Source: an optimization exercise on an open RTL-to-GDS flow (aim: a short achievable clock period and few clock cycles). Production flows keep margins and buffers that such runs may drop.
At most, simulation tests tie the RTL to the original design; equivalence was not proved.
Not every run is shown, and edits may drop behaviour that the tests do not exercise.
For runs 2 and 7, only the layout was checked, not whether the RTL still works.
The flow treats the clock pin as an ideal source, which a real chip does not have.
Power is estimated from default activity; no workload was simulated.

Run 1, where the registers sit:
The bar under the picture is 100 um long.
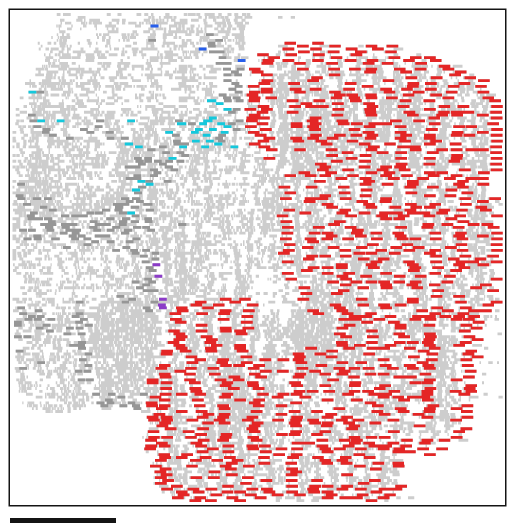
Run 1, met1 routing:
Supply wires on this layer in grey. Cells faint in the background.
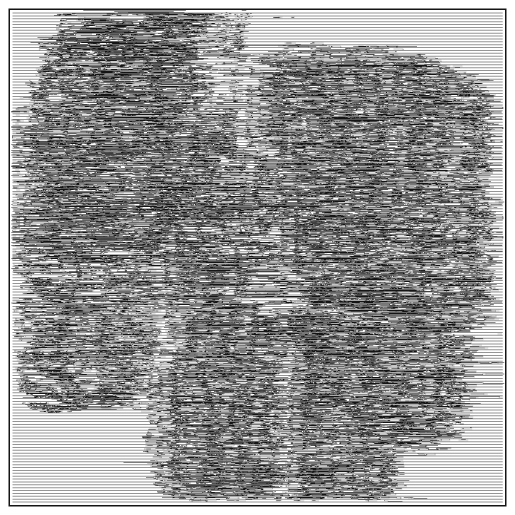
Run 1, close-up of the layout:
The bar under the picture is 10 um long. Window x 331 to 371, y 97 to 137 um. Cells in grey, sequential cells in the stronger grey; small squares are vias.
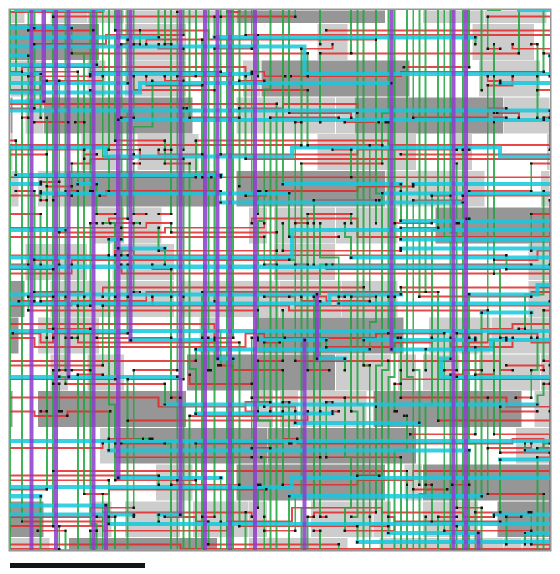
<file path="flow/run.sh">
#!/bin/bash
# synth_recipe.tcl (not shown) runs the flow's synth.tcl, then flattens the netlist and writes it again
# the make line also repeats each setting of config.mk as NAME=value (left out here)
make -C /OpenROAD-flow-scripts/flow DESIGN_CONFIG=/design/flow/config.mk WORK_HOME=/design/flow/orfs CLKGATE_MAP_FILE= SYNTH_SCRIPT=/design/flow/synth_recipe.tcl finish
</file>
<file path="flow/config.mk">
export PLATFORM = sky130hd
export DESIGN_NAME = RV32core
export DESIGN_NICKNAME = RV32core
export VERILOG_FILES = /design/flow/design.v
export SDC_FILE = /design/flow/constraint.sdc
export NUM_CORES = 4
export LEC_CHECK = 0
export CAP_MARGIN = 20
export CORE_MARGIN = 2
export CORE_UTILIZATION = 40
export PLACE_DENSITY = 0.6
export SETUP_SLACK_MARGIN = 5
export SLEW_MARGIN = 20
export SYNTH_HIERARCHICAL = 1
</file>
<file path="flow/constraint.sdc">
create_clock -name core_clock -period 10.0 [get_ports {clk}]
set_input_delay 2.0000 -clock core_clock [delete_from_list [all_inputs] [get_ports {clk}]]
set_output_delay 2.0000 -clock core_clock [all_outputs]
set_load 0.01 [all_outputs]
</file>
<file path="flow/design.v">
`timescale 1ns / 1ps
module add_32(
    input  [31:0] a,
    input  [31:0] b,
    input         cin,
    output [31:0] s
);
    genvar i, k;
    wire [31:0] p0, g0;
    generate
        for (i = 0; i < 32; i = i + 1) begin : l0
            g_xor2 p(.a(a[i]), .b(b[i]), .y(p0[i]));
            if (i == 0) begin : c
                g_maj3 g(.a(a[i]), .b(b[i]), .c(cin), .y(g0[i]));
            end else begin : n
                g_and2 g(.a(a[i]), .b(b[i]), .y(g0[i]));
            end
        end
    endgenerate
    wire [31:0] gg [0:5];
    wire [31:0] pp [0:5];
    assign gg[0] = g0;
    assign pp[0] = p0;
    generate
        for (k = 1; k <= 5; k = k + 1) begin : lv
            for (i = 0; i < 32; i = i + 1) begin : b
                if (i >= (1 << (k - 1))) begin : m
                    if (k % 2 == 1) begin : o
                        g_a21oi g(.a1(pp[k-1][i]), .a2(gg[k-1][i - (1 << (k-1))]), .b1(gg[k-1][i]), .y(gg[k][i]));
                        g_nand2 p(.a(pp[k-1][i]), .b(pp[k-1][i - (1 << (k-1))]), .y(pp[k][i]));
                    end else begin : e
                        g_o21ai g(.a1(pp[k-1][i]), .a2(gg[k-1][i - (1 << (k-1))]), .b1(gg[k-1][i]), .y(gg[k][i]));
                        g_nor2  p(.a(pp[k-1][i]), .b(pp[k-1][i - (1 << (k-1))]), .y(pp[k][i]));
                    end
                end else begin : t
                    g_inv g(.a(gg[k-1][i]), .y(gg[k][i]));
                    assign pp[k][i] = 1'b0;    
                end
            end
        end
    endgenerate
    generate
        for (i = 0; i < 32; i = i + 1) begin : sm
            if (i == 0) begin : z
                g_xor2  x(.a(p0[0]), .b(cin), .y(s[0]));
            end else begin : n
                g_xnor2 x(.a(p0[i]), .b(gg[5][i-1]), .y(s[i]));
            end
        end
    endgenerate
endmodule
`timescale 1ns / 1ps
module g_inv  (input a, output y);                     assign y = ~a;                    endmodule
module g_nand2(input a, input b, output y);            assign y = ~(a & b);              endmodule
module g_nand3(input a, input b, input c, output y);   assign y = ~(a & b & c);          endmodule
module g_nand4(input a, input b, input c, input d, output y); assign y = ~(a & b & c & d); endmodule
module g_nor2 (input a, input b, output y);            assign y = ~(a | b);              endmodule
module g_xnor2(input a, input b, output y);            assign y = ~(a ^ b);              endmodule
module g_a22oi(input a1, input a2, input b1, input b2, output y); assign y = ~(a1 & a2 | b1 & b2); endmodule
module g_a21oi(input a1, input a2, input b1, output y); assign y = ~(a1 & a2 | b1);      endmodule
module g_o21ai(input a1, input a2, input b1, output y); assign y = ~((a1 | a2) & b1);    endmodule
module g_xor2 (input a, input b, output y);            assign y = a ^ b;                 endmodule
module g_and2 (input a, input b, output y);            assign y = a & b;                 endmodule
module g_maj3 (input a, input b, input c, output y);   assign y = a & b | a & c | b & c; endmodule
`timescale 1ns / 1ps
module cmp_32(
    input  [31:0] a,
    input  [31:0] b,
    input  [2:0]  f3,
    output        c
);
    genvar i;
    wire [31:0] nb, l0, e0;
    generate
        for (i = 0; i < 32; i = i + 1) begin : l0g
            g_inv   ib(.a(b[i]), .y(nb[i]));
            g_xnor2 ex(.a(a[i]), .b(b[i]), .y(e0[i]));
            if (i < 31) begin : u
                g_nor2 lt(.a(a[i]), .b(nb[i]), .y(l0[i]));
            end
        end
    endgenerate
    assign l0[31] = f3[1] ? (~a[31] & b[31]) : (a[31] & ~b[31]);
    wire [15:0] l1n, e1n;
    generate
        for (i = 0; i < 16; i = i + 1) begin : t1
            g_a21oi l(.a1(e0[2*i+1]), .a2(l0[2*i]), .b1(l0[2*i+1]), .y(l1n[i]));
            g_nand2 e(.a(e0[2*i+1]), .b(e0[2*i]), .y(e1n[i]));
        end
    endgenerate
    wire [7:0] l2, e2;
    generate
        for (i = 0; i < 8; i = i + 1) begin : t2
            g_o21ai l(.a1(e1n[2*i+1]), .a2(l1n[2*i]), .b1(l1n[2*i+1]), .y(l2[i]));
            g_nor2  e(.a(e1n[2*i+1]), .b(e1n[2*i]), .y(e2[i]));
        end
    endgenerate
    wire [3:0] l3n, e3n;
    generate
        for (i = 0; i < 4; i = i + 1) begin : t3
            g_a21oi l(.a1(e2[2*i+1]), .a2(l2[2*i]), .b1(l2[2*i+1]), .y(l3n[i]));
            g_nand2 e(.a(e2[2*i+1]), .b(e2[2*i]), .y(e3n[i]));
        end
    endgenerate
    wire [1:0] l4, e4;
    generate
        for (i = 0; i < 2; i = i + 1) begin : t4
            g_o21ai l(.a1(e3n[2*i+1]), .a2(l3n[2*i]), .b1(l3n[2*i+1]), .y(l4[i]));
            g_nor2  e(.a(e3n[2*i+1]), .b(e3n[2*i]), .y(e4[i]));
        end
    endgenerate
    wire l5n, e5n;
    g_a21oi l5(.a1(e4[1]), .a2(l4[0]), .b1(l4[1]), .y(l5n));
    g_nand2 e5(.a(e4[1]), .b(e4[0]), .y(e5n));
    assign c = (f3[2] ? l5n : e5n) ^ ~f3[0];
endmodule
`timescale 1ns / 1ps
module Regs(
    input  [991:0] q,       
    input  [4:0]   addr,
    output [31:0]  data
);
    genvar i, b;
    wire [4:0] na;
    wire [3:0] lo_n;        
    wire [7:0] hi_n;        
    wire [31:0] line;       
    generate
        for (i = 0; i < 5; i = i + 1) begin : inv
            g_inv u(.a(addr[i]), .y(na[i]));
        end
        for (i = 0; i < 4; i = i + 1) begin : lo
            g_nand2 u(.a((i % 2) ? addr[0] : na[0]), .b((i / 2) ? addr[1] : na[1]), .y(lo_n[i]));
        end
        for (i = 0; i < 8; i = i + 1) begin : hi
            g_nand3 u(.a((i % 2) ? addr[2] : na[2]), .b(((i / 2) % 2) ? addr[3] : na[3]),
                      .c((i / 4) ? addr[4] : na[4]), .y(hi_n[i]));
        end
        for (i = 0; i < 32; i = i + 1) begin : ln
            g_nor2 u(.a(lo_n[i % 4]), .b(hi_n[i / 4]), .y(line[i]));
        end
        for (b = 0; b < 32; b = b + 1) begin : bt
            wire [15:0] t;      
            wire [3:0]  w;      
            wire [1:0]  v;      
            g_nand2 t0(.a(line[1]), .b(q[b]), .y(t[0]));
            for (i = 1; i < 16; i = i + 1) begin : p
                g_a22oi n(.a1(line[2*i]), .a2(q[32*(2*i-1) + b]),
                          .b1(line[2*i+1]), .b2(q[32*(2*i) + b]), .y(t[i]));
            end
            for (i = 0; i < 4; i = i + 1) begin : e
                g_nand4 n(.a(t[4*i]), .b(t[4*i+1]), .c(t[4*i+2]), .d(t[4*i+3]), .y(w[i]));
            end
            g_nor2  v0(.a(w[0]), .b(w[1]), .y(v[0]));
            g_nor2  v1(.a(w[2]), .b(w[3]), .y(v[1]));
            g_nand2 o (.a(v[0]), .b(v[1]), .y(data[b]));
        end
    endgenerate
endmodule
`timescale 1ns / 1ps
module  RV32core(
        input clk,   
        input rst,   
        output[31:0] imem_addr,
        input [31:0] imem_rdata,
        output[31:0] dmem_addr,
        output[31:0] dmem_wdata,
        output[3:0]  dmem_wstrb,
        output       dmem_we,
        input [31:0] dmem_rdata,
        input [4:0]  debug_addr,
        output[31:0] debug_data
	);
    reg [31:0] seq_pc, tgt_pc;
    reg        sel_tgt;
    wire [31:0] pc = sel_tgt ? tgt_pc : seq_pc;
    reg [31:0] rf [1:31];
    reg        e_wen;         
    reg [4:0]  e_rd;
    reg [31:0] e_a, e_b;      
    reg        e_cin;
    reg [31:0] e_sa, e_sb;    
    reg        e_add, e_slt, e_sltu, e_xor, e_or, e_and, e_sll, e_srl, e_sra, e_link;
    reg        e_load, e_store;
    reg [2:0]  e_mf3;         
    reg [31:0] e_sd;          
    reg [31:0] e_pc4;         
    wire [991:0] rfq;
    genvar gi;
    generate
        for (gi = 1; gi < 32; gi = gi + 1) begin : rfv
            assign rfq[32*gi-1 -: 32] = rf[gi];
        end
    endgenerate
    wire [31:0] sum;
    add_32 e_adder(.a(e_a), .b(e_b), .cin(e_cin), .s(sum));
    wire lt  = (e_a[31] ^ ~e_b[31]) ? e_a[31]  : sum[31];
    wire ltu = (e_a[31] ^ ~e_b[31]) ? ~e_b[31] : sum[31];
    wire [63:0] sra_x = {{32{e_sa[31]}}, e_sa} >> e_sb[4:0];
    wire [31:0] sra = sra_x[31:0];
    wire [31:0] srl = e_sa >> e_sb[4:0];
    wire [31:0] sll = e_sa << e_sb[4:0];
    wire [1:0]  bo = sum[1:0];
    wire [7:0]  ld_b = bo[1] ? (bo[0] ? dmem_rdata[31:24] : dmem_rdata[23:16])
                             : (bo[0] ? dmem_rdata[15:8]  : dmem_rdata[7:0]);
    wire [15:0] ld_h = bo[1] ? dmem_rdata[31:16] : dmem_rdata[15:0];
    wire [31:0] ld   = e_mf3[1] ? dmem_rdata :
                       e_mf3[0] ? {e_mf3[2] ? 16'd0 : {16{ld_h[15]}}, ld_h} :
                                  {e_mf3[2] ? 24'd0 : {24{ld_b[7]}}, ld_b};
    wire [31:0] e_res = {32{e_add}}  & sum |
                        {32{e_slt}}  & {31'd0, lt} |
                        {32{e_sltu}} & {31'd0, ltu} |
                        {32{e_xor}}  & (e_sa ^ e_sb) |
                        {32{e_or}}   & (e_sa | e_sb) |
                        {32{e_and}}  & (e_sa & e_sb) |
                        {32{e_sll}}  & sll |
                        {32{e_srl}}  & srl |
                        {32{e_sra}}  & sra |
                        {32{e_link}} & e_pc4 |
                        {32{e_load}} & ld;
    assign dmem_addr  = sum;
    assign dmem_we    = e_store;
    assign dmem_wdata = e_mf3[1] ? e_sd : e_mf3[0] ? {2{e_sd[15:0]}} : {4{e_sd[7:0]}};
    assign dmem_wstrb = e_mf3[1] ? 4'b1111 : e_mf3[0] ? (bo[1] ? 4'b1100 : 4'b0011) :
                        (4'b0001 << bo);
    wire [31:0] inst = imem_rdata;
    assign imem_addr = pc;
    wire [4:0] op  = inst[6:2];
    wire [2:0] f3  = inst[14:12];
    wire [4:0] rs1 = inst[19:15];
    wire [4:0] rs2 = inst[24:20];
    wire [4:0] rd  = inst[11:7];
    wire is_lui   = op == 5'b01101;
    wire is_auipc = op == 5'b00101;
    wire is_jal   = op == 5'b11011;
    wire is_jalr  = op == 5'b11001;
    wire is_br    = op == 5'b11000;
    wire is_load  = op == 5'b00000;
    wire is_store = op == 5'b01000;
    wire is_opimm = op == 5'b00100;
    wire is_op    = op == 5'b01100;
    wire is_alu   = is_op | is_opimm;
    wire [31:0] imm_i = {{20{inst[31]}}, inst[31:20]};
    wire [31:0] imm_s = {{20{inst[31]}}, inst[31:25], inst[11:7]};
    wire [31:0] imm_b = {{20{inst[31]}}, inst[7], inst[30:25], inst[11:8], 1'b0};
    wire [31:0] imm_u = {inst[31:12], 12'd0};
    wire [31:0] imm_j = {{12{inst[31]}}, inst[19:12], inst[20], inst[30:21], 1'b0};
    wire [31:0] rf1, rf2;
    Regs read1(.q(rfq), .addr(rs1), .data(rf1));
    Regs read2(.q(rfq), .addr(rs2), .data(rf2));
    wire [31:0] rs1v = (e_wen && e_rd == rs1) ? e_res : rf1;
    wire [31:0] rs2v = (e_wen && e_rd == rs2) ? e_res : rf2;
    wire byp1 = e_wen && e_rd == rs1;
    wire byp2 = e_wen && e_rd == rs2;
    wire c_rr, c_er, c_re;
    cmp_32 cmp_rr(.a(rf1),   .b(rf2),   .f3(f3), .c(c_rr));
    cmp_32 cmp_er(.a(e_res), .b(rf2),   .f3(f3), .c(c_er));
    cmp_32 cmp_re(.a(rf1),   .b(e_res), .f3(f3), .c(c_re));
    wire c_ee = ~f3[2] ^ f3[0];    
    wire taken = byp1 ? (byp2 ? c_ee : c_er) : (byp2 ? c_re : c_rr);
    wire [31:0] pc4, pc_tgt;
    add_32 pc_inc(.a(pc), .b(32'd4), .cin(1'b0), .s(pc4));
    add_32 pc_add(.a(pc), .b(is_jal ? imm_j : imm_b), .cin(1'b0), .s(pc_tgt));
    wire [31:0] jr_tgt;
    add_32 jr_add(.a(rs1v), .b(imm_i), .cin(1'b0), .s(jr_tgt));
    wire [31:0] opb  = is_op ? rs2v : imm_i;
    wire        sub  = is_op & inst[30] & f3 == 3'd0;
    wire        cmpf = is_alu & (f3 == 3'd2 || f3 == 3'd3);
    wire        inv  = sub | cmpf;
    wire        fadd = is_alu & f3 == 3'd0;
    always @(posedge clk) begin
        if (rst) begin
            seq_pc  <= 32'd0;
            sel_tgt <= 1'b0;
            e_wen   <= 1'b0;
            e_store <= 1'b0;
        end else begin
            seq_pc  <= pc4;
            sel_tgt <= is_jalr | is_jal | is_br & taken;
            e_wen   <= ~(is_br | is_store) & rd != 5'd0;
            e_store <= is_store;
        end
        tgt_pc <= is_jalr ? {jr_tgt[31:1], 1'b0} : pc_tgt;
        e_rd   <= rd;
        e_a    <= is_auipc ? pc : is_lui ? 32'd0 : rs1v;
        e_b    <= is_alu ? (inv ? ~opb : opb) :
                  is_store ? imm_s : (is_lui | is_auipc) ? imm_u : imm_i;
        e_cin  <= is_alu & inv;
        e_sa   <= rs1v;
        e_sb   <= opb;
        e_add  <= fadd | is_lui | is_auipc;
        e_slt  <= is_alu & f3 == 3'd2;
        e_sltu <= is_alu & f3 == 3'd3;
        e_xor  <= is_alu & f3 == 3'd4;
        e_or   <= is_alu & f3 == 3'd6;
        e_and  <= is_alu & f3 == 3'd7;
        e_sll  <= is_alu & f3 == 3'd1;
        e_srl  <= is_alu & f3 == 3'd5 & ~inst[30];
        e_sra  <= is_alu & f3 == 3'd5 & inst[30];
        e_link <= is_jal | is_jalr;
        e_load <= is_load;
        e_mf3  <= f3;
        e_sd   <= rs2v;
        e_pc4  <= pc4;
    end
    integer i;
    always @(posedge clk) begin
        if (rst) begin
            for (i = 1; i < 32; i = i + 1) rf[i] <= 32'd0;
        end else if (e_wen) begin
            rf[e_rd] <= e_res;
        end
    end
    Regs dbg(.q(rfq), .addr(debug_addr), .data(debug_data));
endmodule
</file>
==> flow_summary.yaml, run 1 <==
floorplan:
  die_x_um: 468
  die-area_sq_mm: 0.219
  die_h_um: 468
  start_util_pct: 40.2
  core_area_sq_mm: 0.214
  pin_count: 204
  num_rows: 170
power_and_ir_drop:
  seqPwrFrac_pct: 34.4
  power_clock_mw: 5.58
  power.total_mw: 19.5
  p_per_area_mw_per_mm2: 171
  pwr-share-clk_pct: 28.7
  p_int_mw: 11.8
  power_switching_mw: 7.67
  p_comb_share_pct: 37.0
grt:
  grt_pass1_vias: 78276
  antenna_found_initial: 28
  grt_pass1_wl_um: 644000
  grt_max_degree: 64
layout:
  n_fill_cell: 18496
  multi_input_area_sq_mm: 0.0551
  final_cell_mix: "a22oi_2, nor2_1, edfxtp_1, buf_4, nand2_1"
  stdcell_count: 12519
  layout_commonest_cell: "a22oi_2"
  drive_above_1_share_pct: 44.1
  fin_area_sq_mm: 0.114
  syn_to_final_growth_pct: 31.8
worst_setup_path:
  crit_start: "debug_addr[1]"
  end_kind: "output port"
  critical_path.endpoint: "debug_data[4]"
  cp.required_ps: 8000
  r2r_start: "e_b[0]$_DFF_P_"
  worst-r2r-cell-count: 28
  crit_path_start_kind: "primary input"
  r2r_setup_slack_ps: 4760
timing:
  finalMaxSlewViolations: 0
  worst_pin_slew_ps: 1230
  rsz0062_at_grt: "yes"
  period_share_pct: 64.3
  period_needed_ps: 6430
  hold_ws_ps: 802
  hold_viol_final: 0
  slew_headroom_pct: 17.6
  setup_violations: 0
  tns_ps: 0
clock_network:
  cts-root-buf: "clkbuf_16"
  cts_hold_buffers: 0
  post_cts_buffers: 440
  path_clk_slew_ps: 60
  htreeDepth: 4
  clock-sinks: 1271
  cts_tree: "yes"
  cts_buffers: 151
job:
  drv_cap: 0
placement:
  place_inst: 11502
  dpl.hpwl_um: 303000
  placed_area_sq_mm: 0.0944
  gp_congestion: 1.04
synth:
  netlist_area_sq_mm: 0.0861
  syn_area_per_cell_sq_um: 10.1
  yosysWarnings: 8
worst_hold_path:
  holdPathEnd: "e_a[1]$_DFF_P_"
  min_path_cells: 3
  min_path_type: "flip-flop to flip-flop"
  min-delay-start: "tgt_pc[1]$_DFF_P_"
detailed_routing:
  drc: 0
  ant_nets: 0
  viasPerCell: 6.80
  avgRoutedWirePerCell_um: 38.9
status:
  status: "finished clean"
Testbench counts for the RTL of run 1, summed over its fixed seeds: cycles 1,712,525.
## Picture notes: 'where the registers sit'
[cyan] e_sb | flops: 32
[purple] e_rd | flops: 5
[blue] e_mf3 | flops: 3
[red] rf | flops: 992
Reg area: 0.0354 sq mm
sequential cell power: 6.69 mW
final design utilization: 53.0%
fraction of area in registers: 31.2%

## Picture notes: 'met1 routing'
wire length on this layer: 169 mm
main direction: horizontal
nets with wire on the layer: 9247
share of all routed wire: 35%
Global Route met1 Usage: 51.1%
WL final: 487000 um
via count: 85170

## Picture notes: 'close-up of the layout'
[red] M1
[purple] M4
[cyan] M3
[green] M2
cells with their middle in the window: 71
most frequent: a22oi_2 (21), nor2_1 (15), edfxtp_1 (15)
netlist names of flops here include: rf (15)
sequential cells in the window: 15

[run 1: state kept, by name (all words and copies together) (netlist names), 3 cells and up]
register / cells
e_a: 32
e_b: 32
e_mf3: 3
e_pc4: 32
e_rd: 5
e_sa: 32
e_sb: 32
e_sd: 32
rf: 992
seq_pc: 32
tgt_pc: 32
[run 1: worst max-delay path, stage by stage]
cell and delay, ps:
buf_12 110, clkinvlp_4 210, nand2_8 210, nor2_4 90
buf_4 180, buf_16 150, buf_12 140, a22oi_2 160
nand4_1 370, nor2_4 510, nand2_2 120, buf_6 140
[run 1: final cells by class]
cell class	instances	area share (%)
sequential	1271	31.2
multi-input combinational	6546	48.5
inverter	362	1.29
clock inverter	83	0.795
tap	2838	3.13
antenna	21	0.0463
timing repair buffer	1206	11.4
clock buffer	192	3.54
[run 1: layer usage]
layer / up-vias / GRT usage (%) / share of wire [%]
met5: - / 0.373 / 0.059
met2: 7308 / 59.2 / 40
met1: 41866 / 51.1 / 35
li1: 34014 / - / -
met4: 26 / 32.1 / 10
met3: 1956 / 17.8 / 15
==> inputs of run 2 (changes only) <==
--- a/flow/design.v
+++ b/flow/design.v
@@ -198,4 +198,3 @@
     wire ltu = (e_a[31] ^ ~e_b[31]) ? ~e_b[31] : sum[31];
-    wire [63:0] sra_x = {{32{e_sa[31]}}, e_sa} >> e_sb[4:0];
-    wire [31:0] sra = sra_x[31:0];
+    wire [31:0] sra = $signed(e_sa) >>> e_sb[4:0];
     wire [31:0] srl = e_sa >> e_sb[4:0];
==> flow_summary.yaml, run 2 <==
status:
  status: "finished clean"
grt:
  grt_pass1_wl_um: 644000
  grt_pass1_vias: 78276
  top_usage_layer: "met2"
  grtUsageMet2_pct: 59.2
  antenna_found_initial: 28
layout:
  drive_above_1_share_pct: 44.1
  multi_input_area_sq_mm: 0.0551
  layout_commonest_cell: "a22oi_2"
  top_register: "rf"
  largest_register_ffs: 992
timing:
  period_share_pct: 64.3
  hold_ws_ps: 802
  period_needed_ps: 6430
  worst_pin_slew_ps: 1230
  slew_headroom_pct: 17.6
job:
  drv_cap: 0
worst_setup_path:
  crit_start: "debug_addr[1]"
  critical_path.endpoint: "debug_data[4]"
  cpLargestDelayFamily: "simple AND/OR/NAND/NOR gates"
  end_kind: "output port"
  slowest_stage: "nor2_4"
  r2r_setup_slack_ps: 4760
  cp.buffers_inverters: 6
  crit_path_start_kind: "primary input"
  crit_chain: "buf_12, clkinvlp_4, nand2_8, nor2_4, buf_4, buf_16, buf_12, a22oi_2, nand4_1, nor2_4, nand2_2, buf_6"
  crit_cells: 12
  r2r_start: "e_b[0]$_DFF_P_"
  worst-r2r-cell-count: 28
synth:
  netlist_area_sq_mm: 0.0861
  syn_area_per_cell_sq_um: 10.1
  yosysWarnings: 8
clock_network:
  clock-sinks: 1271
  cts_tree: "yes"
  path_clk_slew_ps: 60
  cts_hold_buffers: 0
  htreeDepth: 4
power_and_ir_drop:
  power_clock_mw: 5.58
  pwr-share-clk_pct: 28.7
  seqPwrFrac_pct: 34.4
  p_per_area_mw_per_mm2: 171
  p_int_mw: 11.8
  powerSeq_mw: 6.69
  p_comb_share_pct: 37.0
  power_switching_mw: 7.67
worst_hold_path:
  min_path_type: "flip-flop to flip-flop"
  holdPathEnd: "e_a[1]$_DFF_P_"
detailed_routing:
  totalWireLength_um: 487000
  dr_wl_met3_um: 73800
  ant_nets: 0
  vias: 85170
placement:
  dpl.hpwl_um: 303000
  gp_congestion: 1.04
floorplan:
  die_h_um: 468
## run 2: worst reg2reg max path, delay by kind of cell (launching register included)
family	cells	cell delay [ps]
flip-flops	1	380
AND/OR/NAND/NOR	3	1050
multiplexers	1	100
AO/OA/AOI/OAI	11	1790
adder cells (fa/ha/maj)	1	350
XOR/XNOR	3	500
buffers and inverters	9	1000
## run 2: layout make-up
class	instances	share of cell area, %
diodes	21	0.0463
well taps	2838	3.13
multi-input cells	6546	48.5
clock buffers	192	3.54
repair buffers	1206	11.4
flip-flops and latches	1271	31.2
clock inverters	83	0.795
inverters	362	1.29
## run 2: metrics by stage
| step | util [%] | cells | setup WS [ps] |
|---|---|---|---|
| finish | 53.0 | 12519 | 3570 |
| CTS | 50.9 | 12265 | 3860 |
| global route | 52.9 | 12499 | 3670 |
| detailed placement | 44.0 | 11502 | 1680 |
| floorplan | - | 8566 | 4640 |
| global placement | 44.0 | 11501 | 1700 |
## run 2: timing repair
| action | in CTS | in global routing |
|---|---|---|
| pin swaps | 424 | 399 |
| endpoints found under the setup margin | 291 | 105 |
| setup buffers | 440 | 216 |
| gates resized for setup | 1346 | 478 |
| gates cloned | 48 | 16 |
==> inputs of run 3 (changes only) <==
--- a/flow/design.v
+++ b/flow/design.v
@@ -198,3 +198,4 @@
     wire ltu = (e_a[31] ^ ~e_b[31]) ? ~e_b[31] : sum[31];
-    wire [31:0] sra = $signed(e_sa) >>> e_sb[4:0];
+    wire [63:0] sra_x = {{32{e_sa[31]}}, e_sa} >> e_sb[4:0];
+    wire [31:0] sra = sra_x[31:0];
     wire [31:0] srl = e_sa >> e_sb[4:0];
==> flow/flow/run.sh (new file) <==
#!/bin/bash
# Own layout flow: the standard flow with a gate-sizing step after CTS.
# Each tool's output goes to a log file in the folder this runs in.
set -euo pipefail
export FLOW_FLOW_DIR="$PWD/flow"
export POST_CTS_TCL="$FLOW_FLOW_DIR/post_cts.tcl"
bash standard.sh > standard.log 2>&1
==> flow/flow/gsize.tcl (new file) <==
# Greedy gate sizing on the worst paths. For each cell on a path, try every drive
# strength (and the plain buffer/inverter families for buffers and inverters) and keep
# the one that gives the path's endpoint the most slack without lowering the worst slack.
proc ws {} { return [sta::worst_slack_cmd max] }
proc cands {ref} {
  if {[regexp {^sky130_fd_sc_hd__(buf|clkbuf|dlygate|dlymetal|clkdly|bufbuf)} $ref]} {
    set b "sky130_fd_sc_hd__buf"
  } elseif {[regexp {^sky130_fd_sc_hd__(inv|clkinv|clkinvlp)_} $ref]} {
    set b "sky130_fd_sc_hd__inv"
  } else {
    regsub {_[0-9]+$} $ref {} b
  }
  set out {}
  foreach lc [get_lib_cells */${b}_*] {
    set n [get_name $lc]
    if {[regexp "^${b}_\[0-9\]+\$" $n]} { lappend out $n }
  }
  return $out
}
proc reest {inst} {
  foreach pin [get_pins -of_objects $inst] {
    set net [get_nets -quiet -of_objects $pin]
    if {$net ne ""} { est::estimate_parasitic_net $net }
  }
}
proc ep_obj {name} {
  set p [get_ports -quiet $name]
  if {$p ne ""} { return $p }
  return [get_pins $name]
}
proc gsize {rounds npaths} {
  set libname [get_name [lindex [get_libs *] 0]]
  set flat 0; set wprev [ws]
  for {set r 0} {$r < $rounds} {incr r} {
    set changed 0
    set work {}
    foreach pe [find_timing_paths -path_delay max -group_path_count $npaths -unique_paths_to_endpoint] {
      set insts {}
      foreach pt [get_property $pe points] {
        set pin [get_property $pt pin]
        if {[catch {set inst [get_cells -of_objects $pin]}]} continue
        set name [get_full_name $inst]
        if {[lsearch -exact $insts $name] < 0} { lappend insts $name }
      }
      lappend work [list [get_full_name [get_property $pe endpoint]] $insts]
    }
    foreach w $work {
      set ep [lindex $w 0]
      foreach name [lindex $w 1] {
        set inst [get_cells $name]
        set ref [get_property $inst ref_name]
        set w0 [ws]
        set best $ref; set bs [get_property [ep_obj $ep] slack_max]
        foreach c [cands $ref] {
          if {$c eq $ref} continue
          replace_cell $inst $libname/$c
          reest $inst
          set s [get_property [ep_obj $ep] slack_max]
          if {$s > $bs + 1e-13 && [ws] >= $w0 - 1e-13} { set best $c; set bs $s }
        }
        if {$best ne [get_property $inst ref_name]} { replace_cell $inst $libname/$best; reest $inst }
        if {$best ne $ref} { incr changed }
      }
    }
    puts "gsize round $r: ws [format %.4f [expr [ws]*1e9]] changed $changed"
    if {$changed == 0} break
    if {$r > 0 && [ws] < $wprev + 1e-12} { incr flat } else { set flat 0 }
    set wprev [ws]
    if {$flat >= 2} break
  }
}
==> flow/flow/post_cts.tcl (new file) <==
# Hook run by ORFS at the end of CTS (POST_CTS_TCL): greedy gate sizing on the
# worst paths, then legalize the placement again.
source [file join [file dirname [info script]] gsize.tcl]
estimate_parasitics -placement
puts "post_cts: worst slack before sizing [sta::worst_slack_cmd max]"
gsize 12 40
puts "post_cts: worst slack after sizing [sta::worst_slack_cmd max]"
detailed_placement
check_placement -verbose
estimate_parasitics -placement
puts "post_cts: worst slack after legalizing [sta::worst_slack_cmd max]"
repair_design -match_cell_footprint -verbose
estimate_parasitics -placement
puts "post_cts: worst slack after repair_design [sta::worst_slack_cmd max]"
gsize 4 40
detailed_placement
check_placement -verbose
estimate_parasitics -placement
puts "post_cts: worst slack at the end [sta::worst_slack_cmd max]"
==> flow/standard.sh (new file) <==
#!/bin/bash
# synth_recipe.tcl (not shown) runs the flow's synth.tcl, then flattens the netlist and writes it again
# the make line also repeats each setting of config.mk as NAME=value (left out here)
make -C /OpenROAD-flow-scripts/flow DESIGN_CONFIG=/design/flow/config.mk WORK_HOME=/design/flow/orfs CLKGATE_MAP_FILE= SYNTH_SCRIPT=/design/flow/synth_recipe.tcl "${@:-finish}"
removed: flow/run.sh
Run 3, met1 routing:
Supply wires on this layer in grey. Cells faint in the background.
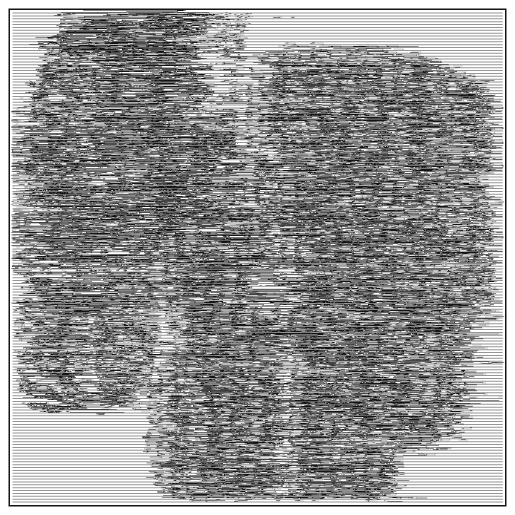
WL final: 496000 um
via count: 85725
Global Route met1 Usage: 51.3%

Run 3, close-up of the layout:
The bar under the picture is 10 um long. Window x 331 to 371, y 97 to 137 um. Cells in grey, sequential cells in the stronger grey; small squares are vias.
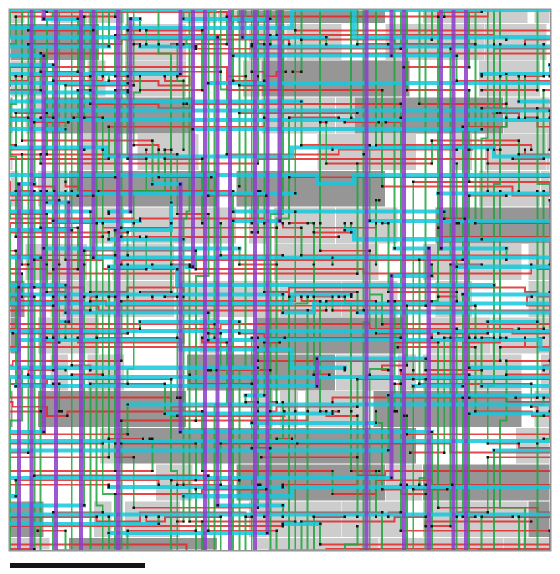
[cyan] M3
[purple] M4
[green] M2
[red] M1
netlist names of flops here include: rf (15)
most frequent: a22oi_2 (21), nor2_1 (15), edfxtp_1 (15)
cells with their middle in the window: 75
sequential cells in the window: 15

Run 3, where the registers sit:
The bar under the picture is 100 um long.
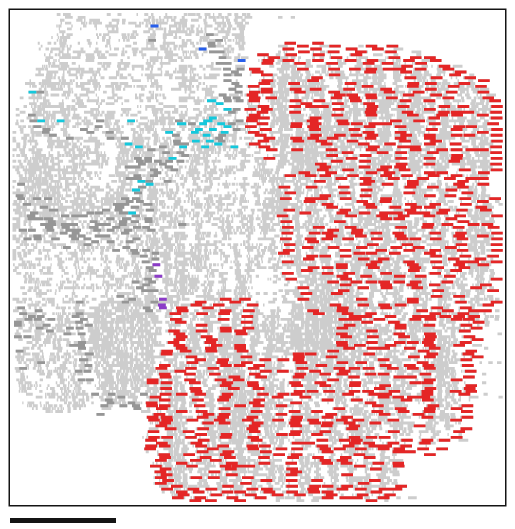
[cyan] e_sb | flops: 32
[blue] e_mf3 | flops: 3
[red] rf | flops: 992
[purple] e_rd | flops: 5
Reg area: 0.0355 sq mm
fraction of area in registers: 30.1%

==> flow_summary.yaml, run 3 <==
status:
  status: "finished clean"
power_and_ir_drop:
  powerSeq_mw: 6.71
  p_per_area_mw_per_mm2: 167
  pwr-share-clk_pct: 28.4
  seqPwrFrac_pct: 34.0
  p_comb_share_pct: 37.6
  power_switching_mw: 7.80
  power_clock_mw: 5.59
  p_leak_nw: 42.1
  powerComb_mw: 7.41
  maxPowerGroup: "combinational cells"
  power.total_mw: 19.7
  p_int_mw: 11.9
placement:
  place_inst: 11502
  placed_area_sq_mm: 0.0944
  gp_congestion: 1.04
  pre_cts_ws_ps: 1680
  dpl.hpwl_um: 303000
layout:
  stdcell_count: 12571
  layout.nets: 9729
  fin_util_pct: 55.0
  drive_above_1_share_pct: 45.8
  final_cell_mix: "nor2_1, a22oi_2, edfxtp_1, buf_4, nand2_1"
  layout_commonest_cell: "nor2_1"
  syn_to_final_growth_pct: 36.9
  largest_register_ffs: 992
  top_register: "rf"
worst_setup_path:
  r2r_setup_slack_ps: 4720
  criticalPathCategory: "primary input to output port"
  cpLargestDelayFamily: "buffers and inverters"
  path_max_fanout: 16
  cp.buffers_inverters: 6
  worst-r2r-cell-count: 27
  cp_common_cell: "buf_12"
  crit_path_start_kind: "primary input"
  r2r_start: "e_a[10]$_DFF_P_"
  end_kind: "output port"
  r2r_end: "sel_tgt$_SDFF_PP0_"
  cp_slowest_stage_delay_ps: 260
  crit_chain: "buf_12, buf_8, nand2_8, buf_12, nor2_8, buf_8, buf_12, a22oi_2, nand4_4, nor2_4, nand2_2, buf_6"
  cp.required_ps: 8000
  slowest_stage: "nand4_4"
timing:
  period_needed_ps: 5860
  slew_headroom_pct: 14.5
  finalMaxSlewViolations: 0
  worst_pin_slew_ps: 1280
  rsz0062_at_grt: "yes"
  setup_ws_ps: 4140
  max_freq_ghz: 0.171
  hold_ws_ps: 816
  setup_violations: 0
  tns_ps: 0
  period_share_pct: 58.6
job:
  drv_cap: 0
worst_hold_path:
  holdPathEnd: "e_a[1]$_DFF_P_"
  min_path_cells: 3
  min_path_type: "flip-flop to flip-flop"
grt:
  grt_util_all_layers_pct: 42.8
  grt_pass1_vias: 79539
  antenna_found_initial: 25
  grt_overflow: 0
  grt_pass1_wl_um: 653000
clock_network:
  clock-sinks: 1271
  path_clk_slew_ps: 60
  cts_tree: "yes"
  clock_latency_ps: 920
floorplan:
  die_x_um: 468
  start_util_pct: 40.2
  die-area_sq_mm: 0.219
  die_h_um: 468
  pin_count: 204
detailed_routing:
  ant_nets: 0
  drt_iter0_drc: 13286
  drc: 0
  viasPerCell: 6.82
synth:
  yosysWarnings: 8
  netlist_area_sq_mm: 0.0861
  syn_area_per_cell_sq_um: 10.1
Testbench counts for the RTL of run 3, summed over its fixed seeds: cycles 1,712,525.
run 3: cell types whose count changed in the layout (fill, tap and decap cells not counted), sizes merged:
cell          before   now
buf             1022  1081
clkinvlp          27    16
inv              347   358
clkbuf           212   219
dlygate4sd2       31    24
diode             21    18
bufbuf            18    16
dlymetal6s2s       3     1
run 3: layer usage:
layer  GRT usage [%]  wire, um
met2            59.6    195000
met4            33.9     53600
met5               0       150
met1            51.3    170000
met3            18.4     76700
run 3: final cells by class:
cell class / count / area, sq um
diodes: 18 / 45.0
clock buffers: 192 / 4010
clock inverters: 83 / 902
fillers: 17911 / 96500
inverters: 362 / 1520
multi-input cells: 6546 / 58100
flip-flops and latches: 1271 / 35500
well taps: 2838 / 3550
repair buffers: 1261 / 14300
run 3: worst max path at each step:
stage / startpoint / end / slack [ps] / cells after the start
global route: debug_addr[1] / debug_data[20] / 4110 / 12
floorplan: debug_addr[2] / debug_data[4] / 4640 / 7
global placement: imem_rdata[17] / tgt_pc[31]$_DFF_P_ / 1700 / 19
finish: debug_addr[1] / debug_data[20] / 4140 / 12
detailed placement: imem_rdata[17] / tgt_pc[31]$_DFF_P_ / 1680 / 19
==> inputs of run 4 (changes only) <==
--- a/flow/design.v
+++ b/flow/design.v
@@ -123,21 +123,9 @@
     genvar i, b;
-    wire [4:0] na;
-    wire [3:0] lo_n;        
-    wire [7:0] hi_n;        
-    wire [31:0] line;       
+    wire [31:0] lines [0:7];
     generate
-        for (i = 0; i < 5; i = i + 1) begin : inv
-            g_inv u(.a(addr[i]), .y(na[i]));
-        end
-        for (i = 0; i < 4; i = i + 1) begin : lo
-            g_nand2 u(.a((i % 2) ? addr[0] : na[0]), .b((i / 2) ? addr[1] : na[1]), .y(lo_n[i]));
-        end
-        for (i = 0; i < 8; i = i + 1) begin : hi
-            g_nand3 u(.a((i % 2) ? addr[2] : na[2]), .b(((i / 2) % 2) ? addr[3] : na[3]),
-                      .c((i / 4) ? addr[4] : na[4]), .y(hi_n[i]));
-        end
-        for (i = 0; i < 32; i = i + 1) begin : ln
-            g_nor2 u(.a(lo_n[i % 4]), .b(hi_n[i / 4]), .y(line[i]));
+        for (i = 0; i < 8; i = i + 1) begin : dc
+            RegDecode dec(.addr(addr), .line(lines[i]));
         end
         for (b = 0; b < 32; b = b + 1) begin : bt
+            wire [31:0] line = lines[b / 4];
             wire [15:0] t;      
@@ -157,2 +145,26 @@
         end
+    endgenerate
+endmodule
+module RegDecode(
+    input  [4:0]  addr,
+    output [31:0] line      
+);
+    genvar i;
+    wire [4:0] na;
+    wire [3:0] lo_n;        
+    wire [7:0] hi_n;        
+    generate
+        for (i = 0; i < 5; i = i + 1) begin : inv
+            g_inv u(.a(addr[i]), .y(na[i]));
+        end
+        for (i = 0; i < 4; i = i + 1) begin : lo
+            g_nand2 u(.a((i % 2) ? addr[0] : na[0]), .b((i / 2) ? addr[1] : na[1]), .y(lo_n[i]));
+        end
+        for (i = 0; i < 8; i = i + 1) begin : hi
+            g_nand3 u(.a((i % 2) ? addr[2] : na[2]), .b(((i / 2) % 2) ? addr[3] : na[3]),
+                      .c((i / 4) ? addr[4] : na[4]), .y(hi_n[i]));
+        end
+        for (i = 0; i < 32; i = i + 1) begin : ln
+            g_nor2 u(.a(lo_n[i % 4]), .b(hi_n[i / 4]), .y(line[i]));
+        end
     endgenerate
--- a/flow/flow/gsize.tcl
+++ b/flow/flow/gsize.tcl
@@ -25,6 +25,7 @@
 }
+proc esc {name} { return [string map {\[ \\[ \] \\] * \\* ? \\?} $name] }
 proc ep_obj {name} {
   set p [get_ports -quiet $name]
-  if {$p ne ""} { return $p }
-  return [get_pins $name]
+  if {[llength $p] == 1} { return $p }
+  return [get_pins [esc $name]]
 }
@@ -41,2 +42,5 @@
         if {[catch {set inst [get_cells -of_objects $pin]}]} continue
+        if {[llength $inst] != 1} continue
+        if {[catch {set ref [get_property $inst ref_name]}]} continue
+        if {![string match sky130_fd_sc_hd__* $ref]} continue
         set name [get_full_name $inst]
@@ -49,3 +53,4 @@
       foreach name [lindex $w 1] {
-        set inst [get_cells $name]
+        set inst [get_cells [esc $name]]
+        if {[llength $inst] != 1} continue
         set ref [get_property $inst ref_name]
==> flow_summary.yaml, run 4 <==
status:
  status: "finished clean"
floorplan:
  die-area_sq_mm: 0.229
  pin_count: 204
placement:
  place_inst: 12521
  dpl.hpwl_um: 325000
  pre_cts_ws_ps: 2150
worst_setup_path:
  cpLargestDelayFamily: "buffers and inverters"
  critical_path.endpoint: "debug_data[23]"
  cp_slowest_stage_delay_ps: 230
  crit_path_start_kind: "primary input"
  cp.buffers_inverters: 6
  cp.required_ps: 8000
  r2r_start: "e_a[10]$_DFF_P_"
  path_max_fanout: 6
  criticalPathCategory: "primary input to output port"
  r2r_end: "sel_tgt$_SDFF_PP0_"
  crit_cells: 12
power_and_ir_drop:
  power.total_mw: 20.0
  p_per_area_mw_per_mm2: 170
  power_switching_mw: 7.87
  pwr-share-clk_pct: 29.4
  p_leak_nw: 40.2
  p_int_mw: 12.1
timing:
  setup_ws_ps: 4410
  setup_violations: 0
  period_share_pct: 55.9
  rsz0062_at_grt: "yes"
grt:
  grt_pass1_wl_um: 663000
  antenna_found_initial: 30
  grt_pass1_vias: 84432
  met3_usage_pct: 11.9
layout:
  stdcell_count: 13140
  layout.nets: 10149
  final_cell_mix: "nor2_1, a22oi_2, edfxtp_1, nand2_1, inv_1"
  largest_register_ffs: 992
  top_register: "rf"
detailed_routing:
  drc: 0
  dr.max_layer_used: "met5"
  drt_iter0_drc: 12578
  wl_met1_um: 187000
  ant_nets: 0
  wl_met2_um: 204000
worst_hold_path:
  min_path_cells: 2
job:
  drv_cap: 0
synth:
  netlist_area_sq_mm: 0.0901
clock_network:
  clock-sinks: 1271
Testbench counts for the RTL of run 4, summed over its fixed seeds: cycles 1,712,525.
==> run 4: power groups by stage <==
| stage | Clock, mW | Sequential, mW | Combinational, mW |
|---|---|---|---|
| 2_1_floorplan | 0 | 6.47 | 3.36 |
| 3_3_place_gp | 0 | 6.74 | 5.54 |
| 3_5_place_dp | 0 | 6.75 | 5.54 |
| 5_1_grt | 6.10 | 6.73 | 7.58 |
| 6_report | 5.88 | 6.72 | 7.41 |
==> run 4: layout make-up <==
type | instances | area [sq um]
timing repair buffer | 680 | 8040
tap | 2992 | 3740
fill | 19995 | 107000
clock inverter | 92 | 1080
inverter | 467 | 2240
antenna | 12 | 30.0
multi-input combinational | 7441 | 62600
clock buffer | 185 | 4070
sequential | 1271 | 35500
==> run 4: worst min-delay path by stage <==
stage,from,slack [ps],end
after floorplan,e_wen$_SDFF_PP0_,620,e_sd[29]$_DFF_P_
after global placement,seq_pc[6]$_SDFF_PP0_,790,e_a[6]$_DFF_P_
after detailed placement,seq_pc[6]$_SDFF_PP0_,810,e_a[6]$_DFF_P_
after global routing,seq_pc[6]$_SDFF_PP0_,820,e_a[6]$_DFF_P_
final,tgt_pc[6]$_DFF_P_,820,e_a[6]$_DFF_P_
Run 4, close-up of the layout:
The bar under the picture is 10 um long. Window x 339 to 379, y 100 to 140 um. Cells in grey, sequential cells in the stronger grey; small squares are vias.
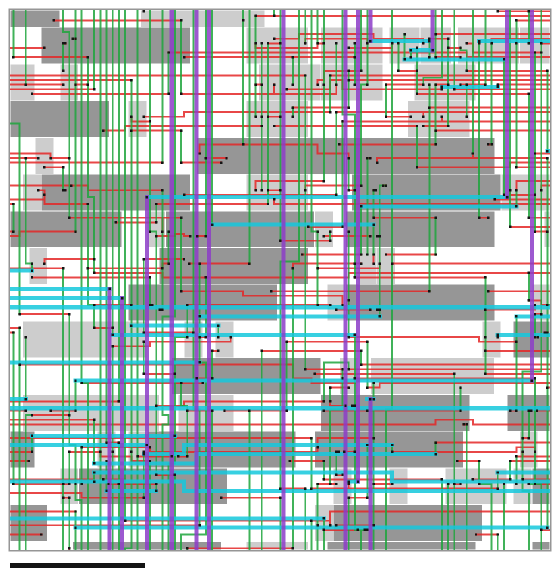

Run 4, met1 routing:
Supply wires on this layer in grey. Cells faint in the background.
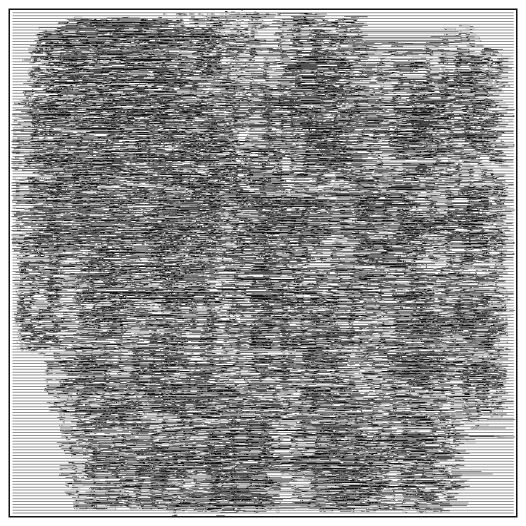
via count: 87772
Global Route met1 Usage: 51.9%
WL final: 489000 um

Run 4, where the registers sit:
The bar under the picture is 100 um long.
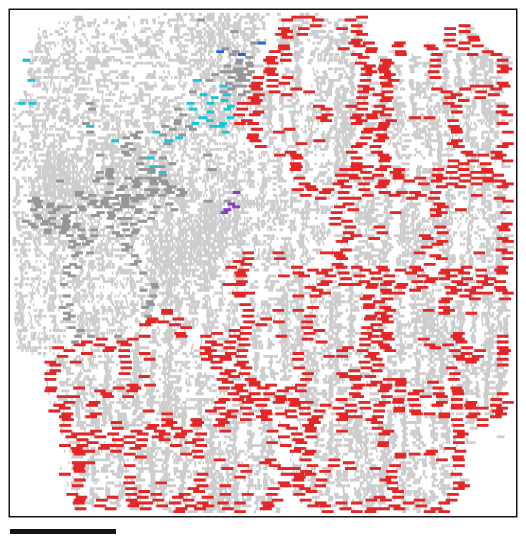
[red] rf | flops: 992 | where: all over the die
[purple] e_rd | flops: 5 | where: centre
[blue] e_mf3 | flops: 3
[cyan] e_sb | flops: 32
not coloured: 239
final design utilization: 52.3%
Reg area: 0.0355 sq mm
fraction of area in registers: 30.3%
sequential cell power: 6.72 mW

==> inputs of run 5 (changes only) <==
==> flow/flow/run.sh (replaced) <==
#!/bin/bash
# Own layout flow: the standard flow with a gate-sizing and buffer-removal step after CTS.
# Each tool's output goes to a log file in the folder this runs in.
set -euo pipefail
export FLOW_FLOW_DIR="$PWD/flow"
export POST_CTS_TCL="$FLOW_FLOW_DIR/post_cts.tcl"
bash standard.sh > standard.log 2>&1
--- a/flow/flow/gsize.tcl
+++ b/flow/flow/gsize.tcl
@@ -76 +76,60 @@
 }
+# Try removing each buffer on the worst paths; put it back when the path's endpoint
+# loses slack or the worst slack drops.
+proc gunbuf {npaths} {
+  set libname [get_name [lindex [get_libs *] 0]]
+  set work {}
+  foreach pe [find_timing_paths -path_delay max -group_path_count $npaths -unique_paths_to_endpoint] {
+    set bufs {}
+    foreach pt [get_property $pe points] {
+      set pin [get_property $pt pin]
+      if {[catch {set inst [get_cells -of_objects $pin]}]} continue
+      if {[llength $inst] != 1} continue
+      if {[catch {set ref [get_property $inst ref_name]}]} continue
+      if {![regexp {^sky130_fd_sc_hd__buf_} $ref]} continue
+      set name [get_full_name $inst]
+      if {[string match input* $name] || [string match output* $name]} continue
+      if {[lsearch -exact $bufs $name] < 0} { lappend bufs $name }
+    }
+    lappend work [list [get_full_name [get_property $pe endpoint]] $bufs]
+  }
+  set removed 0
+  foreach w $work {
+    set ep [lindex $w 0]
+    foreach name [lindex $w 1] {
+      set inst [get_cells -quiet [esc $name]]
+      if {[llength $inst] != 1} continue
+      set ref [get_property $inst ref_name]
+      set inpin [get_pins [esc $name]/A]
+      set outpin [get_pins [esc $name]/X]
+      set innet [get_nets -of_objects $inpin]
+      set outnet [get_nets -of_objects $outpin]
+      set loads {}
+      foreach p [get_pins -of_objects $outnet] {
+        if {[get_full_name $p] ne [get_full_name $outpin]} { lappend loads [get_full_name $p] }
+      }
+      # keep the buffers next to the ports: every port keeps its own buffer
+      if {[llength [get_ports -quiet -of_objects $outnet]] > 0} continue
+      if {[llength [get_ports -quiet -of_objects $innet]] > 0} continue
+      set odbi [[ord::get_db_block] findInst $name]
+      set loc [$odbi getLocation]
+      set w0 [ws]; set s0 [get_property [ep_obj $ep] slack_max]
+      set innet_name [get_full_name $innet]
+      if {[catch {remove_buffers $inst} err]} { puts "gunbuf: $name not removed: $err"; continue }
+      set mnet [get_nets -of_objects [get_pins [esc [lindex $loads 0]]]]
+      est::estimate_parasitic_net $mnet
+      set s1 [get_property [ep_obj $ep] slack_max]; set w1 [ws]
+      if {$s1 > $s0 + 1e-13 && $w1 >= $w0 - 1e-13} {
+        incr removed
+      } else {
+        set lp {}
+        foreach l $loads { lappend lp [get_pins [esc $l]] }
+        insert_buffer -buffer_cell $libname/$ref -net $mnet -load_pins $lp -location [list [expr [lindex $loc 0]/1000.0] [expr [lindex $loc 1]/1000.0]]
+        est::estimate_parasitic_net $mnet
+        foreach l $lp { est::estimate_parasitic_net [get_nets -of_objects $l] }
+        if {[ws] < $w0 - 1e-12} { puts "gunbuf: restore of $name left ws [ws] < $w0" }
+      }
+    }
+  }
+  puts "gunbuf: removed $removed, ws [format %.4f [expr [ws]*1e9]]"
+}
--- a/flow/flow/post_cts.tcl
+++ b/flow/flow/post_cts.tcl
@@ -1,3 +1,3 @@
-# Hook run by ORFS at the end of CTS (POST_CTS_TCL): greedy gate sizing on the
-# worst paths, then legalize the placement again.
+# Hook run by ORFS at the end of CTS (POST_CTS_TCL): greedy gate sizing and
+# buffer removal on the worst paths, then legalize the placement again.
 source [file join [file dirname [info script]] gsize.tcl]
@@ -6,2 +6,6 @@
 gsize 12 40
+for {set k 0} {$k < 4} {incr k} {
+  gunbuf 40
+  gsize 3 40
+}
 puts "post_cts: worst slack after sizing [sta::worst_slack_cmd max]"
Run 5, close-up of the layout:
The bar under the picture is 10 um long. Window x 339 to 379, y 100 to 140 um. Cells in grey, sequential cells in the stronger grey; small squares are vias.
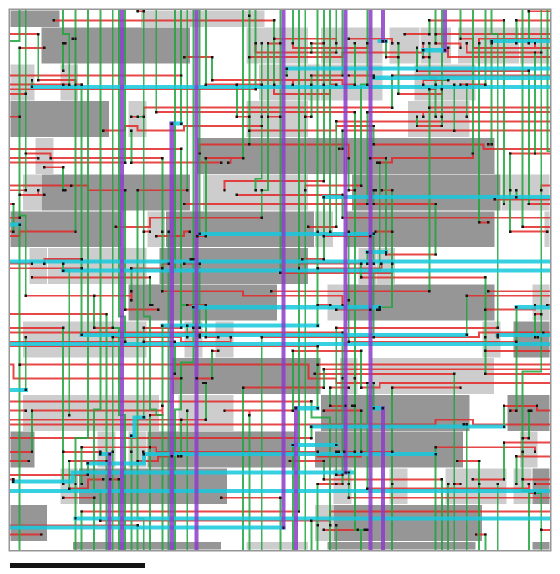
[purple] M4
[red] M1
[cyan] M3
[green] M2
netlist names of flops here include: rf (18)
sequential cells in the window: 18
most frequent: nor2_1 (21), edfxtp_1 (18), a22oi_2 (10)
cells with their middle in the window: 60

Run 5, where the registers sit:
The bar under the picture is 100 um long.
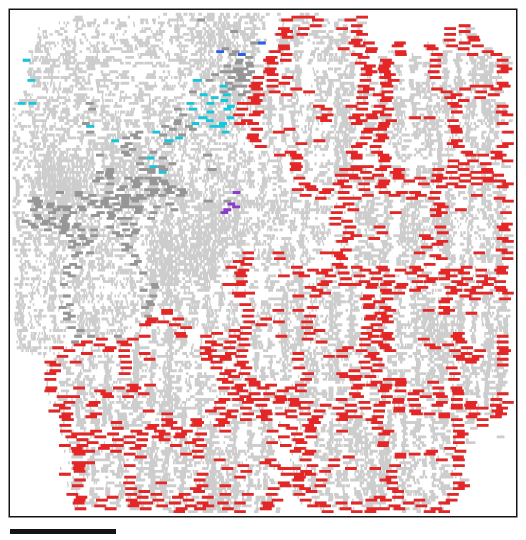
[purple] e_rd | flops: 5 | where: centre
[blue] e_mf3 | flops: 3
[red] rf | flops: 992 | where: all over the die
[cyan] e_sb | flops: 32
not coloured: 239
final design utilization: 52.6%
fraction of area in registers: 30.1%

==> flow_summary.yaml, run 5 <==
layout:
  diodes: 11
  layout_commonest_cell: "nor2_1"
  largest_class: "multi-input combinational cells"
  multi_input_area_share_pct: 53.6
  multi_input_area_sq_mm: 0.0632
  layout.nets: 10148
  syn_to_final_growth_pct: 31.0
  largest_register_ffs: 992
  comb.multi_input.count: 7441
  inv_count: 467
  drive_above_1_share_pct: 42.7
  top_register: "rf"
  seq_area_sq_mm: 0.0355
  design.seq.count: 1271
  n_fill_cell: 19909
  final_cell_mix: "nor2_1, a22oi_2, edfxtp_1, nand2_1, inv_1"
timing:
  max_freq_ghz: 0.179
  slew_headroom_pct: 23.0
  worst_pin_slew_ps: 1150
  setup_violations: 0
  tns_ps: 0
  hold_viol_final: 0
  fin_skew_ps: 34.4
  period_share_pct: 55.8
  period_needed_ps: 5580
  rsz0062_at_grt: "yes"
  finalMaxSlewViolations: 0
floorplan:
  num_rows: 174
  core_area_sq_mm: 0.224
  die-area_sq_mm: 0.229
  pin_count: 204
  die_h_um: 479
  die_x_um: 479
  tap_cells: 2992
  start_util_pct: 40.1
detailed_routing:
  drc: 0
  firstDrtPassIters: 9
  ant_nets: 0
  drt_iter0_drc: 12288
  avgRoutedWirePerCell_um: 37.3
  viasPerCell: 6.69
clock_network:
  cts_tree: "yes"
  clock_latency_ps: 860
  path_clk_slew_ps: 70
  clock-sinks: 1271
worst_setup_path:
  cpLargestDelayFamily: "simple AND/OR/NAND/NOR gates"
  crit_path_start_kind: "primary input"
  cp.required_ps: 8000
  slowest_stage: "nand4_1"
  path_max_fanout: 7
  cp.buffers_inverters: 4
  critPathArrivalTime_ps: 3580
  criticalPathCategory: "primary input to output port"
  crit_chain: "buf_16, buf_4, buf_12, nand3_4, nor2_4, a22oi_2, nand4_1, nor2_2, nand2_4, buf_6"
  cp_slowest_stage_delay_ps: 230
  end_kind: "output port"
grt:
  grt_pass1_wl_um: 664000
  grt_util_all_layers_pct: 40.9
  antenna_found_initial: 29
  grt_max_degree: 60
  met3_usage_pct: 11.9
  grt_pass1_vias: 84991
  top_usage_layer: "met2"
  grtUsageMet2_pct: 59.3
  grt_overflow: 0
synth:
  netlist_area_sq_mm: 0.0901
  syn_area_per_cell_sq_um: 9.48
  yosysWarnings: 9
  syn_inst: 9506
placement:
  dpl.hpwl_um: 325000
  gp_congestion: 1.04
  port_buffers: 201
status:
  status: "finished clean"
power_and_ir_drop:
  p_per_area_mw_per_mm2: 170
  ir_drop_uv: 147
  p_leak_nw: 41.2
worst_hold_path:
  min_path_type: "flip-flop to flip-flop"
job:
  drv_cap: 0
Run 5, met1 routing:
Supply wires on this layer in grey. Cells faint in the background.
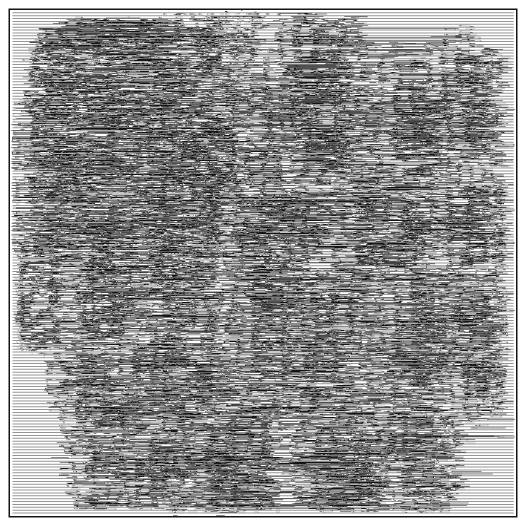
Global Route met1 Usage: 51.9%
via count: 87878
WL final: 490000 um

[run 5: metrics by stage]
stage	hold slack [ps]	worst slack [ps]	cells	power, mW	area [sq um]
final	821	4420	13138	20.0	118000
after global routing	821	4400	13129	20.4	118000
after detailed placement	806	2150	12521	12.3	95900
after global placement	787	2110	12521	12.3	95900
after floorplan	624	4790	9574	9.83	90400
[run 5: path summary, 6_finish.rpt]
| path | from | end | slack, ps | depth (start not counted) |
|---|---|---|---|---|
| worst max-delay path | debug_addr[2] | debug_data[8] | 4420 | 10 |
| worst min-delay path | tgt_pc[6]$_DFF_P_ | e_a[6]$_DFF_P_ | 820 | 2 |
| worst max register to register | e_b[0]$_DFF_P_ | tgt_pc[26]$_DFF_P_ | 4730 | 24 |
| worst min register to register | tgt_pc[6]$_DFF_P_ | e_a[6]$_DFF_P_ | 820 | 2 |
[run 5: routing by layer]
metal,routed length (um),vias up
met3,56300,1700
li1,-,36076
met2,204000,6013
met4,44100,24
met5,358,-
met1,186000,44065
[run 5: where the power goes]
part	internal, mW	leakage [nW]	switching, mW	total [mW]
sequential	6.14	12.6	0.581	6.72
combinational	2.63	26.1	4.80	7.43
clock	3.37	2.47	2.50	5.87
==> inputs of run 6 (changes only) <==
--- a/flow/config.mk
+++ b/flow/config.mk
@@ -9,4 +9,4 @@
 export CORE_MARGIN = 2
-export CORE_UTILIZATION = 40
-export PLACE_DENSITY = 0.6
+export CORE_UTILIZATION = 50
+export PLACE_DENSITY = 0.7
 export SETUP_SLACK_MARGIN = 5
==> flow_summary.yaml, run 6 <==
worst_setup_path:
  end_kind: "output port"
  crit_path_start_kind: "primary input"
  criticalPathCategory: "primary input to output port"
  crit_chain: "buf_12, buf_8, buf_12, buf_12, buf_8, nand3_4, nor2_4, a22oi_2, nand4_4, nor2_8, nand2_4, buf_6"
  cp_slowest_stage_delay_ps: 230
  path_max_fanout: 4
  r2r_start: "e_a[12]$_DFF_P_"
  r2r_setup_slack_ps: 4680
  cp.required_ps: 8000
  worst-r2r-cell-count: 25
timing:
  hold_viol_final: 0
  setup_ws_ps: 4280
  worst_pin_slew_ps: 1270
  tns_ps: 0
  max_freq_ghz: 0.175
  rsz0062_at_grt: "yes"
  hold_ws_ps: 900
  slew_headroom_pct: 14.5
  fin_skew_ps: 45.0
  period_share_pct: 57.2
  period_needed_ps: 5720
clock_network:
  path_clk_slew_ps: 60
  clock_latency_ps: 850
  cts_tree: "yes"
grt:
  met3_usage_pct: 16.9
  antenna_found_initial: 31
  grt_util_all_layers_pct: 48.9
  grt_pass1_vias: 86065
  grt_pass1_wl_um: 645000
  grt_max_degree: 73
  top_usage_layer: "met2"
layout:
  fin_area_sq_mm: 0.119
  n_fill_cell: 13557
  layout_commonest_cell: "nor2_1"
  largest_register_ffs: 992
  stdcell_count: 12524
  comb.multi_input.count: 7442
  multi_input_area_sq_mm: 0.0643
  largest_class: "multi-input combinational cells"
  diodes: 20
  syn_to_final_growth_pct: 31.5
  top_register: "rf"
  drive_above_1_share_pct: 43.4
  design.seq.count: 1271
  inv_count: 467
  multi_input_area_share_pct: 54.2
  layout.nets: 10170
power_and_ir_drop:
  ir_drop_uv: 155
  p_per_area_mw_per_mm2: 168
  p_leak_nw: 41.8
  power.total_mw: 19.9
floorplan:
  core_area_sq_mm: 0.179
  die_h_um: 429
  pin_count: 204
  die_x_um: 429
  tap_cells: 2355
synth:
  syn_area_per_cell_sq_um: 9.48
  yosysWarnings: 9
  netlist_area_sq_mm: 0.0901
detailed_routing:
  dr_wl_met3_um: 65900
  wl_met2_um: 191000
  wl_met1_um: 165000
  drt_iter0_drc: 15127
  avgRoutedWirePerCell_um: 37.4
  viasPerCell: 7.22
  ant_nets: 0
  firstDrtPassIters: 10
  dr.max_layer_used: "met5"
placement:
  gp_congestion: 1.10
  pre_cts_ws_ps: 2490
  port_buffers: 201
  placed_area_sq_mm: 0.0951
  dpl.hpwl_um: 305000
  place_inst: 11874
status:
  status: "finished clean"
worst_hold_path:
  min_path_cells: 3
  holdPathEnd: "e_a[31]$_DFF_P_"
  min-delay-start: "seq_pc[31]$_SDFF_PP0_"
  min_path_type: "flip-flop to flip-flop"
## run 6: changes by cell type in the layout (fill, tap and decap cells not counted), moves of 11 or more
cell | before | now
nor2_2 | 284 | 262
nor2_8 | 17 | 36
nand2b_2 | 26 | 7
buf_12 | 67 | 103
nand2_2 | 164 | 144
nand4_2 | 34 | 21
dlygate4sd2_1 | 30 | 14
nand2_4 | 77 | 98
nor2_1 | 1781 | 1713
nand2b_4 | 8 | 25
clkbuf_16 | 168 | 151
dfxtp_1 | 223 | 234
nor2_4 | 302 | 373
buf_6 | 83 | 94
## run 6: report_power, final
group | internal, mW | total [mW] | switching (mW)
combinational | 2.70 | 7.57 | 4.87
sequential | 6.14 | 6.70 | 0.557
clock | 3.18 | 5.59 | 2.41
total | 12.0 | 19.9 | 7.83
## run 6: worst max-delay path by stage
stage                              start                  to  slack, ps  cells after the start
after detailed placement  dmem_rdata[23]  tgt_pc[29]$_DFF_P_       2490                     16
after floorplan            dmem_rdata[7]  sel_tgt$_SDFF_PP0_       4790                     19
final                      debug_addr[3]      debug_data[23]       4280                     12
after global routing       debug_addr[3]      debug_data[23]       4270                     12
after global placement    dmem_rdata[23]  tgt_pc[29]$_DFF_P_       2470                     16
Run 6, where the registers sit:
The bar under the picture is 100 um long.
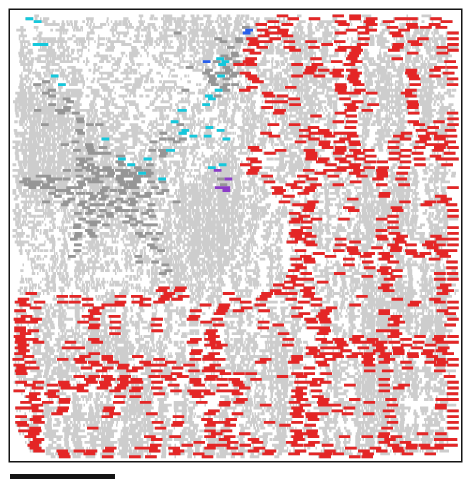
[red] rf | flops: 992 | where: all over the die
[blue] e_mf3 | flops: 3
[cyan] e_sb | flops: 32
[purple] e_rd | flops: 5 | where: centre
not coloured: 239
Reg area: 0.0355 sq mm
final design utilization: 66.3%
fraction of area in registers: 29.9%
sequential cell power: 6.70 mW

Run 6, met1 routing:
Supply wires on this layer in grey. Cells faint in the background.
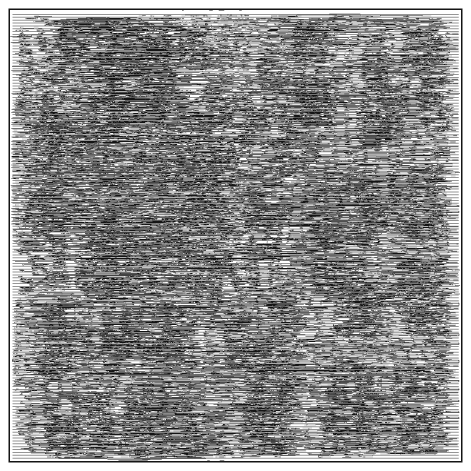
via count: 90402
Global Route met1 Usage: 60.5%
WL final: 469000 um

Run 6, close-up of the layout:
The bar under the picture is 10 um long. Window x 301 to 341, y 87 to 127 um. Cells in grey, sequential cells in the stronger grey; small squares are vias.
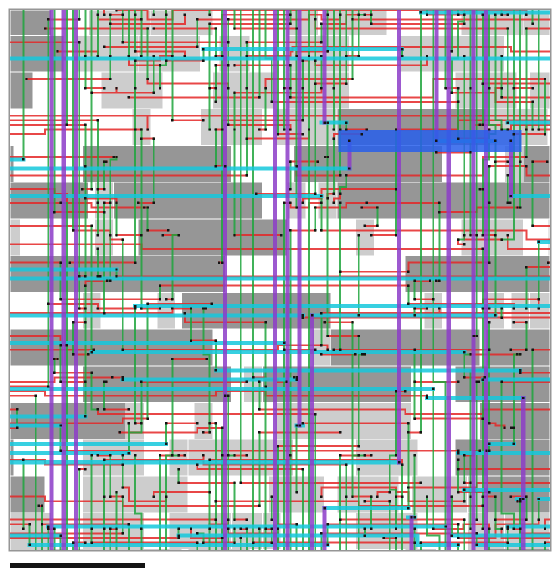
[purple] M4
[red] M1
[blue] M5
[green] M2
[cyan] M3
most frequent: a22oi_2 (23), nor2_1 (20), edfxtp_1 (17)
cells with their middle in the window: 70
netlist names of flops here include: rf (17)
sequential cells in the window: 17

==> run 7: too many edits to list; what changed since run 6 <==
flow/design.v: 327 -> 699 lines; modules unchanged: 0
  REG32: new, 11 lines
  add_32: edited, 50 -> 6 lines
  MUX2T1_32: new, 7 lines
  MUX4T1_32: new, 14 lines
  cmp_32: edited, 51 -> 30 lines
  ALU: new, 64 lines
  ImmGen: new, 26 lines
  CtrlUnit: new, 132 lines
  Regs: edited, 30 -> 30 lines
  HazardDetectionUnit: new, 49 lines
  REG_IF_ID: new, 32 lines
  REG_ID_EX: new, 79 lines
  REG_EX_MEM: new, 49 lines
  REG_MEM_WB: new, 36 lines
  RV32core: edited, 155 -> 119 lines
  removed: g_inv, g_nand2, g_nand3, g_nand4, g_nor2, g_xnor2, g_a22oi, g_a21oi, g_o21ai, g_xor2, g_and2, g_maj3, RegDecode
==> module RV32core as of run 7 <==
module  RV32core(
        input clk,   
        input rst,   
        output[31:0] imem_addr,
        input [31:0] imem_rdata,
        output[31:0] dmem_addr,
        output[31:0] dmem_wdata,
        output[3:0]  dmem_wstrb,
        output       dmem_we,
        input [31:0] dmem_rdata,
        input [4:0]  debug_addr,   
        output[31:0] debug_data    
	);
	wire debug_clk = clk;
    wire Branch_ctrl, JALR, RegWrite_ctrl, mem_w_ctrl, MIO_ctrl,
        ALUSrc_A_ctrl, ALUSrc_B_ctrl, DatatoReg_ctrl, rs1use_ctrl, rs2use_ctrl;
    wire[1:0] hazard_optype_ctrl;
    wire[2:0] ImmSel_ctrl, cmp_ctrl;
    wire[3:0] ALUControl_ctrl;
    wire forward_ctrl_ls;
    wire[1:0] forward_ctrl_A, forward_ctrl_B;
	wire PC_EN_IF;
	wire [31:0] PC_IF, next_PC_IF, PC_4_IF, inst_IF;
    wire reg_FD_EN,reg_FD_stall,reg_FD_flush, cmp_res_ID;
    wire [31:0] jump_PC_ID, PC_ID, inst_ID, Debug_regs, rs1_data_reg, rs2_data_reg,
        Imm_out_ID, rs1_data_ID, rs2_data_ID, addA_ID;
    wire reg_DE_EN, reg_DE_flush, RegWrite_EXE, mem_w_EXE, MIO_EXE,
        ALUSrc_A_EXE, ALUSrc_B_EXE, ALUzero_EXE, ALUoverflow_EXE, DatatoReg_EXE;
    wire[2:0] u_b_h_w_EXE;
    wire[3:0] ALUControl_EXE;
    wire[4:0] rs1_EXE, rs2_EXE, rd_EXE;
    wire[31:0] ALUout_EXE, PC_EXE, inst_EXE, rs1_data_EXE, rs2_data_EXE, Imm_EXE,
        ALUA_EXE, ALUB_EXE, Dataout_EXE;
    wire reg_EM_EN, reg_EM_flush, RegWrite_MEM, DatatoReg_MEM, mem_w_MEM, MIO_MEM;
    wire[2:0] u_b_h_w_MEM;
    wire[4:0] rd_MEM;
    wire[31:0] ALUout_MEM, PC_MEM, inst_MEM, Dataout_MEM, Datain_MEM;
    wire reg_MW_EN, RegWrite_WB, DatatoReg_WB;
    wire[4:0] rd_WB;
    wire [31:0] wt_data_WB, PC_WB, inst_WB, ALUout_WB, Datain_WB;
	REG32 REG_PC(.clk(debug_clk),.rst(rst),.CE(PC_EN_IF),.D(next_PC_IF),.Q(PC_IF));
    add_32 add_IF(.a(PC_IF),.b(32'd4),.c(PC_4_IF));
    MUX2T1_32 mux_IF(.I0(PC_4_IF),.I1(jump_PC_ID),.s(Branch_ctrl),.o(next_PC_IF));
    assign imem_addr = PC_IF;
    assign inst_IF = imem_rdata;
    REG_IF_ID reg_IF_ID(.clk(debug_clk),.rst(rst),.EN(reg_FD_EN),.Data_stall(reg_FD_stall),
        .flush(reg_FD_flush),.PCOUT(PC_IF),.IR(inst_IF),
        .IR_ID(inst_ID),.PCurrent_ID(PC_ID));
    CtrlUnit ctrl(.inst(inst_ID),.cmp_res(cmp_res_ID),.Branch(Branch_ctrl),.ALUSrc_A(ALUSrc_A_ctrl),
        .ALUSrc_B(ALUSrc_B_ctrl),.DatatoReg(DatatoReg_ctrl),.RegWrite(RegWrite_ctrl),
        .mem_w(mem_w_ctrl),.MIO(MIO_ctrl),.rs1use(rs1use_ctrl),.rs2use(rs2use_ctrl),
        .hazard_optype(hazard_optype_ctrl),.ImmSel(ImmSel_ctrl),.cmp_ctrl(cmp_ctrl),
        .ALUControl(ALUControl_ctrl),.JALR(JALR));
    Regs register(.clk(debug_clk),.rst(rst),.L_S(RegWrite_WB),.R_addr_A(inst_ID[19:15]),
        .R_addr_B(inst_ID[24:20]),.rdata_A(rs1_data_reg),.rdata_B(rs2_data_reg),
        .Wt_addr(rd_WB),.Wt_data(wt_data_WB),
        .Debug_addr(debug_addr[4:0]),.Debug_regs(Debug_regs));
    ImmGen imm_gen(.ImmSel(ImmSel_ctrl),.inst_field(inst_ID),.Imm_out(Imm_out_ID));
    MUX4T1_32 mux_forward_A(.I0(rs1_data_reg),.I1(ALUout_EXE),.I2(ALUout_MEM),.I3(Datain_MEM),
        .s(forward_ctrl_A),.o(rs1_data_ID));
    MUX4T1_32 mux_forward_B(.I0(rs2_data_reg),.I1(ALUout_EXE),.I2(ALUout_MEM),.I3(Datain_MEM),
        .s(forward_ctrl_B),.o(rs2_data_ID));
    MUX2T1_32 mux_branch_ID(.I0(PC_ID),.I1(rs1_data_ID),.s(JALR),.o(addA_ID));
    add_32 add_branch_ID(.a(addA_ID),.b(Imm_out_ID),.c(jump_PC_ID));
    cmp_32 cmp_ID(.a(rs1_data_ID),.b(rs2_data_ID),.ctrl(cmp_ctrl),.c(cmp_res_ID));
    HazardDetectionUnit hazard_unit(.clk(debug_clk),.Branch_ID(Branch_ctrl),.rs1use_ID(rs1use_ctrl),
        .rs2use_ID(rs2use_ctrl),.hazard_optype_ID(hazard_optype_ctrl),.rd_EXE(rd_EXE),
        .rd_MEM(rd_MEM),.rs1_ID(inst_ID[19:15]),.rs2_ID(inst_ID[24:20]),.rs2_EXE(rs2_EXE),
        .PC_EN_IF(PC_EN_IF),.reg_FD_EN(reg_FD_EN),.reg_FD_stall(reg_FD_stall),
        .reg_FD_flush(reg_FD_flush),.reg_DE_EN(reg_DE_EN),.reg_DE_flush(reg_DE_flush),
        .reg_EM_EN(reg_EM_EN),.reg_EM_flush(reg_EM_flush),.reg_MW_EN(reg_MW_EN),
        .forward_ctrl_ls(forward_ctrl_ls),.forward_ctrl_A(forward_ctrl_A),
        .forward_ctrl_B(forward_ctrl_B));
    REG_ID_EX reg_ID_EX(.clk(debug_clk),.rst(rst),.EN(reg_DE_EN),.flush(reg_DE_flush),.IR_ID(inst_ID),
		.PCurrent_ID(PC_ID),.rs1_addr(inst_ID[19:15]),.rs2_addr(inst_ID[24:20]),.rs1_data(rs1_data_ID),
		.rs2_data(rs2_data_ID),.Imm32(Imm_out_ID),.rd_addr(inst_ID[11:7]),.ALUSrc_A(ALUSrc_A_ctrl),
		.ALUSrc_B(ALUSrc_B_ctrl),.ALUC(ALUControl_ctrl),.DatatoReg(DatatoReg_ctrl),
        .RegWrite(RegWrite_ctrl),.WR(mem_w_ctrl),.u_b_h_w(inst_ID[14:12]),.MIO(MIO_ctrl),
        .PCurrent_EX(PC_EXE),.IR_EX(inst_EXE),.rs1_EX(rs1_EXE),.rs2_EX(rs2_EXE),
        .A_EX(rs1_data_EXE),.B_EX(rs2_data_EXE),.Imm32_EX(Imm_EXE),.rd_EX(rd_EXE),
        .ALUSrc_A_EX(ALUSrc_A_EXE),.ALUSrc_B_EX(ALUSrc_B_EXE),.ALUC_EX(ALUControl_EXE),
        .DatatoReg_EX(DatatoReg_EXE),.RegWrite_EX(RegWrite_EXE),.WR_EX(mem_w_EXE),
        .u_b_h_w_EX(u_b_h_w_EXE),.MIO_EX(MIO_EXE));
    MUX2T1_32 mux_A_EXE(.I0(rs1_data_EXE),.I1(PC_EXE),.s(ALUSrc_A_EXE),.o(ALUA_EXE));
    MUX2T1_32 mux_B_EXE(.I0(rs2_data_EXE),.I1(Imm_EXE),.s(ALUSrc_B_EXE),.o(ALUB_EXE));
    ALU alu(.A(ALUA_EXE),.B(ALUB_EXE),.Control(ALUControl_EXE),
        .res(ALUout_EXE),.zero(ALUzero_EXE),.overflow(ALUoverflow_EXE));
    MUX2T1_32 mux_forward_EXE(.I0(rs2_data_EXE),.I1(Datain_MEM),.s(forward_ctrl_ls),.o(Dataout_EXE));
    REG_EX_MEM reg_EXE_MEM(.clk(debug_clk),.rst(rst),.EN(reg_EM_EN),.flush(reg_EM_flush),
        .IR_EX(inst_EXE),.PCurrent_EX(PC_EXE),.ALUO_EX(ALUout_EXE),.B_EX(Dataout_EXE),
        .rd_EX(rd_EXE),.DatatoReg_EX(DatatoReg_EXE),.RegWrite_EX(RegWrite_EXE),
        .WR_EX(mem_w_EXE),.u_b_h_w_EX(u_b_h_w_EXE),.MIO_EX(MIO_EXE),
        .PCurrent_MEM(PC_MEM),.IR_MEM(inst_MEM),.ALUO_MEM(ALUout_MEM),.Datao_MEM(Dataout_MEM),
        .rd_MEM(rd_MEM),.DatatoReg_MEM(DatatoReg_MEM),.RegWrite_MEM(RegWrite_MEM),
        .WR_MEM(mem_w_MEM),.u_b_h_w_MEM(u_b_h_w_MEM),.MIO_MEM(MIO_MEM));
    wire[1:0] byte_sel_MEM = ALUout_MEM[1:0];
    wire[7:0] ld_byte_MEM = dmem_rdata >> {byte_sel_MEM, 3'b000};
    wire[15:0] ld_half_MEM = byte_sel_MEM[1] ? dmem_rdata[31:16] : dmem_rdata[15:0];
    assign Datain_MEM =
        u_b_h_w_MEM[1] ? dmem_rdata :
        u_b_h_w_MEM[0] ? {u_b_h_w_MEM[2] ? 16'b0 : {16{ld_half_MEM[15]}}, ld_half_MEM} :
        {u_b_h_w_MEM[2] ? 24'b0 : {24{ld_byte_MEM[7]}}, ld_byte_MEM};
    assign dmem_addr = ALUout_MEM;
    assign dmem_we = mem_w_MEM;
    assign dmem_wdata =
        u_b_h_w_MEM[1] ? Dataout_MEM :
        u_b_h_w_MEM[0] ? {2{Dataout_MEM[15:0]}} : {4{Dataout_MEM[7:0]}};
    assign dmem_wstrb =
        u_b_h_w_MEM[1] ? 4'b1111 :
        u_b_h_w_MEM[0] ? (byte_sel_MEM[1] ? 4'b1100 : 4'b0011) :
        (4'b0001 << byte_sel_MEM);
    REG_MEM_WB reg_MEM_WB(.clk(debug_clk),.rst(rst),.EN(reg_MW_EN),.IR_MEM(inst_MEM),
        .PCurrent_MEM(PC_MEM),.ALUO_MEM(ALUout_MEM),.Datai(Datain_MEM),.rd_MEM(rd_MEM),
        .DatatoReg_MEM(DatatoReg_MEM),.RegWrite_MEM(RegWrite_MEM),
        .PCurrent_WB(PC_WB),.IR_WB(inst_WB),.ALUO_WB(ALUout_WB),.MDR_WB(Datain_WB),
        .rd_WB(rd_WB),.DatatoReg_WB(DatatoReg_WB),.RegWrite_WB(RegWrite_WB));
    MUX2T1_32 mux_WB(.I0(ALUout_WB),.I1(Datain_WB),.s(DatatoReg_WB),.o(wt_data_WB));
	assign debug_data = Debug_regs;
endmodule
==> module MUX2T1_32 as of run 7 <==
module MUX2T1_32(input[31:0]I0,
				 input[31:0]I1,
				 input s,
				 output[31:0]o
    );
    assign o = s ? I1 : I0;
endmodule
==> module Regs as of run 7 <==
module     Regs(input clk,
				input rst,
				input [4:0] R_addr_A, 
				input [4:0] R_addr_B, 
				input [4:0] Wt_addr, 
				input [31:0]Wt_data, 
				input L_S, 
				output [31:0] rdata_A, 
				output [31:0] rdata_B,
				input [4:0] Debug_addr,          
				output[31:0] Debug_regs         
			  );
reg [31:0] register [1:31]; 				 
integer i;
	wire wt_en = (Wt_addr != 0) && (L_S == 1);
	assign rdata_A = (R_addr_A == 0)? 0 : (wt_en && R_addr_A == Wt_addr) ? Wt_data : register[R_addr_A]; 	  
	assign rdata_B = (R_addr_B == 0)? 0 : (wt_en && R_addr_B == Wt_addr) ? Wt_data : register[R_addr_B];     
	always @(posedge clk )
      begin
		if (rst==1) 	 begin 			 
		    for (i=1; i<32; i=i+1)
		    register[i] <= 0;	 
		end
		else begin
		     if (wt_en) 	 
		     register[Wt_addr] <= Wt_data;
		end
	end
    assign Debug_regs = (Debug_addr == 0) ? 0 : register[Debug_addr];                
endmodule
==> module ImmGen as of run 7 <==
module ImmGen(
            input  wire [2:0] ImmSel,
            input  wire [31:0] inst_field,
            output[31:0] Imm_out
    );
    parameter Imm_type_I = 3'b001;
    parameter Imm_type_B = 3'b010;
    parameter Imm_type_J = 3'b011;
    parameter Imm_type_S = 3'b100;
    parameter Imm_type_U = 3'b101;
    wire I = ImmSel == Imm_type_I;
    wire B = ImmSel == Imm_type_B;
    wire J = ImmSel == Imm_type_J;
    wire S = ImmSel == Imm_type_S;
    wire U = ImmSel == Imm_type_U;
    wire[31:0] Imm_I = {{20{inst_field[31]}}, inst_field[31:20]};
    wire[31:0] Imm_B = {{20{inst_field[31]}}, inst_field[7], inst_field[30:25], inst_field[11:8], 1'b0};
    wire[31:0] Imm_J = {{12{inst_field[31]}}, inst_field[19:12], inst_field[20], inst_field[30:21],1'b0};
    wire[31:0] Imm_S = {{20{inst_field[31]}}, inst_field[31:25], inst_field[11:7]};
    wire[31:0] Imm_U = {inst_field[31:12], 12'b0};
    assign Imm_out = {32{I}} & Imm_I |
                     {32{B}} & Imm_B |
                     {32{J}} & Imm_J |
                     {32{S}} & Imm_S |
                     {32{U}} & Imm_U ;
endmodule
==> module add_32 as of run 7 <==
module add_32(    input [31:0] a, 
				  input [31:0] b, 
				  output [31:0]c
    );
    assign c=a+b;
endmodule
==> module MUX4T1_32 as of run 7 <==
module MUX4T1_32(
    input [1:0]s,
    input [31:0]I0, I1, I2, I3,
    output [31:0]o
    );
    wire s0 = s == 2'b00;
    wire s1 = s == 2'b01;
    wire s2 = s == 2'b10;
    wire s3 = s == 2'b11;
    assign o =  {32{s0}} & I0 |
                {32{s1}} & I1 |
                {32{s2}} & I2 |
                {32{s3}} & I3 ;
endmodule
==> module REG32 as of run 7 <==
module REG32(
                    input clk,
					input rst,
					input CE,
					input [31:0]D,
					output reg[31:0]Q
					);
	always @(posedge clk)
		if (rst==1)  Q <= 32'h00000000;
		else if (CE) Q <= D;
endmodule
==> module REG_IF_ID as of run 7 <==
module    REG_IF_ID(input clk,                                       
                    input rst,
                    input EN,
                    input Data_stall,
                    input flush,
                    input [31:0] PCOUT,
                    input [31:0] IR,
                    output reg[31:0] IR_ID,
                    output reg[31:0] PCurrent_ID
                );
    always @(posedge clk) begin
        if(rst) begin
             IR_ID <= 32'h00000000;
             PCurrent_ID <= 32'h00000000;
            end
        else if(EN)begin
                if(Data_stall)begin
                    IR_ID <= IR_ID;                           
                    PCurrent_ID <= PCurrent_ID;  end          
                else if(flush)begin
                        IR_ID <= 32'h00000013;               
                        PCurrent_ID <= PCurrent_ID;  end     
                else begin
                        IR_ID <= IR;                        
                        PCurrent_ID <= PCOUT;  end          
            end
            else begin
                IR_ID <= IR_ID;
                PCurrent_ID <= PCurrent_ID;
            end
    end
endmodule
==> flow/run.sh (new file) <==
#!/bin/bash
# synth_recipe.tcl (not shown) runs the flow's synth.tcl, then flattens the netlist and writes it again
# the make line also repeats each setting of config.mk as NAME=value (left out here)
make -C /OpenROAD-flow-scripts/flow DESIGN_CONFIG=/design/flow/config.mk WORK_HOME=/design/flow/orfs CLKGATE_MAP_FILE= SYNTH_SCRIPT=/design/flow/synth_recipe.tcl finish
--- a/flow/config.mk
+++ b/flow/config.mk
@@ -8,7 +8,5 @@
 export CAP_MARGIN = 20
 export CORE_MARGIN = 2
-export CORE_UTILIZATION = 50
-export PLACE_DENSITY = 0.7
-export SETUP_SLACK_MARGIN = 5
+export CORE_UTILIZATION = 40
+export PLACE_DENSITY = 0.6
 export SLEW_MARGIN = 20
-export SYNTH_HIERARCHICAL = 1
removed: flow/flow/run.sh
removed: flow/flow/gsize.tcl
removed: flow/flow/post_cts.tcl
removed: flow/standard.sh
Run 7, hierarchy map of the flops:
The bar under the picture is 100 um long.
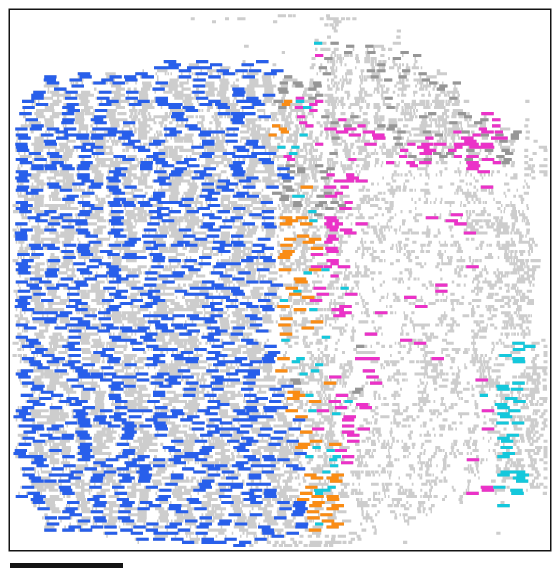
[magenta] reg_ID_EX | flops: 150
[orange] reg_MEM_WB | flops: 71
[blue] register | flops: 1024
[cyan] reg_EXE_MEM | flops: 75
final design utilization: 45.7%
die area: 0.230 sq mm
Non-Filler Instances: 10432

Run 7, close-up of the layout:
The bar under the picture is 10 um long. Window x 340 to 380, y 100 to 140 um. Cells in grey, sequential cells in the stronger grey; small squares are vias.
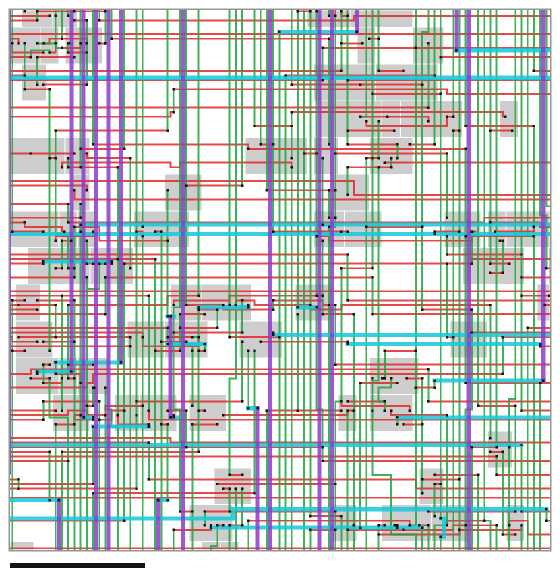
[purple] M4
[cyan] M3
[red] M1
[green] M2
sequential cells in the window: 0
cells with their middle in the window: 61
most frequent: ha_1 (10), inv_1 (6), nor2_1 (5)

Run 7, met1 routing:
Supply wires on this layer in grey. Cells faint in the background.
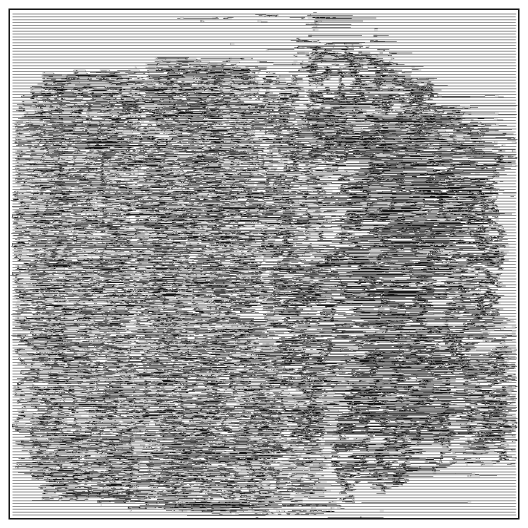
nets with wire on the layer: 7193
main direction: horizontal
longest straight run: 165 um
wire length on this layer: 143 mm
Global Route met1 Usage: 43.0%
WL final: 419000 um

==> flow_summary.yaml, run 7 <==
clock_network:
  path_clk_slew_ps: 60
floorplan:
  tap_cells: 2992
  die_x_um: 480
  die_h_um: 480
  core_area_sq_mm: 0.225
grt:
  antenna_found_initial: 40
  grt_pass1_vias: 69347
  top_usage_layer: "met2"
  grt_pass1_wl_um: 573000
  grt_max_degree: 88
  grt_util_all_layers_pct: 35.8
detailed_routing:
  viasPerCell: 6.89
  drt_iter0_drc: 11207
  wl_met2_um: 195000
  firstDrtPassIters: 11
  dr.max_layer_used: "met5"
  dr_wl_met3_um: 44900
layout:
  multi_input_area_share_pct: 45.8
  multi_input_area_sq_mm: 0.0471
  seq-cell-share_pct: 39.8
  top_register: "register.register"
  largest_class: "multi-input combinational cells"
  comb.multi_input.count: 4970
  fin_area_sq_mm: 0.103
  diodes: 11
  syn_to_final_growth_pct: 13.5
  layout.nets: 7530
  seq_area_sq_mm: 0.0409
status:
  status: "finished clean"
worst_setup_path:
  r2r_start: "reg_ID_EX.ALUSrc_A_EX$_DFFE_PP_"
  criticalPathCategory: "flip-flop to flip-flop"
  worst-r2r-cell-count: 28
  cp_slowest_stage_delay_ps: 750
  path_max_fanout: 33
worst_hold_path:
  min-delay-start: "hazard_unit.hazard_optype_EXE[1]$_DFF_P_"
  holdPathEnd: "hazard_unit.hazard_optype_MEM[1]$_DFF_P_"
  min_path_cells: 0
placement:
  gp_congestion: 1.05
  dpl.hpwl_um: 297000
  place_inst: 10112
  placed_area_sq_mm: 0.0973
timing:
  fin_skew_ps: 71.7
  max_freq_ghz: 0.112
  period_needed_ps: 8910
  rsz0062_at_grt: "no"
  period_share_pct: 89.1
  tns_ps: 0
  slew_headroom_pct: 22.1
  hold_viol_final: 0
power_and_ir_drop:
  powerComb_mw: 3.36
  p_leak_nw: 36.7
  p_comb_share_pct: 20.4
  switching_share_pct: 31.0
  ir_drop_uv: 181
  power_clock_mw: 6.04
synth:
  yosysWarnings: 7
  netlist_area_sq_mm: 0.0905
-- run 7: cell count changes in the layout (fill, tap and decap cells not counted), sizes merged, moves of 162 or more --
cell,delta
nand4,-350
mux4,+898
a22oi,-1421
nand3,-162
inv,-292
mux2i,+169
nand2,-421
edfxtp,+235
nor2,-1055
buf,-203
xnor2,-170
a21oi,-193
-- run 7: how the worst max path moves through the flow --
stage,startpoint,endpoint,cells after the start,slack [ps]
4_1_cts,reg_ID_EX.ALUSrc_A_EX$_DFFE_PP_,reg_IF_ID.PCurrent_ID[28]$_SDFFE_PP0P_,28,1290
3_3_place_gp,dmem_rdata[31],REG_PC.Q[4]$_SDFFE_PP0N_,23,1240
3_5_place_dp,dmem_rdata[31],reg_IF_ID.PCurrent_ID[27]$_SDFFE_PP0P_,19,1200
2_1_floorplan,rst,register.register[11][0]$_SDFFCE_PN0P_,4,2260
6_report,reg_ID_EX.ALUSrc_A_EX$_DFFE_PP_,reg_IF_ID.PCurrent_ID[28]$_SDFFE_PP0P_,28,1090
5_1_grt,reg_ID_EX.ALUSrc_A_EX$_DFFE_PP_,REG_PC.Q[28]$_SDFFE_PP0N_,31,580

-- re-timing with driven ports --
Ports are ideal in the flow. The routed layouts listed here were re-timed in OpenROAD. Step 1, drivers: a clkbuf_16 drives clk and a buf_2 each remaining input, both assumed. Step 2 times the ports against the registers' clock, not the clock port: input delays grow and output delays shrink by t, the midpoint of the rising clock arrivals with the driver on. Three values: no drivers, after step 1, after step 2; two values: the first two.
run	shift t [ns]	setup WS [ns]	latest minus earliest clock arrival (ns)	pins driven straight from the clock port
run 1	0.945	3.566 / 3.409 / 3.409	0.089 / 0.089	1
run 2	0.945	3.566 / 3.409 / 3.409	0.089 / 0.089	1
run 3	0.968	4.136 / 4.008 / 3.552	0.100 / 0.101	1
run 4	0.950	4.407 / 4.057 / 3.713	0.032 / 0.031	1
run 5	0.943	4.417 / 4.038 / 3.706	0.034 / 0.035	1
run 6	0.926	4.276 / 3.999 / 3.723	0.046 / 0.046	1
run 7	0.911	1.094 / 1.094 / 1.014	0.075 / 0.076	1
After both steps every run listed still meets setup and hold. For run 5, which loses most, drivers alone change the setup slack by -0.379 ns; drivers and shift together by -0.711 ns.
